This design comes from an exercise in tuning for small area, a short achievable clock period and few clock cycles per item on the open sky130 flow, not from production work. RTL that was checked went through simulation tests only; none was proved equivalent to the original. The series may have gaps, and a smaller design here may also do less where the tests do not look. No functional check of the RTL was part of runs 2 and 3.

==> flow/design.v <==
module MULDIV_ctrl (
    input clk,
    input start,
    input reset,
    input muldiv_sel,
    input [5:0] AB_status,
    input div_rdy,
    input [1:0] op_mul,
    input op_div1,
    input [31:0] A,
    input [31:0] B,
    input [31:0] A_2C,
	input [31:0] B_2C,
    output reg div_start,
    output reg reg_AB_en,
    output reg reg_muldiv_en,
    output reg mux_muldiv_sel,
    output reg mux_muldiv_out_sel,
    output reg mux_fastres_sel,
    output reg [31:0] fastres,
    output reg muldiv_done
	);
    wire Am1, Bm1, A0, B0, A1, B1;
    parameter IDLE = 3'd0, DIV = 3'd1, DIV_out = 3'd2,
    MUL1 = 3'd3, MUL2 = 3'd4, MUL_out = 3'd5;
    reg [2:0] current_state , next_state;
    reg mux_fastres_sel_temp;
    assign {Bm1, B0, B1, Am1, A0, A1} = AB_status;
always @ (posedge clk or negedge reset) begin
    if(!reset)
        current_state <= IDLE;
    else
        current_state <= next_state;
end
always @*
    mux_fastres_sel = mux_fastres_sel_temp;
always @*
begin
    casez(AB_status)
        6'b???001: begin
        	if(AB_status[5:3] == 3'b000 ||
        	   AB_status[5:3] == 3'b001 ||
        	   AB_status[5:3] == 3'b010 ||
        	   AB_status[5:3] == 3'b100) begin
            	fastres = 32'd0;
           		mux_fastres_sel_temp = 1'b1;
       		end
           	else begin
		       	fastres = 32'd0;
		        mux_fastres_sel_temp = 1'b1;
          	end
           	if(AB_status[3] && muldiv_sel && !op_div1)
           	    fastres = 32'hffffffff;
        end
        6'b000010: begin
            if(muldiv_sel == 1'b0) begin
                if(op_mul == 2'b00)
                    fastres = B;
                else if(op_mul == 2'b01)
                    fastres = {32{B[31]}};
                else
                    fastres = 32'd0;
            end
            else begin
                if (op_div1 == 1'b0)
                    fastres = 32'd0;
                else
                    fastres = 32'd1;
            end
            mux_fastres_sel_temp = 1'b1;
        end
        6'b000100: begin
            if(muldiv_sel == 1'b0) begin
				if(op_mul == 2'b00)
                    fastres = B_2C;
                else if(op_mul == 2'b01)
                    fastres = {32{~B[31]}};
                else
                    fastres = 32'hffffffff;
			end
			else begin
				if (op_div1 == 1'b0)
					fastres = 32'd0;
				else
					fastres = 32'hffffffff;
			end
			mux_fastres_sel_temp = 1'b1;
        end
        6'b010010: begin
            if(muldiv_sel == 1'b0) begin
                if(op_mul == 2'b00)
                    fastres = 32'd1;
                else
                    fastres = 32'd0;
            end
            else begin
                if (op_div1 == 1'b0)
                    fastres = 32'd1;
                else
                    fastres = 32'd0;
            end
            mux_fastres_sel_temp = 1'b1;
        end
        6'b100010: begin
			if(muldiv_sel == 1'b0) begin
				fastres = 32'hffffffff;
			end
			else begin
				if (op_div1 == 1'b0)
					fastres = 32'hffffffff;
				else
					fastres = 32'd0;
			end
            mux_fastres_sel_temp = 1'b1;
        end
       	6'b010100: begin
			if(muldiv_sel == 1'b0) begin
				fastres = 32'hffffffff;
			end
			else begin
				if (op_div1 == 1'b0)
					fastres = 32'hffffffff;
				else
					fastres = 32'd0;
			end
            mux_fastres_sel_temp = 1'b1;
        end
        6'b100100: begin
			if(muldiv_sel == 1'b0) begin
				if(op_mul == 2'b00)
                    fastres = 32'd1;
                else
                    fastres = 32'd0;
			end
			else begin
				if (op_div1 == 1'b0)
					fastres = 32'd1;
				else
					fastres = 32'd0;
			end
			mux_fastres_sel_temp = 1'b1;
        end
        6'b010000: begin
            if(muldiv_sel == 1'b0) begin
                if(op_mul == 2'b00)
                    fastres = A;
                else if(op_mul != 2'b11)
                    fastres = {32{A[31]}};
                else
                    fastres = 32'd0;
            end
            else begin
                if (op_div1 == 1'b0)
                    fastres = A;
                else
                    fastres = 32'd0;
            end
            mux_fastres_sel_temp = 1'b1;
        end
        6'b100000: begin
			if(muldiv_sel == 1'b0) begin
				if(op_mul == 2'b00)
                    fastres = A_2C;
                else
                    fastres = {32{~A[31]}};
			end
			else begin
				if (op_div1 == 1'b0)
					fastres = A_2C;
				else
					fastres = 32'd0;
			end
			mux_fastres_sel_temp = 1'b1;
        end
        6'b001??0: begin
        	if(AB_status[2:1] != 2'b11) begin
		        if(muldiv_sel == 1'b0)
		            fastres = 32'd0;
		        else begin
		            if (op_div1 == 1'b0)
		                fastres = 32'hffffffff;
		            else
		                fastres = A;
		        end
		        mux_fastres_sel_temp = 1'b1;
		  	end
		  	else begin
		  		fastres = 32'd0;
		  		mux_fastres_sel_temp = 1'b0;
		  	end
        end
        6'b000000: begin
            mux_fastres_sel_temp = 1'b0;
            fastres = 32'd0;
        end
		default: begin
            mux_fastres_sel_temp = 1'b1;
            fastres = 32'd0;
        end
    endcase
end
always @*
begin
case(current_state)
    IDLE: begin
        if(start == 1'b1) begin
            div_start = 1'b0;
            reg_muldiv_en = 1'b0;
            mux_muldiv_sel = 1'b0;
            mux_muldiv_out_sel = 1'b0;
            if(mux_fastres_sel_temp) begin
                reg_AB_en = 1'b0;
                muldiv_done = 1'b1;
                next_state = IDLE;
            end
            else begin
                reg_AB_en = 1'b1;
                muldiv_done = 1'b0;
                if(muldiv_sel)
                    next_state = DIV;
                else
                    next_state = MUL1;
            end
        end
        else begin
            div_start = 1'b0;
            reg_AB_en = 1'b0;
            reg_muldiv_en = 1'b0;
            mux_muldiv_sel = 1'b0;
            mux_muldiv_out_sel = 1'b0;
            muldiv_done = 1'b0;
            next_state = IDLE;
       end
    end
    DIV: begin
        reg_AB_en = 1'b0;
        mux_muldiv_sel = 1'b1;
        mux_muldiv_out_sel = 1'b0;
        muldiv_done = 1'b0;
        if (div_rdy == 1'b1) begin
            div_start = 1'b0;
            reg_muldiv_en = 1'b1;
            next_state = DIV_out;
        end
        else begin
            div_start = 1'b1;
            reg_muldiv_en = 1'b0;
            next_state = DIV;
        end
    end
    DIV_out: begin
        div_start = 1'b0;
        reg_AB_en = 1'b0;
        reg_muldiv_en = 1'b0;
        mux_muldiv_sel = 1'b0;
        mux_muldiv_out_sel = 1'b1;
        muldiv_done = 1'b1;
        next_state = IDLE;
    end
    MUL1: begin
        div_start = 1'b0;
        reg_AB_en = 1'b0;
        reg_muldiv_en = 1'b0;
        mux_muldiv_sel = 1'b0;
        mux_muldiv_out_sel = 1'b0;
        muldiv_done = 1'b0;
        next_state = MUL2;
    end
    MUL2: begin
        div_start = 1'b0;
        reg_AB_en = 1'b0;
        reg_muldiv_en = 1'b1;
        mux_muldiv_sel = 1'b0;
        mux_muldiv_out_sel = 1'b0;
        muldiv_done = 1'b0;
        next_state = MUL_out;
    end
    MUL_out: begin
        div_start = 1'b0;
        reg_AB_en = 1'b0;
        reg_muldiv_en = 1'b1;
        mux_muldiv_sel = 1'b0;
        mux_muldiv_out_sel = 1'b0;
        muldiv_done = 1'b1;
        next_state = IDLE;
    end
    default: begin
        div_start = 1'b0;
        reg_AB_en = 1'b0;
        reg_muldiv_en = 1'b0;
        mux_muldiv_sel = 1'b0;
        mux_muldiv_out_sel = 1'b0;
        muldiv_done = 1'b0;
        next_state = IDLE;
    end
    endcase
end
endmodule
module MULDIV_in(
    input [31:0] in_A,
    input [31:0] in_B,
    input op_div0,
    input [1:0] op_mul,
    input muldiv_sel,
    output [5:0] AB_status,
    output [31:0] out_A,
    output [31:0] out_B,
    output [31:0] out_A_2C,
	output [31:0] out_B_2C
	);
    wire [31:0] A_2C, B_2C, A_s, B_s;
    wire [31:0] Dividend, Divisor, M_inA, M_inB;
    reg A0, B0, A1, B1, Am1, Bm1;
    assign A_2C = ~in_A + 1;
    assign B_2C = ~in_B + 1;
    assign A_s = in_A[31] ? A_2C : in_A;
    assign B_s = in_B[31] ? B_2C : in_B;
    assign Dividend = op_div0 ? in_A : A_s;
    assign Divisor = op_div0 ? in_B : B_s;
    assign M_inA = op_mul[1] ? (op_mul[0] ? in_A : A_s) : A_s;
    assign M_inB = op_mul[1] ? in_B : B_s;
    assign out_A = muldiv_sel ? Dividend : M_inA;
    assign out_B = muldiv_sel ? Divisor : M_inB;
	assign out_A_2C = A_2C;
	assign out_B_2C = B_2C;
	always @* begin
		case(in_A)
			32'd0: begin
				A0 = 1'b1;
				A1 = 1'b0;
				Am1 = 1'b0;
	       end
			32'd1: begin
				A0 = 1'b0;
				A1 = 1'b1;
				Am1 = 1'b0;
			end
			32'hffffffff: begin
			    A0 = 1'b0;
				A1 = 1'b0;
				if(muldiv_sel) begin
					if(op_div0)
						Am1 = 1'b0;
					else
						Am1 = 1'b1;
				end
				else begin
					if(op_mul != 2'b11)
						Am1 = 1'b1;
					else
						Am1 = 1'b0;
				end
			end
			default: begin
				A0 = 1'b0;
				A1 = 1'b0;
				Am1 = 1'b0;
			end
		endcase
	end
	always @* begin
		case(in_B)
			32'd0: begin
				B0 = 1'b1;
				B1 = 1'b0;
				Bm1 = 1'b0;
	       end
			32'd1: begin
				B0 = 1'b0;
				B1 = 1'b1;
				Bm1 = 1'b0;
			end
			32'hffffffff: begin
			    B0 = 1'b0;
				B1 = 1'b0;
				if(muldiv_sel) begin
					if(op_div0)
						Bm1 = 1'b0;
					else
						Bm1 = 1'b1;
				end
				else begin
					if(op_mul == 2'b00 || op_mul == 2'b01)
						Bm1 = 1'b1;
					else
						Bm1 = 1'b0;
				end
			end
			default: begin
				B0 = 1'b0;
				B1 = 1'b0;
				Bm1 = 1'b0;
			end
		endcase
	end
    assign AB_status = {Bm1, B1, B0, Am1, A1, A0};
endmodule
module multiplier_32(
    input clk,
    input reset,
    input [31:0] M_inA,
    input [31:0] M_inB,
    output [63:0] P
    );
    wire [7:0] A[0:3], B[0:3];
    wire [15:0] PPHH[3:0], PPHL[3:0], PPLH[3:0], PPLL[3:0];
    wire [15:0] PPHHs2[3:0], PPHLs2[3:0], PPLHs2[3:0], PPLLs2[3:0];
    wire [31:0] MHHs2, MHLs2, MLHs2, MLLs2;
    reg [15:0] PPHH_mreg[3:0], PPHL_mreg[3:0], PPLH_mreg[3:0], PPLL_mreg[3:0];
    assign A[3][7:0] = M_inA[31:24];
    assign A[2][7:0] = M_inA[23:16];
    assign A[1][7:0] = M_inA[15:8];
    assign A[0][7:0] = M_inA[7:0];
    assign B[3][7:0] = M_inB[31:24];
    assign B[2][7:0] = M_inB[23:16];
    assign B[1][7:0] = M_inB[15:8];
    assign B[0][7:0] = M_inB[7:0];
    multiplier_8 PPHH3(A[3], B[3], PPHH[3]);
    multiplier_8 PPHH2(A[3], B[2], PPHH[2]);
    multiplier_8 PPHH1(A[2], B[3], PPHH[1]);
    multiplier_8 PPHH0(A[2], B[2], PPHH[0]);
    multiplier_8 PPHL3(A[3], B[1], PPHL[3]);
    multiplier_8 PPHL2(A[3], B[0], PPHL[2]);
    multiplier_8 PPHL1(A[2], B[1], PPHL[1]);
    multiplier_8 PPHL0(A[2], B[0], PPHL[0]);
    multiplier_8 PPLH3(A[1], B[3], PPLH[3]);
    multiplier_8 PPLH2(A[1], B[2], PPLH[2]);
    multiplier_8 PPLH1(A[0], B[3], PPLH[1]);
    multiplier_8 PPLH0(A[0], B[2], PPLH[0]);
    multiplier_8 PPLL3(A[1], B[1], PPLL[3]);
    multiplier_8 PPLL2(A[1], B[0], PPLL[2]);
    multiplier_8 PPLL1(A[0], B[1], PPLL[1]);
    multiplier_8 PPLL0(A[0], B[0], PPLL[0]);
    always @ (posedge clk or negedge reset)
    begin
        if(!reset) begin
            PPHH_mreg[0] <= 16'd0;
            PPHH_mreg[1] <= 16'd0;
            PPHH_mreg[2] <= 16'd0;
            PPHH_mreg[3] <= 16'd0;
            PPHL_mreg[0] <= 16'd0;
            PPHL_mreg[1] <= 16'd0;
            PPHL_mreg[2] <= 16'd0;
            PPHL_mreg[3] <= 16'd0;
            PPLH_mreg[0] <= 16'd0;
            PPLH_mreg[1] <= 16'd0;
            PPLH_mreg[2] <= 16'd0;
            PPLH_mreg[3] <= 16'd0;
            PPLL_mreg[0] <= 16'd0;
            PPLL_mreg[1] <= 16'd0;
            PPLL_mreg[2] <= 16'd0;
            PPLL_mreg[3] <= 16'd0;
        end
        else begin
            PPHH_mreg[0] <= PPHH[0];
            PPHH_mreg[1] <= PPHH[1];
            PPHH_mreg[2] <= PPHH[2];
            PPHH_mreg[3] <= PPHH[3];
            PPHL_mreg[0] <= PPHL[0];
            PPHL_mreg[1] <= PPHL[1];
            PPHL_mreg[2] <= PPHL[2];
            PPHL_mreg[3] <= PPHL[3];
            PPLH_mreg[0] <= PPLH[0];
            PPLH_mreg[1] <= PPLH[1];
            PPLH_mreg[2] <= PPLH[2];
            PPLH_mreg[3] <= PPLH[3];
            PPLL_mreg[0] <= PPLL[0];
            PPLL_mreg[1] <= PPLL[1];
            PPLL_mreg[2] <= PPLL[2];
            PPLL_mreg[3] <= PPLL[3];
        end
    end
    assign PPHHs2[0] = PPHH_mreg[0];
    assign PPHHs2[1] = PPHH_mreg[1];
    assign PPHHs2[2] = PPHH_mreg[2];
    assign PPHHs2[3] = PPHH_mreg[3];
    assign PPHLs2[0] = PPHL_mreg[0];
    assign PPHLs2[1] = PPHL_mreg[1];
    assign PPHLs2[2] = PPHL_mreg[2];
    assign PPHLs2[3] = PPHL_mreg[3];
    assign PPLHs2[0] = PPLH_mreg[0];
    assign PPLHs2[1] = PPLH_mreg[1];
    assign PPLHs2[2] = PPLH_mreg[2];
    assign PPLHs2[3] = PPLH_mreg[3];
    assign PPLLs2[0] = PPLL_mreg[0];
    assign PPLLs2[1] = PPLL_mreg[1];
    assign PPLLs2[2] = PPLL_mreg[2];
    assign PPLLs2[3] = PPLL_mreg[3];
    assign MHHs2 = (PPHHs2[3] << 16) + ((PPHHs2[2] + PPHHs2[1]) << 8) + PPHHs2[0];
    assign MHLs2 = (PPHLs2[3] << 16) + ((PPHLs2[2] + PPHLs2[1]) << 8) + PPHLs2[0];
    assign MLHs2 = (PPLHs2[3] << 16) + ((PPLHs2[2] + PPLHs2[1]) << 8) + PPLHs2[0];
    assign MLLs2 = (PPLLs2[3] << 16) + ((PPLLs2[2] + PPLLs2[1]) << 8) + PPLLs2[0];
    assign P = (MHHs2 << 32) + ((MHLs2 + MLHs2) << 16) + MLLs2;
endmodule
module multiplier_8(
    input [7:0] a,
    input [7:0] b,
    output [15:0] f
    );
    assign f = a * b;
endmodule
module divider_32(
	input clk,
	input start,
	input reset,
	input [31:0] dividend,
	input [31:0] divisor,
	output rdy,
	output [63:0] div_out);
	wire [31:0] Q32;
	wire A;
	wire [31:0] Rin, Rout, R;
	wire Q;
	wire [4:0] mux_A_sel;
	wire mux_Rin_sel;
	wire reg_Rin_en;
	wire reg_Q_en;
	reg [31:0] reg_R, reg_Q;
	div_control div_control(start, clk, reset, mux_A_sel, mux_Rin_sel, reg_Rin_en, reg_Q_en, rdy);
	div_block div_block(A, divisor, Rin, Rout, Q);
	assign A = dividend[31-mux_A_sel];
	assign Rin = mux_Rin_sel ? reg_R : 32'd0;
	assign Q32 = reg_Q;
	assign R = reg_R;
	assign div_out = {Q32, R};
	always @ (posedge clk or negedge reset) begin
	   if(!reset) begin
	       reg_R <= 32'd0;
           reg_Q <= 32'd0;
	   end
	   else begin
            if (start == 0) begin
                reg_R <= 32'd0;
                reg_Q <= 32'd0;
            end
            else begin
                if (reg_Rin_en == 1)
                    reg_R <= Rout;
                else
                	reg_R <= reg_R;
                if (reg_Q_en == 1) begin
                    reg_Q[31:1] <= reg_Q[30:0];
                    reg_Q[0] <= Q;
                end else
                    reg_Q <= reg_Q;
            end
        end
	end
endmodule
module div_array(
	input [31:0] a,
	input [31:0] b,
	output [31:0] r,
	output q);
	wire [32:0] r_temp;
	wire q_temp;
	assign r_temp = a - b;
	assign q_temp = ~r_temp[32];
	assign r = q_temp ? r_temp[31:0] : a;
	assign q = q_temp;
endmodule
module div_block(
	input A,
	input [31:0] B,
	input [31:0] Rin,
	output [31:0] Rout,
	output Q);
    div_array row_0({Rin[30:0], A}, B, Rout, Q);
endmodule
module div_control(
	input start,
	input clk,
	input reset,
	output reg [4:0] mux_A_sel,
	output reg mux_Rin_sel,
	output reg reg_Rin_en,
	output reg reg_Q_en,
	output reg rdy);
	parameter R1 = 1'b0, Rounds = 1'b1;
	reg current_state;
	reg next_state;
	reg [4:0] round_count;
	reg start_count, rdy_b4_delay;
	always @ (posedge clk or negedge reset) begin
		if(!reset) begin
			current_state <= 1'b0;
			rdy <= 1'b0;	
		end
		else begin
			current_state <= next_state;
			rdy <= rdy_b4_delay;			
		end
	end
	always @ (posedge clk or negedge reset) begin
		if(!reset)
			round_count <= 5'b0;
		else
		begin
			if(start_count)
				round_count <= round_count + 1;
			else
				round_count <= 5'b0;			
		end
	end
	always @* begin
    	case(current_state)
	    	R1: begin
	       		mux_A_sel = 5'b0;
	           	mux_Rin_sel = 1'b0;
	           	rdy_b4_delay = 1'b0;
	    		if(start) begin
	           	   	start_count = 1'b1;
	               	reg_Rin_en = 1'b1;
	               	reg_Q_en = 1'b1;
	               	next_state = Rounds;
	           	end
	           	else begin
	           		start_count = 1'b0;
	               	reg_Rin_en = 1'b0;
	               	reg_Q_en = 1'b0;
	               	next_state = R1;
	           	end
	       	end
	       	Rounds: begin
	       		if(round_count != 5'd31) begin
			   		mux_A_sel = round_count;
			   		start_count = 1'b1;
			   		mux_Rin_sel = 1'b1;
			       	reg_Rin_en = 1'b1;
			       	reg_Q_en = 1'b1;
			       	rdy_b4_delay = 1'b0;
			       	next_state = Rounds;
	           	end
	           	else begin
	           		mux_A_sel = round_count;
	           		start_count = 1'b0;
			   		mux_Rin_sel = 1'b1;
			       	reg_Rin_en = 1'b1;
			       	reg_Q_en = 1'b1;
			       	rdy_b4_delay = 1'b1;
			       	next_state = R1;
	           	end
	       	end
	       	default: begin
	           	start_count = 1'b0;
	           	next_state = R1;
	           	mux_A_sel = 5'b0;
	           	rdy_b4_delay = 0;
	           	mux_Rin_sel = 0;
	           	reg_Rin_en = 0;
	           	reg_Q_en = 0;
	       	end
        endcase
	end
endmodule
module DIVout(
    input [31:0] Q,
    input [31:0] R,
    input Dividend32,
    input [31:0] Divisor_2C,
    input Divisor32,
    input [1:0] op_div,
    output [31:0] out_div);
    wire [31:0] Q_2C, R_2C, out_Rs, out_Qs, out_Q, out_R;
    wire [1:0] signs;
    assign Q_2C = ~Q + 1;
    assign R_2C = ~R + 1;
    assign signs = {Divisor32, Dividend32};
    assign out_Qs = signs[1] ? (signs[0] ? Q : Q_2C) : (signs[0] ? Q_2C : Q);
    assign out_Q = op_div[0] ? Q : out_Qs;
    assign out_Rs = signs[0] ? R_2C : R;
    assign out_R = op_div[0] ? R : out_Rs;
    assign out_div = op_div[1] ? out_R : out_Q;
endmodule
module MULout(
    input [63:0] P,
    input M_inA32,
    input M_inB32,
    input [1:0] op_mul,
    output [31:0] out_mul
    );
    wire [63:0] P_2C, P_s, P_su;
    wire [1:0] signs;
    assign P_2C = ~P + 1;
    assign signs = {M_inA32, M_inB32};
    assign P_s = signs[1] ? (signs[0] ? P : P_2C) : (signs[0] ? P_2C : P);
    assign P_su = signs[1] ? P_2C : P;
    assign out_mul = op_mul[1] ? (op_mul[0] ? P[63:32] : P_su[63:32]) : (op_mul[0] ? P_s[63:32] : P_s[31:0]);
endmodule
module MULDIV_top (
    input clk,
    input start,
    input reset,
    input [31:0] in_A,
    input [31:0] in_B,
    input [1:0] op_div,
    input [1:0] op_mul,
    input muldiv_sel,
    output [31:0] R,
    output muldiv_done
	);
    wire [63:0] AB, P, QR, muldiv1, muldiv2;
    wire [31:0] out_A, out_B, out_A_2C, out_B_2C;
    wire [31:0] out_mul, out_div, muldiv_out;
    wire [5:0] AB_status;
    wire div_start, div_rdy;
    wire reg_AB_en, reg_muldiv_en, mux_muldiv_sel, mux_muldiv_out_sel, mux_fastres_sel;
    wire [31:0] fastres;
    reg [63:0] reg_AB, reg_muldiv;
    MULDIV_ctrl MULDIV_ctrl(clk, start, reset, muldiv_sel, AB_status, div_rdy, op_mul, op_div[1], in_A, in_B, out_A_2C, out_B_2C,
    div_start, reg_AB_en, reg_muldiv_en, mux_muldiv_sel, mux_muldiv_out_sel, mux_fastres_sel, fastres, muldiv_done);
    MULDIV_in MULDIV_in(in_A, in_B, op_div[0], op_mul, muldiv_sel,
    AB_status, out_A, out_B, out_A_2C, out_B_2C);
    assign AB = reg_AB;
    multiplier_32 MUL(clk, reset, AB[63:32], AB[31:0], P);
    divider_32 DIV(clk, div_start, reset, AB[63:32], AB[31:0], div_rdy, QR);
    assign muldiv1 = mux_muldiv_sel ? QR : P;
    assign muldiv2 = reg_muldiv;
    MULout MULout(muldiv2, in_A[31], in_B[31], op_mul, out_mul);
    DIVout DIVout(muldiv2[63:32], muldiv2[31:0], in_A[31], out_B, in_B[31], op_div, out_div);
    assign muldiv_out = mux_muldiv_out_sel ? out_div : out_mul;
    assign R = mux_fastres_sel ? fastres : muldiv_out;
    always @ (posedge clk or negedge reset) begin
        if(!reset) begin
            reg_AB <= 63'd0;
            reg_muldiv <= 63'd0;
        end
        else begin
            if(reg_AB_en) begin
                reg_AB[31:0] <= out_B;
                reg_AB[63:32] <= out_A;
            end
            if(reg_muldiv_en)
                reg_muldiv <= muldiv1;
        end
    end
endmodule
==> flow/run.sh <==
#!/bin/bash
# synth_recipe.tcl (not shown) runs the flow's synth.tcl, then flattens the netlist and writes it again
# the make line also repeats each setting of config.mk as NAME=value (left out here)
make -C /OpenROAD-flow-scripts/flow DESIGN_CONFIG=/design/flow/config.mk WORK_HOME=/design/flow/orfs CLKGATE_MAP_FILE= SYNTH_SCRIPT=/design/flow/synth_recipe.tcl finish
==> flow/config.mk <==
export PLATFORM = sky130hd
export DESIGN_NAME = MULDIV_top
export DESIGN_NICKNAME = MULDIV_top
export VERILOG_FILES = /design/flow/design.v
export SDC_FILE = /design/flow/constraint.sdc
export NUM_CORES = 4
export LEC_CHECK = 0
export CAP_MARGIN = 20
export CORE_MARGIN = 2
export CORE_UTILIZATION = 45
export PLACE_DENSITY = 0.6
export SLEW_MARGIN = 20
==> flow/constraint.sdc <==
create_clock -name core_clock -period 10.0 [get_ports {clk}]
set_input_delay 2.0000 -clock core_clock [delete_from_list [all_inputs] [get_ports {clk}]]
set_output_delay 2.0000 -clock core_clock [all_outputs]
set_load 0.01 [all_outputs]
==> run_1/port_nets.png <==
Bar = 100 um.
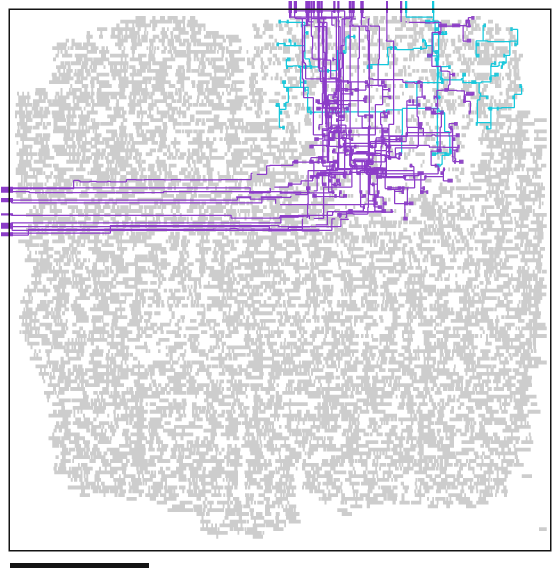
Cyan stands for op_div, bits 2, direction input, end cells 76, buffers 3, wire 1170 um. Purple stands for in_A, bits 32, direction input, end cells 187, buffers 35, wire 7780 um.

==> run_1/cell_classes.png <==
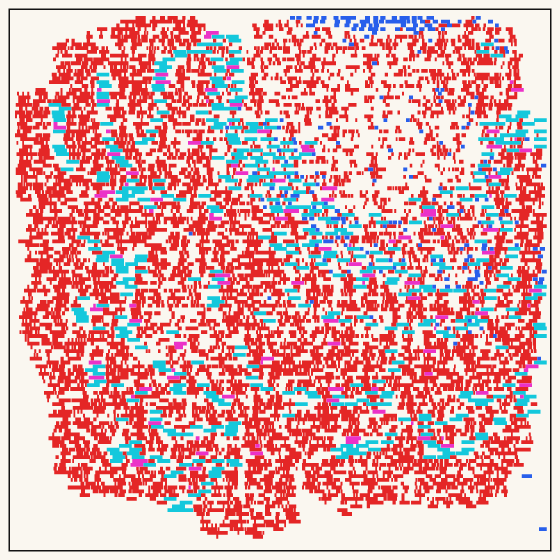
Magenta stands for clock drivers and dummy loads, cells 112. Red stands for all other logic, cells 7114. Blue stands for other buffers and delay cells, cells 234. Cyan stands for flip-flops, cells 458.

==> flow_summary.html, run 1 <==
<table>
<tr><th>Metric</th><th>Value</th></tr>
<tr><th colspan="2">Floorplanning</th></tr>
<tr><td>Tap cell count</td><td>1917</td></tr>
<tr><td>Total core area</td><td>between 100000 and 150000 um^2</td></tr>
<tr><td>Floorplan die height</td><td>388 um</td></tr>
<tr><td>Ports</td><td>105</td></tr>
<tr><td>Number of placement rows</td><td>140</td></tr>
<tr><td>Area enclosed by the die boundary</td><td>~150000 um^2</td></tr>
<tr><td>X dimension of the die</td><td>~390 um</td></tr>
<tr><th colspan="2">Finish</th></tr>
<tr><td>Final core occ</td><td>0.489</td></tr>
<tr><td>Area of all placed cells without fillers</td><td>roughly 71000 um^2</td></tr>
<tr><td>Multi-input combinational area share</td><td>0.696</td></tr>
<tr><td>Area added between synthesis and finish</td><td>7.76%</td></tr>
<tr><td>Top cell category</td><td>multi-input gates</td></tr>
<tr><td>Final Net Count</td><td>9344</td></tr>
<tr><td>Layout clock area frac</td><td>0.0313</td></tr>
<tr><td>Layout cell share with drive strength beyond 1</td><td>0.0402</td></tr>
<tr><td>Area occupied by multi-input gates</td><td>about 50000 um^2</td></tr>
<tr><td>Register area</td><td>between 10000 and 15000 um^2</td></tr>
<tr><td>Sequential fraction of total cell area</td><td>0.161</td></tr>
<tr><td>Antenna Diode Count</td><td>13</td></tr>
<tr><td>Clock buffer count in the final layout</td><td>71</td></tr>
<tr><td>Non-clock buffer contribution to total cell area</td><td>0.0284</td></tr>
<tr><td>Multi-input logic cell count</td><td>~6000</td></tr>
<tr><td>Most frequent cells in the layout</td><td>inv_1 (950), nand2_1 (861), ha_1 (817)</td></tr>
<tr><td>Most common cell after layout, fill and taps aside</td><td>inv_1</td></tr>
<tr><td>Count of fill cells added during filler insertion</td><td>approximately 14000</td></tr>
<tr><td>Non-clk invs</td><td>roughly 950</td></tr>
<tr><td>Total of plain and repair buffers excluding clock buffers</td><td>234</td></tr>
<tr><th colspan="2">Drt</th></tr>
<tr><td>DRT antenna net count</td><td>0</td></tr>
<tr><td>WL met3</td><td>around 17000 um</td></tr>
<tr><td>Detailed-routing wirelength on met1</td><td>approximately 96000 um</td></tr>
<tr><td>DRC violations left</td><td>0</td></tr>
<tr><td>Vias/cell</td><td>approximately 5.7</td></tr>
<tr><td>Number of detailed-route iterations in the first pass</td><td>8</td></tr>
<tr><td>Number of DRC markers in iteration 0</td><td>roughly 4600</td></tr>
<tr><td>Met2 layer wire length in the routed design</td><td>between 90000 and 100000 um</td></tr>
<tr><th colspan="2">Clock network</th></tr>
<tr><td>Number of hold buffers added after CTS</td><td>0</td></tr>
<tr><td>Sinks on the clock net</td><td>about 460</td></tr>
<tr><td>Post-CTS Setup Repair Bufs</td><td>0</td></tr>
<tr><td>Gates resized, CTS repair</td><td>0</td></tr>
<tr><td>Clock tree from TritonCTS</td><td>yes</td></tr>
<tr><td>Clock slew seen by the registers of the worst setup and hold paths</td><td>~70 ps</td></tr>
<tr><td>CTS H-tree depth</td><td>2</td></tr>
<tr><td>Inserted Clock Buffers</td><td>60</td></tr>
<tr><td>Clock tree root buffer cell</td><td>clkbuf_16</td></tr>
<tr><th colspan="2">Synth</th></tr>
<tr><td>Cell type with the highest aggregate area in the netlist</td><td>fa_1</td></tr>
<tr><td>Yosys warning total</td><td>14</td></tr>
<tr><td>Synth Area in XOR/XNOR</td><td>0.0761</td></tr>
<tr><td>Post-synthesis sequential element count</td><td>approximately 460</td></tr>
<tr><td>Part of the Yosys area used for sequential elements</td><td>0.173</td></tr>
<tr><td>Main combinational cell family by area after synthesis</td><td>adder cells</td></tr>
<tr><td>Count of cell types in the netlist</td><td>82</td></tr>
<tr><td>Area share of the largest cell type after synthesis</td><td>0.177</td></tr>
<tr><td>Post-synthesis adder-cell area fraction</td><td>0.332</td></tr>
<tr><td>Share of synthesized cell area in and, or, nand and nor gates</td><td>0.200</td></tr>
<tr><td>Post-synth net total</td><td>9484</td></tr>
<tr><td>Synthesized instance count</td><td>around 8000</td></tr>
<tr><td>Mean instance size in the synthesized netlist</td><td>roughly 8.3 um^2</td></tr>
<tr><td>Most used flip-flop cell after synthesis</td><td>dfrtp_1</td></tr>
<tr><td>Post-synth EDFFs</td><td>0</td></tr>
<tr><td>Biggest area contributors in the synthesized netlist</td><td>fa_1 (18%), dfrtp_1 (17%), ha_1 (15%)</td></tr>
<tr><td>Share of synthesized registers carrying an async set or reset</td><td>1.00</td></tr>
<tr><th colspan="2">STA</th></tr>
<tr><td>Final critical-path share of the clock period</td><td>0.941</td></tr>
<tr><td>Slew @ Worst Pin</td><td>about 1200 ps</td></tr>
<tr><td>Worst relative slew slack</td><td>0.199</td></tr>
<tr><td>Number of setup violations in the final report</td><td>0</td></tr>
<tr><td>Setup repair after global routing missed its margin</td><td>false</td></tr>
<tr><td>Max-slew violation count</td><td>0</td></tr>
<tr><td>Final TNS setup</td><td>0 ps</td></tr>
<tr><td>Final hold vios</td><td>0</td></tr>
<tr><td>Minimum clock period</td><td>between 9000 and 10000 ps</td></tr>
<tr><td>Fin Hold WS</td><td>453 ps</td></tr>
<tr><th colspan="2">Critical path</th></tr>
<tr><td>WS Path Type</td><td>in2out</td></tr>
<tr><td>CP startpoint</td><td>in_B[16]</td></tr>
<tr><td>Data required time of the critical path</td><td>8000 ps</td></tr>
<tr><td>Startpoint type of the worst setup path</td><td>primary input</td></tr>
<tr><td>WP data arrival</td><td>approximately 7400 ps</td></tr>
<tr><td>Cell with the biggest individual delay on the critical path</td><td>nand4_1</td></tr>
<tr><td>Top fanout value on the critical path</td><td>18</td></tr>
<tr><td>CP top delay family</td><td>simple AND/OR/NAND/NOR gates</td></tr>
<tr><td>Ordered list of cells on the worst path</td><td>clkdlybuf4s50_1, or4_1, nor4_1, nand4_1, a221oi_1, nand4_1, inv_1, nand2_1, and2_1, nor4b_1, o21ai_0, clkdlybuf4s50_1</td></tr>
<tr><td>Slowest stage delay, CP</td><td>approximately 800 ps</td></tr>
<tr><th colspan="2">Placed design</th></tr>
<tr><td>PortBufs</td><td>104</td></tr>
<tr><td>Placed inst area</td><td>approximately 69000 um^2</td></tr>
<tr><td>Global placer's final weighted congestion</td><td>between 1 and 1.5</td></tr>
<tr><th colspan="2">Global routing</th></tr>
<tr><td>Highest-utilization routing layer at the global route stage</td><td>met2</td></tr>
<tr><td>Pin count of the biggest net entering global routing</td><td>approximately 150</td></tr>
<tr><td>First-pass GRT wire length</td><td>approximately 340000 um</td></tr>
<tr><td>GR Layer Usage met2</td><td>0.469</td></tr>
<tr><td>Total grt overflow</td><td>0</td></tr>
<tr><td>Grt met3 use</td><td>0.0558</td></tr>
<tr><td>Met1 global-route usage</td><td>0.393</td></tr>
<tr><td>Vias in the first global route</td><td>roughly 57000</td></tr>
<tr><td>Antenna violations before repair</td><td>31</td></tr>
<tr><th colspan="2">Job</th></tr>
<tr><td>Max-cap violations</td><td>0</td></tr>
<tr><th colspan="2">Run status</th></tr>
<tr><td>Run status</td><td>no timing/DRC/antenna violations</td></tr>
<tr><th colspan="2">Hold path</th></tr>
<tr><td>Type of the most critical hold path</td><td>reg2reg</td></tr>
<tr><td>Worst hold start</td><td>DIV.reg_Q[0]</td></tr>
</table>
Testbench counts for the RTL of run 1, summed over its fixed seeds: cycles 28,472, items 2,400.
==> run_1/clock_map.png <==
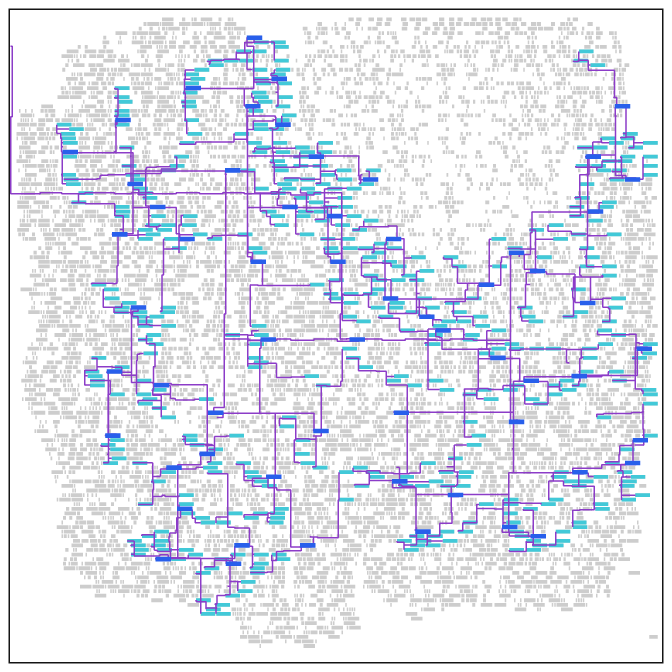
Purple stands for clock wires, length 8280 um. Cyan stands for flip-flops, count 458. Blue stands for cells driving clock nets, count 60.
There are 61 routed clock nets.
Layout Skew: 52.8 ps
clock insertion delay at the later pin of the skew report: 700 ps

==> run_1/final_routing.png <==
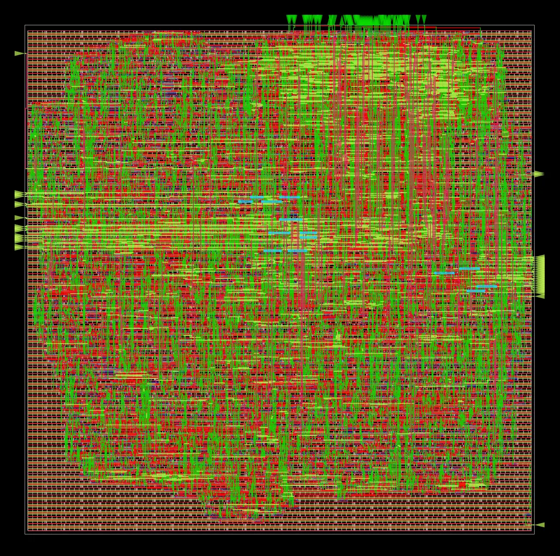
routed wire length per instance: 22.5 um
Detailed Route WL: 222000 um
Overall Global Routing Usage: 0.295

[run 1: synthesized netlist by cell type (17+ instances only)]
master	instances
nand4_1	47
mux2i_1	40
nand2_1	862
clkbuf_1	419
dfrtp_1	458
or2_2	26
a31oi_1	57
nor4_1	46
and3_1	45
nand2b_1	32
or4_1	17
o21a_1	38
o21bai_1	33
ha_1	817
nor3_1	97
xnor2_1	401
xor2_1	175
o31ai_1	27
a21o_1	102
a211o_1	18
o22ai_1	31
a211oi_1	49
o211ai_1	45
nor3b_1	17
a21oi_1	428
inv_1	950
o21ai_0	433
nor2b_1	77
a21boi_0	60
or3_1	58
fa_1	587
nand3_1	104
and2_1	670
nor2_1	546
[run 1: path summary, 6_finish.rpt]
check,depth (start not counted),to,slack (ps)
worst max-delay path,12,R[9],590
worst min-delay path,1,DIV.reg_Q[1],450
worst max register to register,35,reg_muldiv[62],1550
worst min register to register,1,DIV.reg_Q[1],450
max in group asynchronous,3,reg_AB[62],6560
min in group asynchronous,1,MUL.PPLL_mreg[2][3],1250
[run 1: metrics by stage]
step	cells	worst slack, ps
2_1_floorplan	8008	2760
3_3_place_gp	9723	449
3_5_place_dp	9723	756
4_1_cts	9835	744
5_1_grt	9839	416
6_report	9848	586
==> run_1/gate_families.png <==
Bar = 100 um.
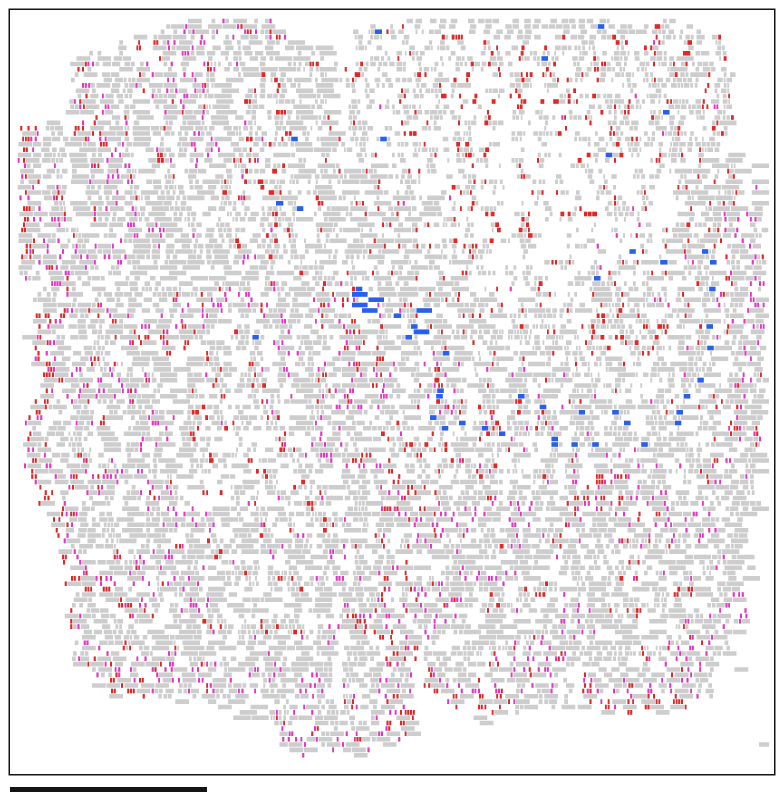

## Run 2: files that changed since run 1, shown whole
==> flow/design.v <==
module MULDIV_top (
    input clk,
    input start,
    input reset,
    input [31:0] in_A,
    input [31:0] in_B,
    input [1:0] op_div,
    input [1:0] op_mul,
    input muldiv_sel,
    output [31:0] R,
    output muldiv_done
    );
    localparam S_IDLE = 3'd0, S_NORM = 3'd1, S_ITER = 3'd2, S_FIX = 3'd3, S_DONE = 3'd4;
    reg [2:0] state;
    reg       done_r;
    reg        is_div, na, nb, bz, out_hi;
    reg  [1:0] op;
    reg  [5:0] wa, wb;
    reg  [5:0] cnt;
    reg [33:0] areg, breg;
    reg [63:0] acc;
    function [5:0] bitlen;
        input [31:0] v;
        integer i;
        begin
            bitlen = 6'd0;
            for (i = 0; i < 32; i = i + 1)
                if (v[i]) bitlen = i + 1;
        end
    endfunction
    wire sa_in = muldiv_sel ? ~op_div[0] : (op_mul != 2'd3);
    wire sb_in = muldiv_sel ? ~op_div[0] : ~op_mul[1];
    wire na_in = sa_in & in_A[31];
    wire nb_in = sb_in & in_B[31];
    wire [4:0] ha = wa[5:1];
    wire [4:0] hb = wb[5:1];
    wire swap = ~is_div & (ha < hb);
    wire [4:0] hsel = swap ? ha : hb;
    wire [6:0] wa_est = {1'b0, wa} + {6'b0, na};
    wire [6:0] dsh = wa_est - {1'b0, wb};           
    wire div_none = dsh[6] | bz;                     
    wire [5:0] mul_sh = {(5'd16 - hsel), 1'b0};
    wire [5:0] sh = is_div ? dsh[5:0] : mul_sh;
    wire [33:0] sh_src = swap ? areg : breg;
    wire [33:0] sh_out = sh_src << sh;
    wire fix_q   = ~op[1];
    wire fix_neg = op[1] ? na : (na ^ nb) & ~bz;
    wire need_fix = fix_neg | (bz & ~op[1]);
    wire in_norm = (state == S_NORM);
    wire in_iter = (state == S_ITER);
    wire in_fix  = (state == S_FIX);
    wire [2:0] bd = in_norm ? (na ? 3'b110 : 3'b001) :
                    (in_iter & ~is_div) ? breg[33:31] : 3'b000;
    wire d_mag2 = (bd == 3'b011) | (bd == 3'b100);
    wire d_mag1 = bd[1] ^ bd[0];
    wire d_neg  = bd[2] & ~(bd[1] & bd[0]);
    wire [34:0] pp_mag = d_mag2 ? {areg, 1'b0} : d_mag1 ? {areg[33], areg} : 35'd0;
    wire div_step = in_iter & is_div;
    wire [34:0] Yop = div_step ? ({breg[33], breg} ^ {35{~nb}}) : (pp_mag ^ {35{d_neg}});
    wire        cin = div_step ? ~nb : in_fix ? fix_neg : d_neg;
    wire [34:0] Xop = div_step ? {3'b0, acc[31:0]} :
                      in_fix ? {3'b111, ~(fix_q ? acc[63:32] : acc[31:0])} :
                      {acc[32:0], 2'b00};
    wire [35:0] S = {1'b0, Xop} + {1'b0, Yop} + {35'd0, cin};
    wire hi_y = pp_mag[34] ^ d_neg;
    wire [28:0] hi_new = acc[61:33] + {29{hi_y}} + {28'd0, S[35]};
    wire q = ~S[34];
    wire last = (cnt == 6'd1);
    always @(posedge clk or negedge reset) begin
        if (!reset) begin
            state  <= S_IDLE;
            done_r <= 1'b0;
        end else begin
            done_r <= 1'b0;
            case (state)
                S_IDLE: if (start) state <= S_NORM;
                S_NORM: begin
                    if (is_div & div_none) begin
                        if (need_fix) state <= S_FIX;
                        else begin state <= S_DONE; done_r <= 1'b1; end
                    end else state <= S_ITER;
                end
                S_ITER: if (last) begin
                    if (is_div & need_fix) state <= S_FIX;
                    else begin state <= S_DONE; done_r <= 1'b1; end
                end
                S_FIX: begin state <= S_DONE; done_r <= 1'b1; end
                default: state <= S_IDLE;
            endcase
        end
    end
    always @(posedge clk) begin
        case (state)
            S_IDLE: begin
                areg   <= {na_in, na_in, in_A};
                breg   <= {nb_in, nb_in, in_B};
                acc    <= 64'd0;
                wa     <= bitlen(in_A ^ {32{na_in}});
                wb     <= bitlen(in_B ^ {32{nb_in}});
                na     <= na_in;
                nb     <= nb_in;
                bz     <= (in_B == 32'd0);
                is_div <= muldiv_sel;
                op     <= muldiv_sel ? op_div : op_mul;
            end
            S_NORM: begin
                breg <= sh_out;
                if (swap) areg <= breg;
                if (is_div) begin
                    acc <= {hi_new, S[34:0]};
                    cnt <= dsh[5:0] + 6'd1;
                    out_hi  <= ~op[1] & ~need_fix;
                end else begin
                    cnt <= {1'b0, hsel} + 6'd1;
                    out_hi  <= (op != 2'd0);
                end
            end
            S_ITER: begin
                cnt <= cnt - 6'd1;
                if (is_div) begin
                    breg <= {breg[33], breg[33:1]};
                    acc  <= {acc[62:32], q, q ? S[31:0] : acc[31:0]};
                end else begin
                    breg <= {breg[31:0], 2'b00};
                    acc  <= {hi_new, S[34:0]};
                end
            end
            S_FIX: begin
                acc[31:0] <= S[31:0];
            end
            default: ;
        endcase
    end
    assign R = out_hi ? acc[63:32] : acc[31:0];
    assign muldiv_done = done_r;
endmodule
==> run_2/gate_families.png <==
Bar = 50 um.
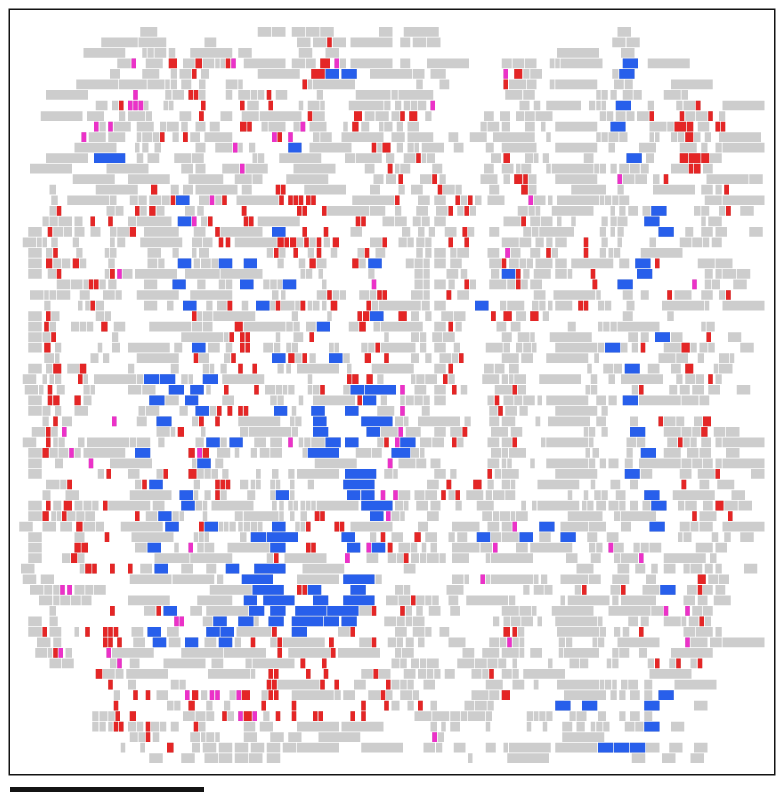
Magenta stands for inverters, cells 65, where spread over the die. Red stands for NAND gates, cells 347, where spread over the die. Blue stands for multiplexers, cells 136.
multi-input combinational area share: 0.602
most common cell after layout, fill and taps aside: nand2_1

==> flow_summary.html, run 2 <==
<table>
<tr><th>Metric</th><th>Value</th></tr>
<tr><th colspan="2">Floorplanning</th></tr>
<tr><td>Total core area</td><td>36700 um^2</td></tr>
<tr><td>Area enclosed by the die boundary</td><td>39000 um^2</td></tr>
<tr><td>X dimension of the die</td><td>approximately 200 um</td></tr>
<tr><th colspan="2">Clock network</th></tr>
<tr><td>CTS H-tree depth</td><td>4</td></tr>
<tr><td>Post-CTS Setup Repair Bufs</td><td>0</td></tr>
<tr><td>Clock tree root buffer cell</td><td>clkbuf_16</td></tr>
<tr><td>Clock insertion delay at the later pin of the skew report</td><td>460 ps</td></tr>
<tr><td>Inserted Clock Buffers</td><td>17</td></tr>
<tr><td>Clock tree from TritonCTS</td><td>yes</td></tr>
<tr><th colspan="2">Global routing</th></tr>
<tr><td>GR Layer Usage met2</td><td>0.469</td></tr>
<tr><td>Total grt overflow</td><td>0</td></tr>
<tr><td>Highest-utilization routing layer at the global route stage</td><td>met2</td></tr>
<tr><td>Antenna violations before repair</td><td>0</td></tr>
<tr><td>Met1 global-route usage</td><td>0.367</td></tr>
<tr><td>Vias in the first global route</td><td>15000</td></tr>
<tr><td>Overall Global Routing Usage</td><td>0.276</td></tr>
<tr><td>First-pass GRT wire length</td><td>between 80000 and 90000 um</td></tr>
<tr><th colspan="2">Synth</th></tr>
<tr><td>Yosys warning total</td><td>1</td></tr>
<tr><td>Count of cell types in the netlist</td><td>75</td></tr>
<tr><td>Biggest area contributors in the synthesized netlist</td><td>edfxtp_1 (28%), a21oi_1 (6.9%), nand2_1 (6.1%)</td></tr>
<tr><td>Main combinational cell family by area after synthesis</td><td>compound AO/OA/AOI/OAI gates</td></tr>
<tr><td>Post-synthesis sequential element count</td><td>roughly 160</td></tr>
<tr><td>Share of synthesized cell area in and, or, nand and nor gates</td><td>0.191</td></tr>
<tr><td>Synth Area in XOR/XNOR</td><td>0.0755</td></tr>
<tr><td>Synthesized instance count</td><td>2089</td></tr>
<tr><td>Mean instance size in the synthesized netlist</td><td>slightly above 8 um^2</td></tr>
<tr><td>Share of synthesized registers carrying an async set or reset</td><td>0.0248</td></tr>
<tr><td>Post-synth EDFFs</td><td>between 150 and 200</td></tr>
<tr><th colspan="2">STA</th></tr>
<tr><td>Max-slew violation count</td><td>0</td></tr>
<tr><td>Final setup margin</td><td>just over 900 ps</td></tr>
<tr><td>Layout Skew</td><td>about 11 ps</td></tr>
<tr><td>Final critical-path share of the clock period</td><td>0.907</td></tr>
<tr><td>Final hold vios</td><td>0</td></tr>
<tr><td>Final TNS setup</td><td>0 ps</td></tr>
<tr><th colspan="2">Finish</th></tr>
<tr><td>Antenna Diode Count</td><td>0</td></tr>
<tr><td>Final Net Count</td><td>2276</td></tr>
<tr><td>Most frequent cells in the layout</td><td>nand2_1 (271), a21oi_1 (232), nor2_1 (200)</td></tr>
<tr><th colspan="2">Placed design</th></tr>
<tr><td>Placed cells</td><td>approximately 2600</td></tr>
<tr><td>PortBufs</td><td>around 100</td></tr>
<tr><td>Global placer's final weighted congestion</td><td>roughly 0.94</td></tr>
<tr><td>Placed inst area</td><td>approximately 18000 um^2</td></tr>
<tr><th colspan="2">Drt</th></tr>
<tr><td>DRT antenna net count</td><td>0</td></tr>
<tr><td>Detailed Route WL</td><td>53800 um</td></tr>
<tr><td>Met2 layer wire length in the routed design</td><td>between 20000 and 30000 um</td></tr>
<tr><td>Vias/cell</td><td>between 6 and 7</td></tr>
<tr><td>Number of detailed-route iterations in the first pass</td><td>6</td></tr>
<tr><td>Number of DRC markers in iteration 0</td><td>~1400</td></tr>
<tr><th colspan="2">Critical path</th></tr>
<tr><td>Cell with the biggest individual delay on the critical path</td><td>dfrtp_1</td></tr>
<tr><td>WS Path Type</td><td>reg2reg</td></tr>
<tr><td>WP data arrival</td><td>a little over 9000 ps</td></tr>
<tr><td>Data required time of the critical path</td><td>a little over 10000 ps</td></tr>
<tr><td>Startpoint type of the worst setup path</td><td>flip-flop</td></tr>
<tr><th colspan="2">Run status</th></tr>
<tr><td>Run status</td><td>no timing/DRC/antenna violations</td></tr>
</table>
==> run_2/final_placement.png <==
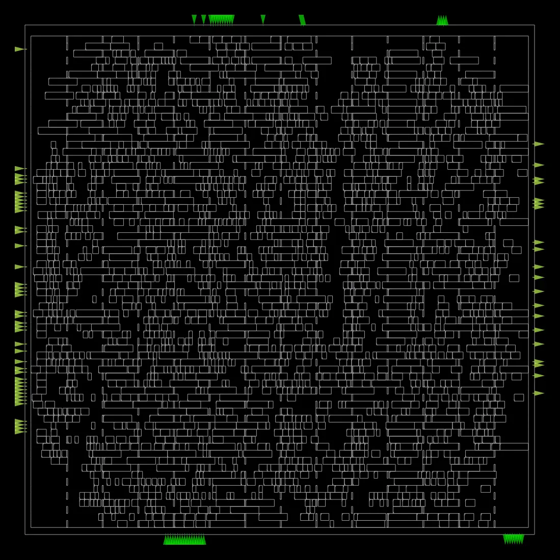
count of flip-flops and latches: 161
tap cell count: 468
count of fill cells added during filler insertion: 3522
final core occ: 0.514
count of non-filler cells in the finished layout: 2598

run 2: cell families after synthesis:
kind of cell / after synthesis
compound gates: 652
xor+xnor: 145
fa+ha+maj: 87
buf+inv: 195
flops: 161
mux: 136
simple gates: 713
run 2: final cells by class:
cell class / instances / area [um^2]
multi-input cells: 1733 / 11300
inverters: 65 / 244
clock inverters: 13 / 120
well taps: 468 / 586
repair buffers: 139 / 1300
flip-flops and latches: 161 / 4810
clock buffers: 19 / 433
fillers: 3522 / 17900
run 2: worst register-to-register path, delay by kind of cell (launching register included):
family / cells / cell delay, ps
AO/OA/AOI/OAI: 21 / 4270
AND/OR/NAND/NOR: 8 / 1670
adder cells (fa/ha/maj): 4 / 1510
flip-flops: 1 / 580
multiplexers: 1 / 510
XOR/XNOR: 2 / 300
run 2: path summary, 6_finish.rpt:
check | end | depth (start not counted) | slack, ps | startpoint
worst max-delay path | acc[61] | 36 | 930 | state[0]
worst min-delay path | out_hi | 1 | 540 | op[0]
worst max register to register | acc[61] | 36 | 930 | state[0]
worst min register to register | out_hi | 1 | 540 | op[0]
max in group asynchronous | state[2] | 1 | 8090 | reset
min in group asynchronous | done_r | 1 | 1740 | reset
==> run_2/final_routing.png <==
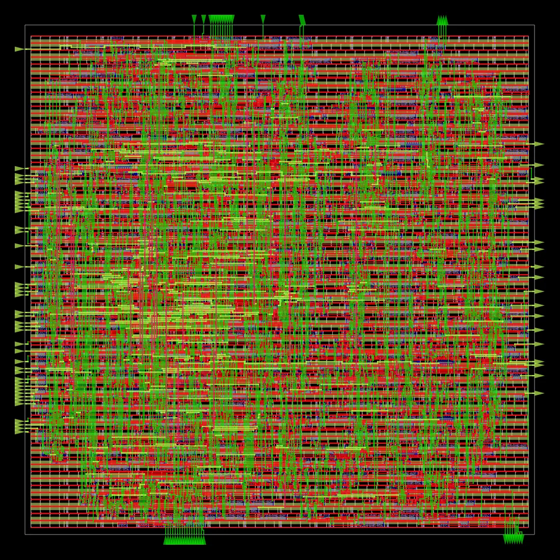

## Run 3: files that changed since run 2, shown whole
==> flow/design.v <==
module MULDIV_top (
    input clk,
    input start,
    input reset,
    input [31:0] in_A,
    input [31:0] in_B,
    input [1:0] op_div,
    input [1:0] op_mul,
    input muldiv_sel,
    output [31:0] R,
    output muldiv_done
    );
    localparam S_IDLE = 3'd0, S_NORM = 3'd1, S_ITER = 3'd2, S_FIX = 3'd3, S_DONE = 3'd4;
    reg [2:0] state;
    reg       done_r;
    reg        is_div, na, nb, bz, out_hi;
    reg  [1:0] op;
    reg  [5:0] wa, wb;
    reg  [5:0] cnt;
    reg [33:0] areg, breg;
    reg [63:0] acc;
    reg x_div, x_fix;            
    reg y_div;                   
    reg b_s1, b_s2, b_neg;       
    reg fix_hi;                  
    reg c_fix;                   
    function [5:0] bitlen;
        input [31:0] v;
        integer i;
        begin
            bitlen = 6'd0;
            for (i = 0; i < 32; i = i + 1)
                if (v[i]) bitlen = i + 1;
        end
    endfunction
    wire sa_in = muldiv_sel ? ~op_div[0] : (op_mul != 2'd3);
    wire sb_in = muldiv_sel ? ~op_div[0] : ~op_mul[1];
    wire na_in = sa_in & in_A[31];
    wire nb_in = sb_in & in_B[31];
    wire [4:0] ha = wa[5:1];
    wire [4:0] hb = wb[5:1];
    wire swap = ~is_div & (ha < hb);
    wire [4:0] hsel = swap ? ha : hb;
    wire [6:0] wa_est = {1'b0, wa} + {6'b0, na};
    wire [6:0] dsh = wa_est - {1'b0, wb};           
    wire div_none = dsh[6] | bz;                     
    wire [5:0] mul_sh = {(5'd16 - hsel), 1'b0};
    wire [5:0] sh = is_div ? dsh[5:0] : mul_sh;
    wire [33:0] sh_src = swap ? areg : breg;
    wire [33:0] sh_out = sh_src << sh;
    wire fix_neg = op[1] ? na : (na ^ nb) & ~bz;
    wire need_fix = fix_neg | (bz & ~op[1]);
    wire [34:0] pp = ({35{b_s2}} & {areg, 1'b0}) | ({35{b_s1}} & {areg[33], areg});
    wire [34:0] Yop = y_div ? ({breg[33], breg} ^ {35{~nb}}) : (pp ^ {35{b_neg}});
    wire [34:0] Xop = x_div ? {3'b0, acc[31:0]} :
                      x_fix ? {3'b111, ~(fix_hi ? acc[63:32] : acc[31:0])} :
                      {acc[32:0], 2'b00};
    wire        cin = y_div ? ~nb : (b_neg | c_fix);
    wire [36:0] S2 = {1'b0, Xop, 1'b1} + {1'b0, Yop, cin};
    wire [35:0] S = S2[36:1];
    wire hi_y = ((b_s1 | b_s2) & areg[33]) ^ b_neg;
    wire [28:0] hi = acc[61:33];
    wire [28:0] hi_p = hi + 29'd1;
    wire [28:0] hi_m = hi - 29'd1;
    wire [28:0] hi_new = hi_y ? (S[35] ? hi : hi_m) : (S[35] ? hi_p : hi);
    wire q = ~S[34];
    wire last = (cnt == 6'd1);
    function [2:0] bdec;    
        input [2:0] x;
        begin
            bdec[2] = (x == 3'b011) | (x == 3'b100);
            bdec[1] = x[1] ^ x[0];
            bdec[0] = x[2] & ~(x[1] & x[0]);
        end
    endfunction
    wire go_fix  = is_div & need_fix;
    wire norm_end = is_div & div_none;
    always @(posedge clk or negedge reset) begin
        if (!reset) begin
            state  <= S_IDLE;
            done_r <= 1'b0;
        end else begin
            done_r <= 1'b0;
            case (state)
                S_IDLE: if (start) state <= S_NORM;
                S_NORM: begin
                    if (norm_end) begin
                        if (go_fix) state <= S_FIX;
                        else begin state <= S_DONE; done_r <= 1'b1; end
                    end else state <= S_ITER;
                end
                S_ITER: if (last) begin
                    if (go_fix) state <= S_FIX;
                    else begin state <= S_DONE; done_r <= 1'b1; end
                end
                S_FIX: begin state <= S_DONE; done_r <= 1'b1; end
                default: state <= S_IDLE;
            endcase
        end
    end
    always @(posedge clk) begin
        x_div <= 1'b0; x_fix <= 1'b0; y_div <= 1'b0;
        {b_s2, b_s1, b_neg} <= 3'b000;
        c_fix <= 1'b0;
        case (state)
            S_IDLE: begin
                areg   <= {na_in, na_in, in_A};
                breg   <= {nb_in, nb_in, in_B};
                acc    <= 64'd0;
                wa     <= bitlen(in_A ^ {32{na_in}});
                wb     <= bitlen(in_B ^ {32{nb_in}});
                na     <= na_in;
                nb     <= nb_in;
                bz     <= (in_B == 32'd0);
                is_div <= muldiv_sel;
                op     <= muldiv_sel ? op_div : op_mul;
                b_s1   <= muldiv_sel;
                b_neg  <= muldiv_sel & na_in;
            end
            S_NORM: begin
                breg <= sh_out;
                if (swap) areg <= breg;
                if (is_div) begin
                    acc    <= {hi_new, S[34:0]};
                    cnt    <= dsh[5:0] + 6'd1;
                    out_hi <= ~op[1] & ~need_fix;
                    x_div  <= ~div_none;
                    y_div  <= ~div_none;
                    x_fix  <= div_none;
                    c_fix  <= div_none & fix_neg;
                end else begin
                    cnt    <= {1'b0, hsel} + 6'd1;
                    out_hi <= (op != 2'd0);
                    {b_s2, b_s1, b_neg} <= bdec(sh_out[33:31]);
                end
                fix_hi <= ~op[1];
            end
            S_ITER: begin
                cnt <= cnt - 6'd1;
                if (is_div) begin
                    breg <= {breg[33], breg[33:1]};
                    acc  <= {acc[62:32], q, q ? S[31:0] : acc[31:0]};
                    x_div <= ~last;
                    y_div <= ~last;
                    x_fix <= last;
                    c_fix <= last & fix_neg;
                end else begin
                    breg <= {breg[31:0], 2'b00};
                    acc  <= {hi_new, S[34:0]};
                    if (!last) {b_s2, b_s1, b_neg} <= bdec(breg[31:29]);
                end
            end
            S_FIX: begin
                acc[31:0] <= S[31:0];
            end
            default: ;
        endcase
    end
    assign R = out_hi ? acc[63:32] : acc[31:0];
    assign muldiv_done = done_r;
endmodule
==> run_3/final_routing.png <==
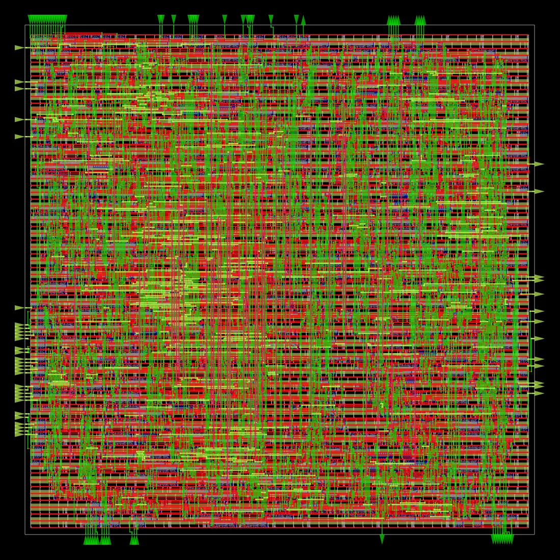
Overall Global Routing Usage: 0.317
highest metal layer with signal wires: met4

==> flow_summary.html, run 3 <==
<table>
<tr><th>Metric</th><th>Value</th></tr>
<tr><th colspan="2">Run status</th></tr>
<tr><td>Run status</td><td>no timing/DRC/antenna violations</td></tr>
<tr><th colspan="2">Clock network</th></tr>
<tr><td>Sinks on the clock net</td><td>168</td></tr>
<tr><td>CTS H-tree depth</td><td>4</td></tr>
<tr><td>Post-CTS Setup Repair Bufs</td><td>0</td></tr>
<tr><td>Clock slew seen by the registers of the worst setup and hold paths</td><td>about 80 ps</td></tr>
<tr><td>Clock tree root buffer cell</td><td>clkbuf_16</td></tr>
<tr><td>Number of hold buffers added after CTS</td><td>0</td></tr>
<tr><td>Gates resized, CTS repair</td><td>0</td></tr>
<tr><td>Inserted Clock Buffers</td><td>17</td></tr>
<tr><td>Clock insertion delay at the later pin of the skew report</td><td>around 480 ps</td></tr>
<tr><td>Clock tree from TritonCTS</td><td>yes</td></tr>
<tr><th colspan="2">Critical path</th></tr>
<tr><td>Data required time of the critical path</td><td>slightly above 10000 ps</td></tr>
<tr><td>WS Path Type</td><td>reg2reg</td></tr>
<tr><td>WP data arrival</td><td>5800 ps</td></tr>
<tr><td>Top fanout value on the critical path</td><td>between 100 and 150</td></tr>
<tr><td>Slowest stage delay, CP</td><td>780 ps</td></tr>
<tr><td>CP top delay family</td><td>compound AO/OA/AOI/OAI gates</td></tr>
<tr><td>Cell with the biggest individual delay on the critical path</td><td>buf_4</td></tr>
<tr><td>Ordered list of cells on the worst path</td><td>buf_4, nor2_1, a21oi_1, inv_1, fa_1, nor2b_1, o21ai_1, a21boi_1, o311ai_1, a21bo_2, a21o_1, a211o_1, a221oi_2, nor4_1, or3_1</td></tr>
<tr><td>Startpoint type of the worst setup path</td><td>flip-flop</td></tr>
<tr><th colspan="2">Synth</th></tr>
<tr><td>Post-synth net total</td><td>around 2400</td></tr>
<tr><td>Part of the Yosys area used for sequential elements</td><td>0.280</td></tr>
<tr><td>Area share of the largest cell type after synthesis</td><td>0.268</td></tr>
<tr><td>Share of synthesized cell area in and, or, nand and nor gates</td><td>0.226</td></tr>
<tr><td>Most used flip-flop cell after synthesis</td><td>edfxtp_1</td></tr>
<tr><td>Post-synthesis sequential element count</td><td>between 150 and 200</td></tr>
<tr><td>Biggest area contributors in the synthesized netlist</td><td>edfxtp_1 (27%), nand2_1 (7.5%), mux2i_1 (6.5%)</td></tr>
<tr><td>Share of synthesized registers carrying an async set or reset</td><td>0.0238</td></tr>
<tr><td>Mean instance size in the synthesized netlist</td><td>~7.9 um^2</td></tr>
<tr><td>Cell with the most instances after synthesis</td><td>nand2_1</td></tr>
<tr><td>Post-synth EDFFs</td><td>around 160</td></tr>
<tr><td>Yosys warning total</td><td>1</td></tr>
<tr><td>Count of cell types in the netlist</td><td>between 90 and 100</td></tr>
<tr><td>Synth Area in XOR/XNOR</td><td>0.0558</td></tr>
<tr><td>Main combinational cell family by area after synthesis</td><td>compound AO/OA/AOI/OAI gates</td></tr>
<tr><td>Cell type with the highest aggregate area in the netlist</td><td>edfxtp_1</td></tr>
<tr><td>Synthesized instance count</td><td>roughly 2200</td></tr>
<tr><td>Multiplexer share of the synthesized area</td><td>0.0981</td></tr>
<tr><td>Post-synthesis adder-cell area fraction</td><td>0.0455</td></tr>
<tr><th colspan="2">Finish</th></tr>
<tr><td>Clock buffer count in the final layout</td><td>19</td></tr>
<tr><td>Top cell category</td><td>multi-input gates</td></tr>
<tr><td>Total of plain and repair buffers excluding clock buffers</td><td>around 140</td></tr>
<tr><td>Area of all placed cells without fillers</td><td>roughly 20000 um^2</td></tr>
<tr><td>Final Net Count</td><td>2366</td></tr>
<tr><td>Area occupied by multi-input gates</td><td>11800 um^2</td></tr>
<tr><td>Non-clock buffer contribution to total cell area</td><td>0.0652</td></tr>
<tr><td>Count of fill cells added during filler insertion</td><td>around 3700</td></tr>
<tr><td>Layout cell share with drive strength beyond 1</td><td>0.0637</td></tr>
<tr><td>Multi-input logic cell count</td><td>~1800</td></tr>
<tr><td>Most common cell after layout, fill and taps aside</td><td>nand2_1</td></tr>
<tr><td>Layout clock area frac</td><td>0.0299</td></tr>
<tr><td>Multi-input combinational area share</td><td>0.600</td></tr>
<tr><td>Non-clk invs</td><td>slightly above 100</td></tr>
<tr><td>Area added between synthesis and finish</td><td>10.8%</td></tr>
<tr><td>Antenna Diode Count</td><td>0</td></tr>
<tr><th colspan="2">Placed design</th></tr>
<tr><td>Placed inst area</td><td>19100 um^2</td></tr>
<tr><td>Placed cells</td><td>roughly 2700</td></tr>
<tr><td>PortBufs</td><td>104</td></tr>
<tr><td>Setup Slack @ Placement</td><td>approximately 4200 ps</td></tr>
<tr><th colspan="2">Floorplanning</th></tr>
<tr><td>Floorplan die height</td><td>about 200 um</td></tr>
<tr><td>X dimension of the die</td><td>between 200 and 250 um</td></tr>
<tr><td>Tap cell count</td><td>approximately 520</td></tr>
<tr><td>Area enclosed by the die boundary</td><td>about 41000 um^2</td></tr>
<tr><td>Total core area</td><td>38700 um^2</td></tr>
<tr><td>Number of placement rows</td><td>72</td></tr>
<tr><td>Ports</td><td>between 100 and 150</td></tr>
<tr><th colspan="2">Hold path</th></tr>
<tr><td>Type of the most critical hold path</td><td>reg2reg</td></tr>
<tr><th colspan="2">Drt</th></tr>
<tr><td>Vias/cell</td><td>about 6.3</td></tr>
<tr><td>Routed wire length per instance</td><td>around 23 um</td></tr>
<tr><td>Number of DRC markers in iteration 0</td><td>between 1500 and 2000</td></tr>
<tr><td>DRT antenna net count</td><td>0</td></tr>
<tr><td>Detailed Route WL</td><td>around 65000 um</td></tr>
<tr><td>Number of detailed-route iterations in the first pass</td><td>5</td></tr>
<tr><th colspan="2">STA</th></tr>
<tr><td>Number of setup violations in the final report</td><td>0</td></tr>
<tr><td>Final setup margin</td><td>between 4000 and 5000 ps</td></tr>
<tr><td>Max-slew violation count</td><td>0</td></tr>
<tr><td>Layout Skew</td><td>between 10 and 15 ps</td></tr>
<tr><td>Setup repair after global routing missed its margin</td><td>false</td></tr>
<tr><td>Final hold vios</td><td>0</td></tr>
<tr><td>Worst relative slew slack</td><td>0.224</td></tr>
<tr><td>Final TNS setup</td><td>0 ps</td></tr>
<tr><td>Slew @ Worst Pin</td><td>about 1200 ps</td></tr>
<tr><td>Fin Hold WS</td><td>674 ps</td></tr>
<tr><td>Minimum clock period</td><td>between 5000 and 6000 ps</td></tr>
<tr><th colspan="2">Global routing</th></tr>
<tr><td>Vias in the first global route</td><td>around 16000</td></tr>
<tr><td>Antenna violations before repair</td><td>0</td></tr>
</table>
==> run_3/registers.png <==
Other sequential cells in the stronger gray, the rest of the logic in the fainter gray.
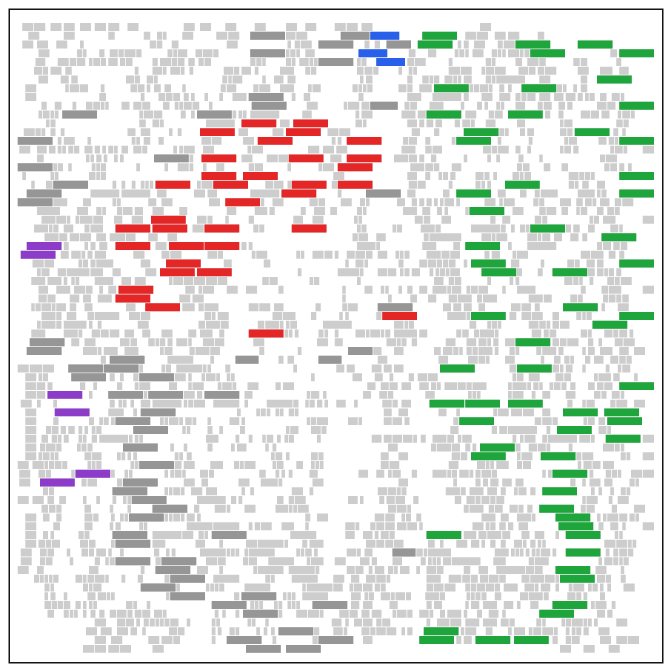
Blue stands for state, flops 3. Purple stands for wa, flops 6. Green stands for acc, flops 64. Red stands for breg, flops 34.
sequential fraction of total cell area: 0.253
final core occ: 0.507
register area: 4970 um^2

run 3: cell types whose count changed after synthesis, sizes merged, moves of 21 or more:
cell / delta
clkbuf: +42
a21oi: -112
a22oi: +36
nand2: +80
ha: -22
inv: +37
a21o: -21
mux2i: +50
mux2: -39
xor2: -21
nor2: -23
or3: +26
nor3: +31
run 3: worst paths after layout:
kind                              from  endpoint  slack [ps]  cells past startpoint
worst min-delay path            cnt[0]    cnt[0]         670                      1
worst max-delay path             x_div   acc[53]        4430                     15
min in group asynchronous        reset    done_r        1710                      1
worst max register to register   x_div   acc[53]        4430                     15
worst min register to register  cnt[0]    cnt[0]         670                      1
max in group asynchronous        reset  state[0]        8130                      1
run 3: routing by layer:
layer	wire length [um]	part of all wire	track usage	up-vias
li1	-	-	-	8233
met1	27400	0.42	0.416	8282
met2	30500	0.47	0.521	673
met3	3800	0.059	0.0353	114
met4	3190	0.049	0.152	0
met5	0	0	0	-
==> run_3/gate_families.png <==
Bar = 50 um.
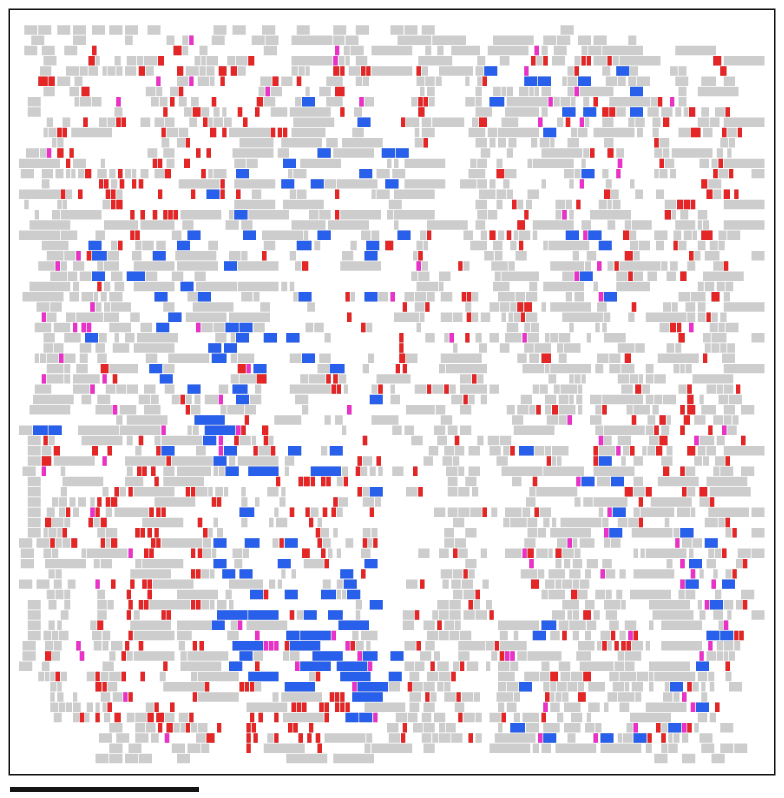

==> run 4: a larger rewrite; changed files in full <==
==> flow/design.v <==
module MULDIV_top (
    input clk,
    input start,
    input reset,
    input [31:0] in_A,
    input [31:0] in_B,
    input [1:0] op_div,
    input [1:0] op_mul,
    input muldiv_sel,
    output [31:0] R,
    output muldiv_done
    );
    localparam S_IDLE = 3'd0, S_NORM = 3'd1, S_ITER = 3'd2, S_FIX = 3'd3, S_DONE = 3'd4;
    reg [2:0] state;
    reg       done_r;
    reg        is_div, na, nb, bz, out_hi;
    reg  [1:0] op;
    reg  [5:0] lza, lzb;         
    reg  [5:0] cnt;
    reg [33:0] areg, breg;
    reg [63:0] acc;
    reg b_s1, b_s2;              
    reg y_div;                   
    reg y_inv, x_inv, c_in;      
    function [5:0] lzc;
        input [31:0] v;
        integer i;
        begin
            lzc = 6'd32;
            for (i = 0; i < 32; i = i + 1)
                if (v[i]) lzc = 31 - i;
        end
    endfunction
    wire sa_in = muldiv_sel ? ~op_div[0] : (op_mul != 2'd3);
    wire sb_in = muldiv_sel ? ~op_div[0] : ~op_mul[1];
    wire na_in = sa_in & in_A[31];
    wire nb_in = sb_in & in_B[31];
    wire [5:0] lza_in = lzc({in_A[31] & ~sa_in, in_A[30:0] ^ {31{in_A[31]}}});
    wire [5:0] lzb_in = lzc({in_B[31] & ~sb_in, in_B[30:0] ^ {31{in_B[31]}}});
    wire swap = ~is_div & (lza > lzb);               
    wire [4:0] dza = lza[5:1] + {4'd0, lza[0]};      
    wire [4:0] dzb = lzb[5:1] + {4'd0, lzb[0]};
    wire [4:0] dz  = swap ? dza : dzb;
    wire [6:0] dsh = {1'b0, lzb} - {1'b0, lza} + {6'd0, na};    
    wire div_none = dsh[6] | bz;                     
    wire [5:0] sh = is_div ? dsh[5:0] : {dz, 1'b0};
    wire [33:0] sh_src = swap ? areg : breg;
    wire [33:0] sh_out = sh_src << sh;
    wire q_neg = (na ^ nb) & ~bz;
    wire is_rem = op[1];
    wire [34:0] Ymag = ({35{b_s1}} & {areg[33], areg}) | ({35{b_s2}} & {areg, 1'b0}) |
                       ({35{y_div}} & {breg[32:0], 2'b00});
    wire [34:0] Yop = Ymag ^ {35{y_inv}};
    wire [34:0] Xop = {acc[32:0], 2'b00} ^ {35{x_inv}};
    wire [36:0] S2 = {1'b0, Xop, 1'b1} + {1'b0, Yop, c_in};
    wire [35:0] S = S2[36:1];
    wire hi_y = ((b_s1 | b_s2) & areg[33]) ^ y_inv;
    wire [28:0] hi = acc[61:33];
    wire [28:0] hi_p = hi + 29'd1;
    wire [28:0] hi_m = hi - 29'd1;
    wire [28:0] hi_new = hi_y ? (S[35] ? hi : hi_m) : (S[35] ? hi_p : hi);
    wire q = ~S[34];
    wire last = (cnt == 6'd1);
    function [2:0] bdec;
        input [2:0] x;
        begin
            bdec[2] = (x == 3'b011) | (x == 3'b100);
            bdec[1] = x[1] ^ x[0];
            bdec[0] = x[2] & ~(x[1] & x[0]);
        end
    endfunction
    wire go_fix = ~is_rem | na;
    always @(posedge clk or negedge reset) begin
        if (!reset) begin
            state  <= S_IDLE;
            done_r <= 1'b0;
        end else begin
            done_r <= 1'b0;
            case (state)
                S_IDLE: if (start) state <= S_NORM;
                S_NORM: begin
                    if (is_div & div_none) begin
                        if (go_fix) state <= S_FIX;
                        else begin state <= S_DONE; done_r <= 1'b1; end
                    end else state <= S_ITER;
                end
                S_ITER: if (last) begin
                    if (is_div & go_fix) state <= S_FIX;
                    else begin state <= S_DONE; done_r <= 1'b1; end
                end
                S_FIX: begin state <= S_DONE; done_r <= 1'b1; end
                default: state <= S_IDLE;
            endcase
        end
    end
    reg [2:0] bd_next;
    always @* begin
        bd_next = bdec(state == S_NORM ? sh_out[33:31] : breg[31:29]);
    end
    always @(posedge clk) begin
        b_s1 <= 1'b0; b_s2 <= 1'b0; y_div <= 1'b0;
        y_inv <= 1'b0; x_inv <= 1'b0; c_in <= 1'b0;
        case (state)
            S_IDLE: begin
                areg   <= {na_in, na_in, in_A};
                breg   <= {nb_in, nb_in, in_B};
                acc    <= 64'd0;
                lza    <= lza_in;
                lzb    <= lzb_in;
                na     <= na_in;
                nb     <= nb_in;
                bz     <= (in_B == 32'd0);
                is_div <= muldiv_sel;
                op     <= muldiv_sel ? op_div : op_mul;
                out_hi <= ~muldiv_sel & (op_mul != 2'd0);
                b_s1   <= muldiv_sel;
                y_inv  <= muldiv_sel & na_in;
                c_in   <= muldiv_sel & na_in;
            end
            S_NORM: begin
                breg <= sh_out;
                if (is_div) begin
                    if (~div_none | is_rem) acc <= {hi_new, S[34:0]};
                    areg <= 34'd0;                   
                    cnt  <= dsh[5:0] + 6'd1;
                    if (div_none) begin
                        b_s1  <= ~is_rem;
                        y_inv <= ~is_rem & (q_neg | bz);
                        c_in  <= is_rem | q_neg;
                        x_inv <= is_rem;
                    end else begin
                        y_div <= 1'b1;
                        y_inv <= ~nb;
                        c_in  <= ~nb;
                    end
                end else begin
                    if (swap) areg <= breg;
                    cnt  <= 6'd17 - {1'b0, dz};
                    {b_s2, b_s1, y_inv} <= bd_next;
                    c_in <= bd_next[0];
                end
            end
            S_ITER: begin
                cnt <= cnt - 6'd1;
                if (is_div) begin
                    breg <= {breg[33], breg[33:1]};
                    areg <= {areg[32:0], q};
                    if (last & ~is_rem) acc <= 64'd0;
                    else if (q) acc[32:0] <= S[34:2];
                    if (last) begin
                        b_s1  <= ~is_rem;
                        y_inv <= ~is_rem & (q_neg | bz);
                        c_in  <= is_rem | q_neg;
                        x_inv <= is_rem;
                    end else begin
                        y_div <= 1'b1;
                        y_inv <= ~nb;
                        c_in  <= ~nb;
                    end
                end else begin
                    breg <= {breg[31:0], 2'b00};
                    acc  <= {hi_new, S[34:0]};
                    if (!last) begin
                        {b_s2, b_s1, y_inv} <= bd_next;
                        c_in <= bd_next[0];
                    end
                end
            end
            S_FIX: begin
                if (is_rem) acc[32:0] <= S[34:2];
                else acc <= {hi_new, S[34:0]};
            end
            default: ;
        endcase
    end
    assign R = out_hi ? acc[63:32] : acc[31:0];
    assign muldiv_done = done_r;
endmodule
==> flow/config.mk <==
export PLATFORM = sky130hd
export DESIGN_NAME = MULDIV_top
export DESIGN_NICKNAME = MULDIV_top
export VERILOG_FILES = /design/flow/design.v
export SDC_FILE = /design/flow/constraint.sdc
export NUM_CORES = 4
export LEC_CHECK = 0
export CAP_MARGIN = 20
export CORE_MARGIN = 2
export CORE_UTILIZATION = 45
export PLACE_DENSITY = 0.6
export SETUP_SLACK_MARGIN = 5
export SLEW_MARGIN = 20
==> run_4/gate_families.png <==
Bar = 50 um.
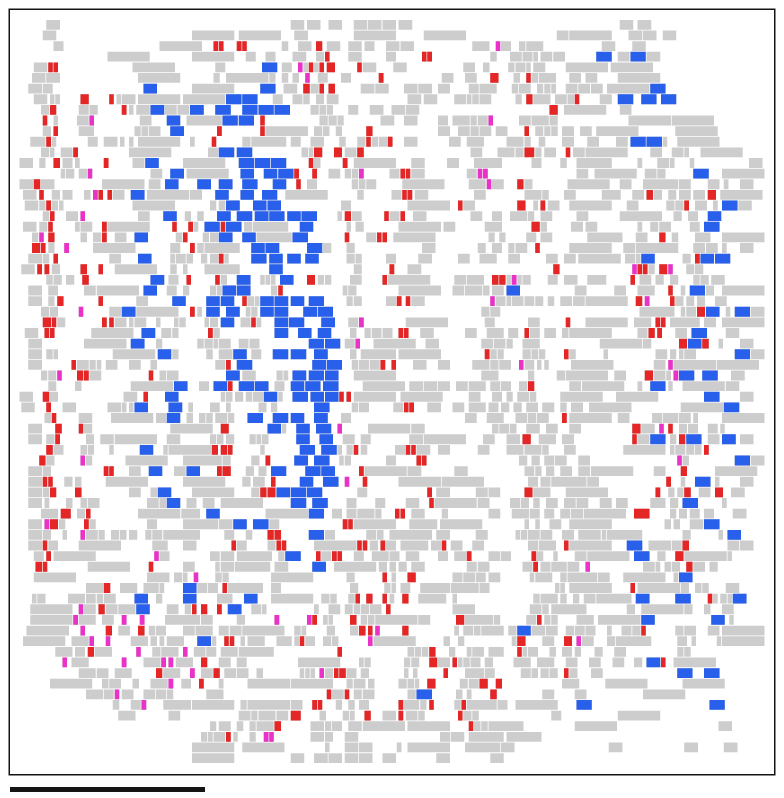
Magenta stands for inverters, cells 61, where spread over the die. Blue stands for multiplexers, cells 211. Red stands for NAND gates, cells 296, where spread over the die.

==> flow_summary.html, run 4 <==
<table>
<tr><th>Metric</th><th>Value</th></tr>
<tr><th colspan="2">Hold path</th></tr>
<tr><td>Type of the most critical hold path</td><td>reg2reg</td></tr>
<tr><td>Hold Path End</td><td>areg[22]</td></tr>
<tr><td>Hold Path Depth</td><td>2</td></tr>
<tr><td>Worst hold start</td><td>areg[21]</td></tr>
<tr><th colspan="2">Global routing</th></tr>
<tr><td>Antenna violations before repair</td><td>0</td></tr>
<tr><td>Highest-utilization routing layer at the global route stage</td><td>met2</td></tr>
<tr><td>Pin count of the biggest net entering global routing</td><td>58</td></tr>
<tr><td>Vias in the first global route</td><td>14700</td></tr>
<tr><td>Grt met3 use</td><td>0.0288</td></tr>
<tr><td>Met1 global-route usage</td><td>0.351</td></tr>
<tr><td>GR Layer Usage met2</td><td>0.470</td></tr>
<tr><td>First-pass GRT wire length</td><td>around 80000 um</td></tr>
<tr><td>Total grt overflow</td><td>0</td></tr>
<tr><td>Overall Global Routing Usage</td><td>0.274</td></tr>
<tr><th colspan="2">Floorplanning</th></tr>
<tr><td>Area enclosed by the die boundary</td><td>about 38000 um^2</td></tr>
<tr><td>X dimension of the die</td><td>196 um</td></tr>
<tr><td>Floorplan die height</td><td>~200 um</td></tr>
<tr><td>Total core area</td><td>roughly 36000 um^2</td></tr>
<tr><td>Number of placement rows</td><td>70</td></tr>
<tr><th colspan="2">Critical path</th></tr>
<tr><td>Ordered list of cells on the worst path</td><td>buf_6, inv_1, o2111a_1, nor3_2, buf_4, mux2_2, mux2i_1, mux2i_1, and3_1, o21ai_0, and2_1, ha_1, o22ai_1, nand2_1</td></tr>
<tr><td>Slowest stage delay, CP</td><td>730 ps</td></tr>
<tr><td>Data required time of the critical path</td><td>a little over 10000 ps</td></tr>
<tr><td>Cell with the biggest individual delay on the critical path</td><td>edfxtp_1</td></tr>
<tr><td>Number of cells on the critical path</td><td>14</td></tr>
<tr><td>Worst R2R Setup Slack</td><td>5320 ps</td></tr>
<tr><td>RR Startpoint</td><td>is_div</td></tr>
<tr><td>Timing endpoint of the critical path</td><td>b_s1</td></tr>
<tr><td>WS Path Type</td><td>reg2reg</td></tr>
<tr><td>WP data arrival</td><td>about 5000 ps</td></tr>
<tr><td>Startpoint type of the worst setup path</td><td>flip-flop</td></tr>
<tr><td>CP startpoint</td><td>is_div</td></tr>
<tr><td>CP top delay family</td><td>buffers and inverters</td></tr>
<tr><td>Worst reg2reg endpoint</td><td>b_s1</td></tr>
<tr><td>Logic depth of the worst register-to-register path</td><td>14</td></tr>
<tr><td>Top fanout value on the critical path</td><td>between 50 and 60</td></tr>
<tr><th colspan="2">Synth</th></tr>
<tr><td>Cell with the most instances after synthesis</td><td>nand2_1</td></tr>
<tr><td>Area share of the largest cell type after synthesis</td><td>0.284</td></tr>
<tr><td>Post-synth EDFFs</td><td>between 150 and 200</td></tr>
<tr><td>Biggest area contributors in the synthesized netlist</td><td>edfxtp_1 (28%), mux2i_1 (7.2%), mux2_2 (6.3%)</td></tr>
<tr><td>Most used flip-flop cell after synthesis</td><td>edfxtp_1</td></tr>
<tr><td>Synthesized instance count</td><td>about 1900</td></tr>
<tr><td>Cell types with the highest counts after synthesis</td><td>nand2_1 (198), edfxtp_1 (156), nor2_1 (145)</td></tr>
<tr><td>Count of cell types in the netlist</td><td>approximately 80</td></tr>
<tr><td>Yosys warning total</td><td>1</td></tr>
<tr><td>Share of synthesized registers carrying an async set or reset</td><td>0.0241</td></tr>
<tr><td>Part of the Yosys area used for sequential elements</td><td>0.297</td></tr>
<tr><td>Cell type with the highest aggregate area in the netlist</td><td>edfxtp_1</td></tr>
<tr><td>Post-synth net total</td><td>a little over 2000</td></tr>
<tr><td>Post-synthesis sequential element count</td><td>approximately 170</td></tr>
<tr><td>Mean instance size in the synthesized netlist</td><td>8.70 um^2</td></tr>
<tr><th colspan="2">Drt</th></tr>
<tr><td>Detailed Route WL</td><td>approximately 53000 um</td></tr>
<tr><td>Highest metal layer with signal wires</td><td>met4</td></tr>
<tr><td>Met2 layer wire length in the routed design</td><td>between 20000 and 30000 um</td></tr>
<tr><td>DRC violations left</td><td>0</td></tr>
<tr><td>DRT antenna net count</td><td>0</td></tr>
<tr><td>Detailed-routing wirelength on met1</td><td>22800 um</td></tr>
<tr><td>Number of detailed-route iterations in the first pass</td><td>6</td></tr>
<tr><td>WL met3</td><td>2760 um</td></tr>
<tr><td>Routed wire length per instance</td><td>between 20 and 25 um</td></tr>
<tr><td>Vias/cell</td><td>between 6 and 7</td></tr>
<tr><td>Number of DRC markers in iteration 0</td><td>1363</td></tr>
<tr><th colspan="2">Finish</th></tr>
<tr><td>Final Net Count</td><td>2068</td></tr>
<tr><td>Most frequent cells in the layout</td><td>nand2_1 (198), edfxtp_1 (156), nor2_1 (142)</td></tr>
<tr><td>Area of all placed cells without fillers</td><td>between 15000 and 20000 um^2</td></tr>
<tr><td>Antenna Diode Count</td><td>0</td></tr>
<tr><td>Area added between synthesis and finish</td><td>12.8%</td></tr>
<tr><td>Most common cell after layout, fill and taps aside</td><td>nand2_1</td></tr>
<tr><td>Layout cell share with drive strength beyond 1</td><td>0.0963</td></tr>
<tr><th colspan="2">Placed design</th></tr>
<tr><td>DPL Wire Length</td><td>40400 um</td></tr>
<tr><td>Placed inst area</td><td>~18000 um^2</td></tr>
<tr><td>Global placer's final weighted congestion</td><td>0.964</td></tr>
<tr><th colspan="2">Clock network</th></tr>
<tr><td>CTS H-tree depth</td><td>4</td></tr>
<tr><td>Clock insertion delay at the later pin of the skew report</td><td>around 470 ps</td></tr>
<tr><td>Inserted Clock Buffers</td><td>17</td></tr>
<tr><td>Clock slew seen by the registers of the worst setup and hold paths</td><td>about 70 ps</td></tr>
<tr><td>Clock tree root buffer cell</td><td>clkbuf_16</td></tr>
<tr><td>Sinks on the clock net</td><td>roughly 170</td></tr>
<tr><td>Gates resized, CTS repair</td><td>0</td></tr>
<tr><td>Clock tree from TritonCTS</td><td>yes</td></tr>
<tr><td>Post-CTS Setup Repair Bufs</td><td>0</td></tr>
<tr><th colspan="2">Job</th></tr>
<tr><td>Max-cap violations</td><td>0</td></tr>
<tr><th colspan="2">STA</th></tr>
<tr><td>Fin Hold WS</td><td>around 640 ps</td></tr>
<tr><td>Minimum clock period</td><td>4680 ps</td></tr>
<tr><td>Final TNS setup</td><td>0 ps</td></tr>
<tr><td>Number of setup violations in the final report</td><td>0</td></tr>
<tr><td>Final setup margin</td><td>between 5000 and 6000 ps</td></tr>
<tr><td>Slew @ Worst Pin</td><td>between 900 and 1000 ps</td></tr>
<tr><td>Final hold vios</td><td>0</td></tr>
<tr><td>Worst relative slew slack</td><td>0.348</td></tr>
<tr><td>Max-slew violation count</td><td>0</td></tr>
<tr><td>Setup repair after global routing missed its margin</td><td>false</td></tr>
<tr><td>Layout Skew</td><td>approximately 15 ps</td></tr>
<tr><td>Final critical-path share of the clock period</td><td>0.468</td></tr>
<tr><th colspan="2">Run status</th></tr>
<tr><td>Run status</td><td>no timing/DRC/antenna violations</td></tr>
</table>
Testbench counts for the RTL of run 4, summed over its fixed seeds: cycles 23,482, items 2,400.
==> run_4/port_nets.png <==
Bar = 50 um.
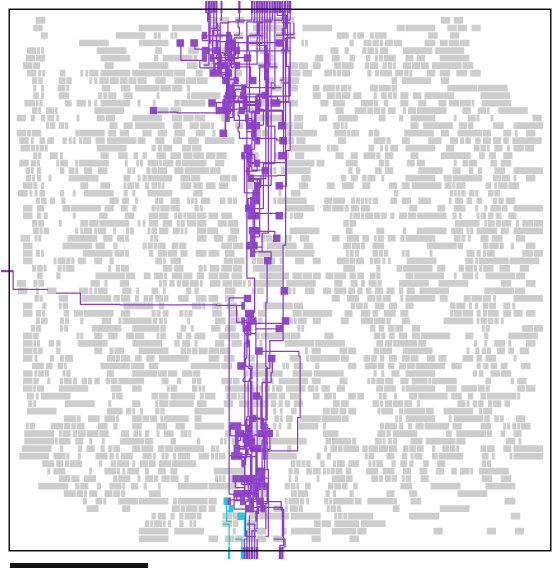
Cyan stands for op_div, bits 2, direction input, end cells 3, buffers 2, wire 35.8 um. Purple stands for in_A, bits 32, direction input, end cells 136, buffers 33, wire 3240 um.
Ports: 105
PortBufs: 104

[run 4: through the flow]
stage                      util  cells
after floorplan               -   1899
after global placement    0.493   2375
after detailed placement  0.494   2376
after CTS                 0.512   2409
after global routing      0.513   2409
final                     0.513   2409
[run 4: cell type report]
class	count	area [um^2]
fillers	3483	17700
multi-input cells	1552	11000
flip-flops and latches	166	4910
repair buffers	130	1260
clock buffers	27	599
well taps	468	586
inverters	61	229
clock inverters	5	40.0
[run 4: tightest hold or removal path, delay by kind of cell (launching register included)]
kind / cells / cell delay, ps
flip-flops: 1 / 410
AND/OR/NAND/NOR: 2 / 120
[run 4: logic make-up (layout without fill, tap and decap cells)]
| family | after synthesis | after routing | synth area share |
|---|---|---|---|
| AO/OA/AOI/OAI | 500 | 501 | 0.214 |
| XOR/XNOR | 147 | 147 | 0.0780 |
| adder cells (fa/ha/maj) | 68 | 68 | 0.0524 |
| buffers and inverters | 182 | 223 | 0.0435 |
| flip-flops | 166 | 166 | 0.297 |
| multiplexers | 211 | 211 | 0.135 |
| AND/OR/NAND/NOR | 625 | 625 | 0.180 |
==> run_4/final_placement.png <==
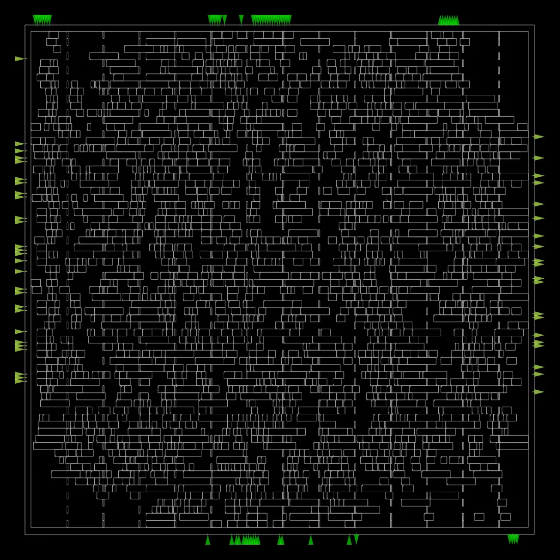

==> run 5: a larger rewrite; changed files in full <==
==> flow/design.v <==
module MULDIV_top (
    input clk,
    input start,
    input reset,
    input [31:0] in_A,
    input [31:0] in_B,
    input [1:0] op_div,
    input [1:0] op_mul,
    input muldiv_sel,
    output [31:0] R,
    output muldiv_done
    );
    localparam S_IDLE = 3'd0, S_NORM = 3'd1, S_ITER = 3'd2, S_FIX = 3'd3, S_DONE = 3'd4, S_CORR = 3'd5;
    reg [2:0] state;
    reg       done_r;
    reg        is_div, is_mul_n, na, nb, bz, out_hi;
    reg  [1:0] op;
    reg  [5:0] lza, lzb;         
    wire [5:0] cnt = lza;        
    reg [32:0] areg;             
    reg [35:0] breg;
    reg [63:0] acc;
    reg b1_s1, b1_s2, n1;        
    reg b0_s1, b0_s2;            
    reg y0_inv, x0;              
    reg y_div;                   
    reg x_inv, x_se, c_in;       
    function [5:0] lzc;
        input [31:0] x;
        reg [15:0] v1, p1;
        reg [7:0]  v2;
        reg [15:0] p2;
        reg [3:0]  v3;
        reg [11:0] p3;
        reg [1:0]  v4;
        reg [7:0]  p4;
        reg [4:0]  p5;
        integer k;
        begin
            for (k = 0; k < 16; k = k + 1) begin
                v1[k] = x[2*k+1] | x[2*k];
                p1[k] = ~x[2*k+1];
            end
            for (k = 0; k < 8; k = k + 1) begin
                v2[k] = v1[2*k+1] | v1[2*k];
                p2[2*k+1 -: 2] = v1[2*k+1] ? {1'b0, p1[2*k+1]} : {1'b1, p1[2*k]};
            end
            for (k = 0; k < 4; k = k + 1) begin
                v3[k] = v2[2*k+1] | v2[2*k];
                p3[3*k+2 -: 3] = v2[2*k+1] ? {1'b0, p2[4*k+3 -: 2]} : {1'b1, p2[4*k+1 -: 2]};
            end
            for (k = 0; k < 2; k = k + 1) begin
                v4[k] = v3[2*k+1] | v3[2*k];
                p4[4*k+3 -: 4] = v3[2*k+1] ? {1'b0, p3[6*k+5 -: 3]} : {1'b1, p3[6*k+2 -: 3]};
            end
            p5 = v4[1] ? {1'b0, p4[7:4]} : {1'b1, p4[3:0]};
            lzc = (v4[1] | v4[0]) ? {1'b0, p5} : 6'd32;
        end
    endfunction
    wire sa_in = muldiv_sel ? ~op_div[0] : (op_mul != 2'd3);
    wire sb_in = muldiv_sel ? ~op_div[0] : ~op_mul[1];
    wire na_in = sa_in & in_A[31];
    wire nb_in = sb_in & in_B[31];
    wire [5:0] lza_in = lzc({in_A[31] & ~sa_in, in_A[30:0] ^ in_A[31:1]});
    wire [5:0] lzb_in = lzc({in_B[31] & ~sb_in, in_B[30:0] ^ in_B[31:1]});
    wire swap = is_mul_n & (lza > lzb);               
    wire [3:0] cza = lza[5:2] + {3'd0, lza[1:0] != 2'd0};    
    wire [3:0] czb = lzb[5:2] + {3'd0, lzb[1:0] != 2'd0};
    wire [3:0] cz  = swap ? cza : czb;
    wire [6:0] dsh = {1'b0, lzb} - {1'b0, lza} + {6'd0, na};    
    wire div_none = dsh[6] | bz;                     
    wire [5:0] sh = is_mul_n ? {cz, 2'b00} : dsh[5:0];
    wire [35:0] sh_src = swap ? {{3{areg[32]}}, areg} : breg;
    wire [35:0] sh_out = sh_src << sh;
    wire q_neg = (na ^ nb) & ~bz;
    wire is_rem = op[1];
    wire [34:0] a35 = {{2{areg[32]}}, areg};
    wire [34:0] Y1 = (({35{b1_s1}} & a35) | ({35{b1_s2}} & {a35[33:0], 1'b0})) ^ {35{n1}};
    wire [34:0] Y0 = (({35{b0_s1}} & a35) | ({35{b0_s2}} & {a35[33:0], 1'b0})) ^ {35{y0_inv}};
    wire [39:0] A1 = {{3{Y1[34]}}, Y1, 2'b00};
    wire [39:0] A0 = y_div ? ({breg, 4'b0000} ^ {40{y0_inv}}) : {{5{Y0[34]}}, Y0};
    wire [39:0] X  = x_inv ? ~{{2{x_se & acc[33]}}, acc[33:0], 4'b0000}
                           : {{2{x_se & acc[33]}}, acc[33:0], 1'b0, n1, 1'b0, x0};
    wire [39:0] cs_s = X ^ A1 ^ A0;
    wire [39:0] cs_c = (X & A1) | (X & A0) | (A1 & A0);
    wire [40:0] T2 = {cs_s, 1'b1} + {cs_c[38:0], 1'b0, c_in};
    wire [39:0] T = T2[40:1];
    wire [25:0] hi = acc[59:34];
    wire [25:0] hi_p = hi + 26'd1;
    wire [25:0] hi_m = hi - 26'd1;
    wire [25:0] hi_new = T[39] ? hi_m : (T[38] ? hi_p : hi);
    wire q = ~T[39];
    wire last = (cnt == 6'd1);
    function [2:0] bdec;
        input [2:0] x;
        begin
            bdec[2] = (x == 3'b011) | (x == 3'b100);
            bdec[1] = x[1] ^ x[0];
            bdec[0] = x[2] & ~(x[1] & x[0]);
        end
    endfunction
    wire go_fix = ~is_rem | na;
    always @(posedge clk or negedge reset) begin
        if (!reset) begin
            state  <= S_IDLE;
            done_r <= 1'b0;
        end else begin
            done_r <= 1'b0;
            case (state)
                S_IDLE: if (start) state <= S_NORM;
                S_NORM: begin
                    if (is_div & div_none) begin
                        if (go_fix) state <= S_FIX;
                        else begin state <= S_DONE; done_r <= 1'b1; end
                    end else state <= S_ITER;
                end
                S_ITER: if (last) begin
                    if (is_div & is_rem & ~q) state <= S_CORR;
                    else if (is_div & go_fix) state <= S_FIX;
                    else begin state <= S_DONE; done_r <= 1'b1; end
                end
                S_CORR: begin
                    if (na) state <= S_FIX;
                    else begin state <= S_DONE; done_r <= 1'b1; end
                end
                S_FIX: begin state <= S_DONE; done_r <= 1'b1; end
                default: state <= S_IDLE;
            endcase
        end
    end
    wire [5:0] bd_next = (state == S_NORM) ? {bdec(sh_out[35:33]), bdec(sh_out[33:31])}
                                           : {bdec(breg[31:29]), bdec(breg[29:27])};
    always @(posedge clk) begin
        {b1_s2, b1_s1, n1, b0_s2, b0_s1, y0_inv, x0} <= 7'd0;
        y_div <= 1'b0; x_inv <= 1'b0; x_se <= 1'b0; c_in <= 1'b0;
        case (state)
            S_IDLE: begin
                areg   <= {na_in, in_A};
                breg   <= {{4{nb_in}}, in_B};
                acc    <= 64'd0;
                lza    <= lza_in;
                lzb    <= lzb_in;
                na     <= na_in;
                nb     <= nb_in;
                bz     <= (in_B == 32'd0);
                is_div <= muldiv_sel;
                is_mul_n <= ~muldiv_sel;
                op     <= muldiv_sel ? op_div : op_mul;
                out_hi <= ~muldiv_sel & (op_mul != 2'd0);
                b0_s1  <= muldiv_sel;
                y0_inv <= muldiv_sel & na_in;
                x0     <= muldiv_sel & na_in;
            end
            S_NORM: begin
                breg <= sh_out;
                if (is_div) begin
                    if (~div_none | is_rem) acc <= {hi_new, T[37:0]};
                    areg <= 33'd0;                   
                    lza  <= dsh[5:0] + 6'd1;
                    if (div_none) begin
                        b0_s1  <= ~is_rem;
                        y0_inv <= ~is_rem & (q_neg | bz);
                        x0     <= ~is_rem & q_neg;
                        x_inv  <= is_rem;
                        x_se   <= is_rem;
                        c_in   <= is_rem;
                    end else begin
                        y_div  <= 1'b1;
                        x_se   <= 1'b1;
                        y0_inv <= ~nb;
                        x0     <= ~nb;
                    end
                end else begin
                    if (swap) areg <= breg[32:0];
                    lza  <= 6'd9 - {2'd0, cz};
                    {b1_s2, b1_s1, n1, b0_s2, b0_s1, y0_inv} <= bd_next;
                    x0 <= bd_next[0];
                end
            end
            S_ITER: begin
                lza <= cnt - 6'd1;
                if (is_div) begin
                    if (~last) breg <= {breg[35], breg[35:1]};
                    areg <= {areg[31:0], q};
                    if (last & ~is_rem) acc <= 64'd0;
                    else acc[33:0] <= T[37:4];
                    if (last) begin
                        if (is_rem & ~q) begin
                            y_div  <= 1'b1;
                            x_se   <= 1'b1;
                            y0_inv <= nb;
                            x0     <= nb;
                        end else begin
                            b0_s1  <= ~is_rem;
                            y0_inv <= ~is_rem & (q_neg | bz);
                            x0     <= ~is_rem & q_neg;
                            x_inv  <= is_rem;
                            x_se   <= is_rem;
                            c_in   <= is_rem;
                        end
                    end else begin
                        y_div  <= 1'b1;
                        x_se   <= 1'b1;
                        y0_inv <= q ^ nb;
                        x0     <= q ^ nb;
                    end
                end else begin
                    breg <= {breg[31:0], 4'b0000};
                    acc  <= {hi_new, T[37:0]};
                    if (!last) begin
                        {b1_s2, b1_s1, n1, b0_s2, b0_s1, y0_inv} <= bd_next;
                        x0 <= bd_next[0];
                    end
                end
            end
            S_CORR: begin
                acc[33:0] <= T[37:4];
                x_inv <= 1'b1;       
                x_se  <= 1'b1;
                c_in  <= 1'b1;
            end
            S_FIX: begin
                if (is_rem) acc[33:0] <= T[37:4];
                else acc <= {hi_new, T[37:0]};
            end
            default: ;
        endcase
    end
    assign R = out_hi ? acc[63:32] : acc[31:0];
    assign muldiv_done = done_r;
endmodule
==> flow/config.mk <==
export PLATFORM = sky130hd
export DESIGN_NAME = MULDIV_top
export DESIGN_NICKNAME = MULDIV_top
export VERILOG_FILES = /design/flow/design.v
export SDC_FILE = /design/flow/constraint.sdc
export NUM_CORES = 4
export LEC_CHECK = 0
export CAP_MARGIN = 20
export CORE_MARGIN = 2
export CORE_UTILIZATION = 70
export PLACE_DENSITY = 0.75
export SETUP_SLACK_MARGIN = 5
export SLEW_MARGIN = 20
==> run_5/final_placement.png <==
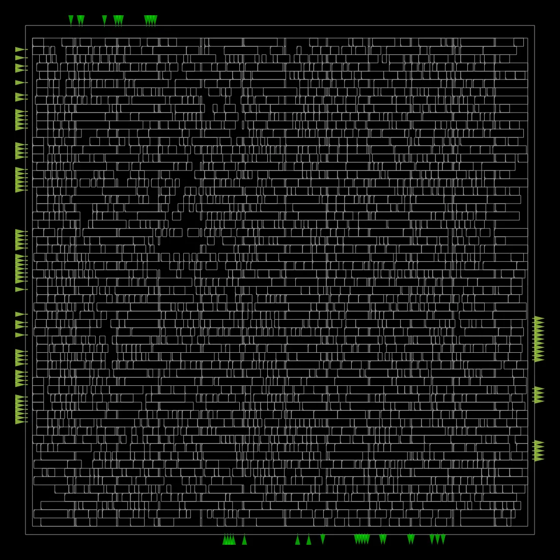
sequential fraction of total cell area: 0.231
total core area: 26100 um^2
count of fill cells added during filler insertion: 1719

==> flow_summary.html, run 5 <==
<table>
<tr><th>Metric</th><th>Value</th></tr>
<tr><th colspan="2">Synth</th></tr>
<tr><td>Part of the Yosys area used for sequential elements</td><td>0.260</td></tr>
<tr><td>Multiplexer share of the synthesized area</td><td>0.100</td></tr>
<tr><td>Fraction of the mapped netlist area in compound gates</td><td>0.223</td></tr>
<tr><td>Main combinational cell family by area after synthesis</td><td>compound AO/OA/AOI/OAI gates</td></tr>
<tr><td>Post-synth net total</td><td>about 2500</td></tr>
<tr><td>Share of synthesized registers carrying an async set or reset</td><td>0.0241</td></tr>
<tr><td>Cell type with the highest aggregate area in the netlist</td><td>edfxtp_1</td></tr>
<tr><td>Post-synthesis sequential element count</td><td>~170</td></tr>
<tr><td>Post-synthesis instance area</td><td>around 19000 um^2</td></tr>
<tr><td>Count of cell types in the netlist</td><td>82</td></tr>
<tr><td>Synth Area in XOR/XNOR</td><td>0.0919</td></tr>
<tr><td>Area share of the largest cell type after synthesis</td><td>0.244</td></tr>
<tr><td>Biggest area contributors in the synthesized netlist</td><td>edfxtp_1 (24%), ha_1 (6.3%), xnor2_1 (5.2%)</td></tr>
<tr><td>Most used flip-flop cell after synthesis</td><td>edfxtp_1</td></tr>
<tr><td>Synthesized instance count</td><td>between 2000 and 2500</td></tr>
<tr><td>Mean instance size in the synthesized netlist</td><td>between 8 and 9 um^2</td></tr>
<tr><td>Share of synthesized cell area in and, or, nand and nor gates</td><td>0.159</td></tr>
<tr><td>Yosys warning total</td><td>1</td></tr>
<tr><td>Post-synth EDFFs</td><td>approximately 150</td></tr>
<tr><td>Post-synthesis adder-cell area fraction</td><td>0.104</td></tr>
<tr><th colspan="2">Clock network</th></tr>
<tr><td>Sinks on the clock net</td><td>around 170</td></tr>
<tr><td>Inserted Clock Buffers</td><td>17</td></tr>
<tr><td>Clock tree from TritonCTS</td><td>yes</td></tr>
<tr><td>CTS H-tree depth</td><td>4</td></tr>
<tr><td>Clock slew seen by the registers of the worst setup and hold paths</td><td>80 ps</td></tr>
<tr><td>Clock tree root buffer cell</td><td>clkbuf_16</td></tr>
<tr><td>Clock insertion delay at the later pin of the skew report</td><td>roughly 460 ps</td></tr>
<tr><th colspan="2">Critical path</th></tr>
<tr><td>CP top delay family</td><td>adder cells</td></tr>
<tr><td>Top fanout value on the critical path</td><td>30</td></tr>
<tr><td>Ordered list of cells on the worst path</td><td>ha_1, inv_1, ha_1, fa_1, nor2b_2, buf_4, mux4_2, mux2i_2, mux2i_1, a21oi_2, a21oi_1, and2_1, ha_1, o31ai_1, a21oi_1, o21ai_0</td></tr>
<tr><td>Cell with the biggest individual delay on the critical path</td><td>fa_1</td></tr>
<tr><td>WS Path Type</td><td>reg2reg</td></tr>
<tr><td>WP data arrival</td><td>5450 ps</td></tr>
<tr><td>Slowest stage delay, CP</td><td>roughly 650 ps</td></tr>
<tr><td>Data required time of the critical path</td><td>approximately 10000 ps</td></tr>
<tr><th colspan="2">STA</th></tr>
<tr><td>Setup repair after global routing missed its margin</td><td>true</td></tr>
<tr><td>Final TNS setup</td><td>0 ps</td></tr>
<tr><td>Layout Skew</td><td>22.7 ps</td></tr>
<tr><td>Fin Hold WS</td><td>about 670 ps</td></tr>
<tr><td>Final setup margin</td><td>a little under 5000 ps</td></tr>
<tr><td>Max-slew violation count</td><td>0</td></tr>
<tr><td>Final critical-path share of the clock period</td><td>0.510</td></tr>
<tr><td>Final hold vios</td><td>0</td></tr>
<tr><td>Worst relative slew slack</td><td>0.222</td></tr>
<tr><td>Minimum clock period</td><td>a little over 5000 ps</td></tr>
<tr><td>Slew @ Worst Pin</td><td>1150 ps</td></tr>
<tr><td>Number of setup violations in the final report</td><td>0</td></tr>
<tr><th colspan="2">Drt</th></tr>
<tr><td>DRC violations left</td><td>0</td></tr>
<tr><td>Number of DRC markers in iteration 0</td><td>around 3400</td></tr>
<tr><td>Routed wire length per instance</td><td>24.5 um</td></tr>
<tr><td>Number of detailed-route iterations in the first pass</td><td>26</td></tr>
<tr><td>Vias/cell</td><td>between 7 and 8</td></tr>
<tr><td>WL met3</td><td>8120 um</td></tr>
<tr><td>Highest metal layer with signal wires</td><td>met4</td></tr>
<tr><td>Detailed Route WL</td><td>64600 um</td></tr>
<tr><td>DRT antenna net count</td><td>0</td></tr>
<tr><td>Met2 layer wire length in the routed design</td><td>a little under 30000 um</td></tr>
<tr><td>Detailed-routing wirelength on met1</td><td>around 23000 um</td></tr>
<tr><th colspan="2">Finish</th></tr>
<tr><td>Layout cell share with drive strength beyond 1</td><td>0.102</td></tr>
<tr><td>Final Net Count</td><td>approximately 2500</td></tr>
<tr><td>Area of all placed cells without fillers</td><td>21100 um^2</td></tr>
<tr><td>Antenna Diode Count</td><td>0</td></tr>
<tr><td>Most common cell after layout, fill and taps aside</td><td>nand2_1</td></tr>
<tr><th colspan="2">Global routing</th></tr>
<tr><td>Total grt overflow</td><td>0</td></tr>
<tr><td>Pin count of the biggest net entering global routing</td><td>71</td></tr>
<tr><td>First-pass GRT wire length</td><td>a little under 100000 um</td></tr>
<tr><td>Overall Global Routing Usage</td><td>0.439</td></tr>
<tr><td>Vias in the first global route</td><td>roughly 18000</td></tr>
<tr><td>Grt met3 use</td><td>0.0806</td></tr>
<tr><td>GR Layer Usage met2</td><td>0.702</td></tr>
<tr><td>Antenna violations before repair</td><td>0</td></tr>
<tr><th colspan="2">Placed design</th></tr>
<tr><td>Placed inst area</td><td>roughly 20000 um^2</td></tr>
<tr><td>PortBufs</td><td>approximately 100</td></tr>
<tr><td>Global placer's final weighted congestion</td><td>~1.0</td></tr>
<tr><td>Setup Slack @ Placement</td><td>~4300 ps</td></tr>
<tr><td>DPL Wire Length</td><td>~46000 um</td></tr>
<tr><th colspan="2">Floorplanning</th></tr>
<tr><td>Number of placement rows</td><td>59</td></tr>
<tr><td>Area enclosed by the die boundary</td><td>approximately 28000 um^2</td></tr>
<tr><td>Ports</td><td>about 110</td></tr>
<tr><td>Floorplan die height</td><td>between 150 and 200 um</td></tr>
<tr><td>X dimension of the die</td><td>roughly 170 um</td></tr>
<tr><th colspan="2">Job</th></tr>
<tr><td>Max-cap violations</td><td>0</td></tr>
<tr><th colspan="2">Hold path</th></tr>
<tr><td>Type of the most critical hold path</td><td>reg2reg</td></tr>
<tr><th colspan="2">Run status</th></tr>
<tr><td>Run status</td><td>no timing/DRC/antenna violations</td></tr>
</table>
Testbench counts for the RTL of run 5, summed over its fixed seeds: cycles 18,203, items 2,400.
==> run_5/registers.png <==
Other sequential cells in the stronger gray, the rest of the logic in the fainter gray.
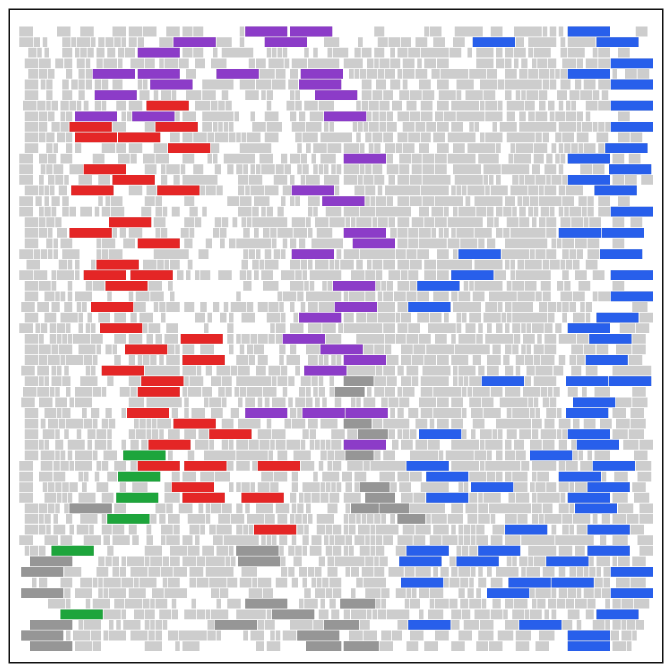
Blue stands for acc, flops 64. Green stands for lza, flops 6, where bottom left. Purple stands for areg, flops 33. Red stands for breg, flops 36.
Another 27 sequential cells are not colored.

## run 5: timing repair
| action | CTS | global route |
|---|---|---|
| gates resized for setup | 26 | 36 |
| endpoints found under the setup margin | 34 | 43 |
| cloned | 0 | 3 |
| endpoints found under the hold margin | 0 | 0 |
| hold buffers | 0 | 0 |
| buffers inserted | 5 | 19 |
| pin swaps | 2 | 7 |
## run 5: worst min-delay path, delay by kind of cell, from the launching register on
family	cells	cell delay, ps
flops	1	460
simple gates	2	130
## run 5: path summary, 6_finish.rpt
kind | slack (ps) | startpoint | endpoint | cells past startpoint
worst max-delay path | 4900 | lza[0] | y0_inv | 16
worst min-delay path | 670 | areg[26] | areg[27] | 2
worst max register to register | 4900 | lza[0] | y0_inv | 16
worst min register to register | 670 | areg[26] | areg[27] | 2
max in group asynchronous | 8090 | reset | done_r | 1
min in group asynchronous | 1750 | reset | state[0] | 1
## run 5: cell type report
type	instances	area, um^2	share of cell area
multi-input combinational	1777	13000	0.615
sequential	166	4870	0.231
timing repair buffer	160	1620	0.0768
inverter	166	623	0.0295
clock buffer	17	425	0.0202
tap	335	419	0.0199
clock inverter	15	171	0.00812
==> run_5/cell_classes.png <==
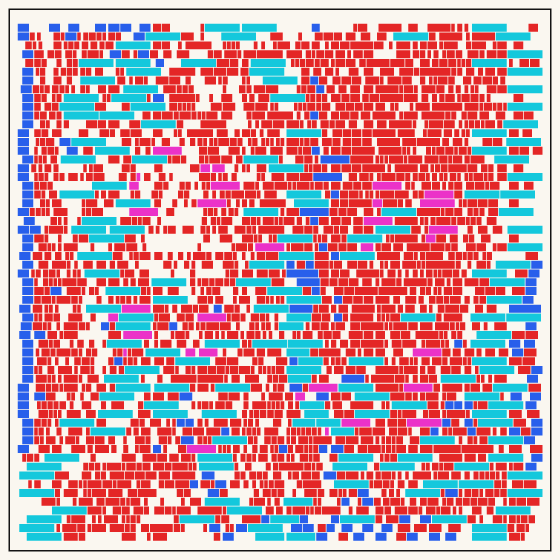

==> run 6, diff against run 5 <==
--- a/flow/design.v
+++ b/flow/design.v
@@ -62,6 +62,6 @@
     wire na_in = sa_in & in_A[31];
     wire nb_in = sb_in & in_B[31];
-    wire [5:0] lza_in = lzc({in_A[31] & ~sa_in, in_A[30:0] ^ in_A[31:1]});
-    wire [5:0] lzb_in = lzc({in_B[31] & ~sb_in, in_B[30:0] ^ in_B[31:1]});
+    wire [5:0] lza_in = (in_A[31] & ~sa_in) ? 6'd0 : lzc({1'b0, in_A[30:0] ^ in_A[31:1]});
+    wire [5:0] lzb_in = (in_B[31] & ~sb_in) ? 6'd0 : lzc({1'b0, in_B[30:0] ^ in_B[31:1]});
     wire swap = is_mul_n & (lza > lzb);               
     wire [3:0] cza = lza[5:2] + {3'd0, lza[1:0] != 2'd0};    
@@ -77,9 +77,10 @@
     wire [34:0] a35 = {{2{areg[32]}}, areg};
     wire [34:0] Y1 = (({35{b1_s1}} & a35) | ({35{b1_s2}} & {a35[33:0], 1'b0})) ^ {35{n1}};
-    wire [34:0] Y0 = (({35{b0_s1}} & a35) | ({35{b0_s2}} & {a35[33:0], 1'b0})) ^ {35{y0_inv}};
+    wire [34:0] Y0 = (({35{b0_s1}} & a35) | ({35{b0_s2}} & {a35[33:0], 1'b0}) |
+                      ({35{y_div}} & {breg[30:0], 4'b0000})) ^ {35{y0_inv}};
+    wire        y0_se = ((b0_s1 | b0_s2) & areg[32]) ^ y0_inv;
     wire [39:0] A1 = {{3{Y1[34]}}, Y1, 2'b00};
-    wire [39:0] A0 = y_div ? ({breg, 4'b0000} ^ {40{y0_inv}}) : {{5{Y0[34]}}, Y0};
-    wire [39:0] X  = x_inv ? ~{{2{x_se & acc[33]}}, acc[33:0], 4'b0000}
-                           : {{2{x_se & acc[33]}}, acc[33:0], 1'b0, n1, 1'b0, x0};
+    wire [39:0] A0 = {y_div ? (breg[35:31] ^ {5{y0_inv}}) : {5{y0_se}}, Y0};
+    wire [39:0] X  = {{2{x_se & acc[33]}}, acc[33:0], 1'b0, n1, 1'b0, x0} ^ {40{x_inv}};
     wire [39:0] cs_s = X ^ A1 ^ A0;
     wire [39:0] cs_c = (X & A1) | (X & A0) | (A1 & A0);
@@ -185,23 +186,15 @@
                     if (last & ~is_rem) acc <= 64'd0;
                     else acc[33:0] <= T[37:4];
-                    if (last) begin
-                        if (is_rem & ~q) begin
-                            y_div  <= 1'b1;
-                            x_se   <= 1'b1;
-                            y0_inv <= nb;
-                            x0     <= nb;
-                        end else begin
-                            b0_s1  <= ~is_rem;
-                            y0_inv <= ~is_rem & (q_neg | bz);
-                            x0     <= ~is_rem & q_neg;
-                            x_inv  <= is_rem;
-                            x_se   <= is_rem;
-                            c_in   <= is_rem;
-                        end
+                    if (last & ~is_rem) begin
+                        b0_s1  <= 1'b1;
+                        y0_inv <= q_neg | bz;
+                        x0     <= q_neg;
                     end else begin
-                        y_div  <= 1'b1;
+                        y_div  <= ~(last & q);
                         x_se   <= 1'b1;
-                        y0_inv <= q ^ nb;
-                        x0     <= q ^ nb;
+                        y0_inv <= last ? (~q & nb) : (q ^ nb);
+                        x0     <= last ? (~q & nb) : (q ^ nb);
+                        x_inv  <= last & q;
+                        c_in   <= last & q;
                     end
                 end else begin
==> run_6/cell_classes.png <==
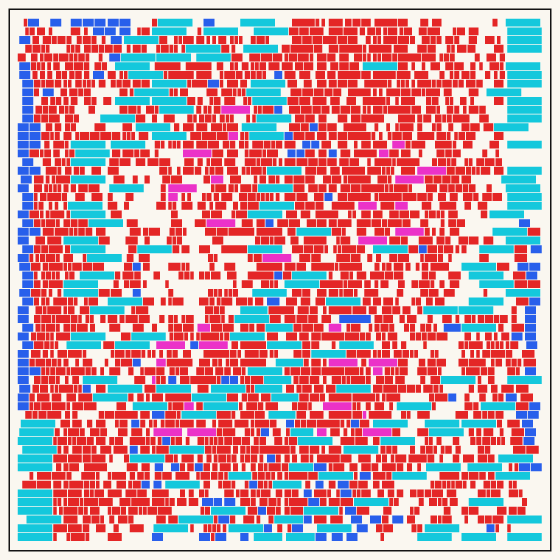
Red stands for all other logic, cells 1894. Cyan stands for flip-flops, cells 166. Blue stands for other buffers and delay cells, cells 152. Magenta stands for clock drivers and dummy loads, cells 32.

==> run_6/gate_families.png <==
Bar = 50 um.
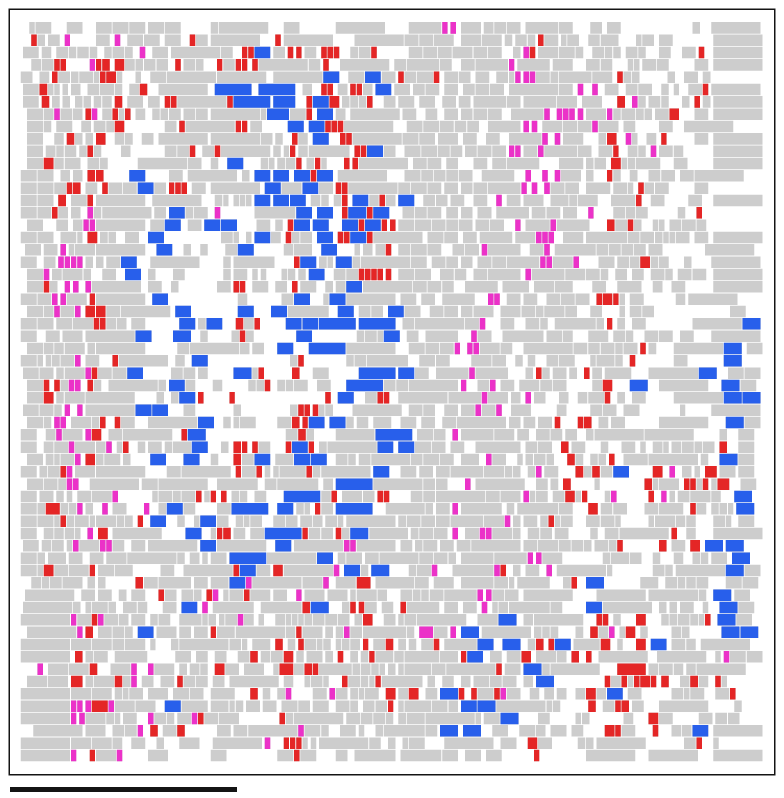
Red stands for NAND gates, cells 315, where spread over the die. Magenta stands for inverters, cells 164, where spread over the die. Blue stands for multiplexers, cells 164.
count of non-filler cells in the finished layout: 2585
multi-input combinational area share: 0.620

==> flow_summary.html, run 6 <==
<table>
<tr><th>Metric</th><th>Value</th></tr>
<tr><th colspan="2">Critical path</th></tr>
<tr><td>CP top delay family</td><td>compound AO/OA/AOI/OAI gates</td></tr>
<tr><td>Top fanout value on the critical path</td><td>6</td></tr>
<tr><td>Number of cells on the critical path</td><td>15</td></tr>
<tr><td>Worst R2R Setup Slack</td><td>about 5000 ps</td></tr>
<tr><td>Logic depth of the worst register-to-register path</td><td>15</td></tr>
<tr><td>Startpoint type of the worst setup path</td><td>flip-flop</td></tr>
<tr><td>WS Path Type</td><td>reg2reg</td></tr>
<tr><td>Timing endpoint of the critical path</td><td>acc[32]</td></tr>
<tr><td>WP data arrival</td><td>~5000 ps</td></tr>
<tr><th colspan="2">Clock network</th></tr>
<tr><td>Clock insertion delay at the later pin of the skew report</td><td>about 450 ps</td></tr>
<tr><td>Gates resized, CTS repair</td><td>7</td></tr>
<tr><td>CTS H-tree depth</td><td>4</td></tr>
<tr><td>Inserted Clock Buffers</td><td>17</td></tr>
<tr><td>Clock slew seen by the registers of the worst setup and hold paths</td><td>80 ps</td></tr>
<tr><th colspan="2">Run status</th></tr>
<tr><td>Run status</td><td>no timing/DRC/antenna violations</td></tr>
<tr><th colspan="2">Synth</th></tr>
<tr><td>Mean instance size in the synthesized netlist</td><td>8.57 um^2</td></tr>
<tr><td>Synthesized instance count</td><td>approximately 2200</td></tr>
<tr><td>Share of synthesized registers carrying an async set or reset</td><td>0.0241</td></tr>
<tr><td>Post-synth EDFFs</td><td>~150</td></tr>
<tr><td>Cell type with the highest aggregate area in the netlist</td><td>edfxtp_1</td></tr>
<tr><td>Part of the Yosys area used for sequential elements</td><td>0.257</td></tr>
<tr><td>Yosys warning total</td><td>1</td></tr>
<tr><td>Most used flip-flop cell after synthesis</td><td>edfxtp_1</td></tr>
<tr><td>Count of cell types in the netlist</td><td>just under 100</td></tr>
<tr><td>Post-synth net total</td><td>between 2000 and 2500</td></tr>
<tr><td>Cell types with the highest counts after synthesis</td><td>nand2_1 (219), inv_1 (162), edfxtp_1 (152)</td></tr>
<tr><td>Cell with the most instances after synthesis</td><td>nand2_1</td></tr>
<tr><td>Post-synthesis instance area</td><td>18900 um^2</td></tr>
<tr><th colspan="2">Floorplanning</th></tr>
<tr><td>X dimension of the die</td><td>169 um</td></tr>
<tr><td>Number of placement rows</td><td>60</td></tr>
<tr><td>Floorplan die height</td><td>about 170 um</td></tr>
<tr><th colspan="2">Placed design</th></tr>
<tr><td>Setup Slack @ Placement</td><td>4670 ps</td></tr>
<tr><td>Placed inst area</td><td>20100 um^2</td></tr>
<tr><td>Global placer's final weighted congestion</td><td>around 1.0</td></tr>
<tr><th colspan="2">Drt</th></tr>
<tr><td>DRT antenna net count</td><td>0</td></tr>
<tr><td>Detailed-routing wirelength on met1</td><td>around 23000 um</td></tr>
<tr><td>Number of DRC markers in iteration 0</td><td>2900</td></tr>
<tr><td>Detailed Route WL</td><td>around 64000 um</td></tr>
<tr><td>DRC violations left</td><td>0</td></tr>
<tr><td>Routed wire length per instance</td><td>between 20 and 25 um</td></tr>
<tr><th colspan="2">Finish</th></tr>
<tr><td>Most frequent cells in the layout</td><td>nand2_1 (219), inv_1 (162), edfxtp_1 (152)</td></tr>
<tr><td>Count of fill cells added during filler insertion</td><td>roughly 1800</td></tr>
<tr><td>Final Net Count</td><td>2436</td></tr>
<tr><th colspan="2">STA</th></tr>
<tr><td>Max-slew violation count</td><td>0</td></tr>
<tr><td>Final critical-path share of the clock period</td><td>0.490</td></tr>
<tr><td>Final setup margin</td><td>between 5000 and 6000 ps</td></tr>
<tr><td>Slew @ Worst Pin</td><td>around 1100 ps</td></tr>
<tr><th colspan="2">Hold path</th></tr>
<tr><td>Hold Path End</td><td>areg[21]</td></tr>
<tr><td>Type of the most critical hold path</td><td>reg2reg</td></tr>
<tr><th colspan="2">Global routing</th></tr>
<tr><td>Vias in the first global route</td><td>17600</td></tr>
<tr><td>Antenna violations before repair</td><td>1</td></tr>
</table>
Testbench counts for the RTL of run 6, summed over its fixed seeds: cycles 18,203, items 2,400.
==> run 6: changes by cell type in the layout (fill, tap and decap cells not counted), sizes merged, moves of 22 or more <==
cell,before,now
mux2,66,39
nand2,255,220
xnor2,110,78
nor2,176,132
o21ai,139,83
mux2i,88,110
a22oi,108,73
a222oi,2,30
==> run 6: kinds of logic (layout without fill, tap and decap cells) <==
logic type	Yosys count	count (layout)	share of synthesized area
AND/OR/NAND/NOR	627	627	0.158
AO/OA/AOI/OAI	622	622	0.231
buffers and inverters	313	348	0.0666
XOR/XNOR	184	184	0.0851
flip-flops	166	166	0.257
multiplexers	164	164	0.0991
adder cells (fa/ha/maj)	133	133	0.103
==> run 6: routing by layer <==
metal,up-vias,global-route usage
met5,-,0
met4,2,0.255
met3,291,0.0832
met2,1508,0.704
met1,8716,0.560
li1,8211,-
==> run 6: layout make-up <==
class | count | share of cell area
clock buffer | 18 | 0.0205
clock inverter | 14 | 0.00658
inverter | 164 | 0.0297
multi-input combinational | 1730 | 0.620
sequential | 166 | 0.234
tap | 341 | 0.0204
timing repair buffer | 152 | 0.0689

==> separate check: timing with driven ports <==
In the flow no input, the clock included, has a driving cell. The finished layouts below were timed again as built, in two steps.
Step 1: set_driving_cell puts a clkbuf_16 on clk and a buf_2 on each other input, an assumption about the parent block.
Step 2 adds t to the input delays and takes it off the output delays; t is the mean of the earliest and latest rising clock arrival at the registers after step 1. Input paths then give back, and output paths get back, about the clock's delay inside the block.
Three values: ideal ports, drivers, drivers and shift; two values: the first two.
| run | t, ns | setup WS [ns] | worst slew at a driven data input, ns |
|---|---|---|---|
| run 1 | 0.756 | 0.586 / 0.520 / 0.520 | 0.27 |
| run 2 | 0.508 | 0.925 / 0.925 / 0.925 | 0.04 |
| run 3 | 0.530 | 4.426 / 4.426 / 4.222 | 0.05 |
| run 4 | 0.516 | 5.315 / 5.315 / 5.010 | 0.04 |
| run 5 | 0.502 | 4.903 / 4.903 / 4.880 | 0.04 |
| run 6 | 0.497 | 5.101 / 5.101 / 4.818 | 0.04 |
After both steps every run listed still meets setup and hold. For run 4, which loses most, drivers alone change the setup slack by 0.000 ns; drivers and shift together by -0.305 ns.
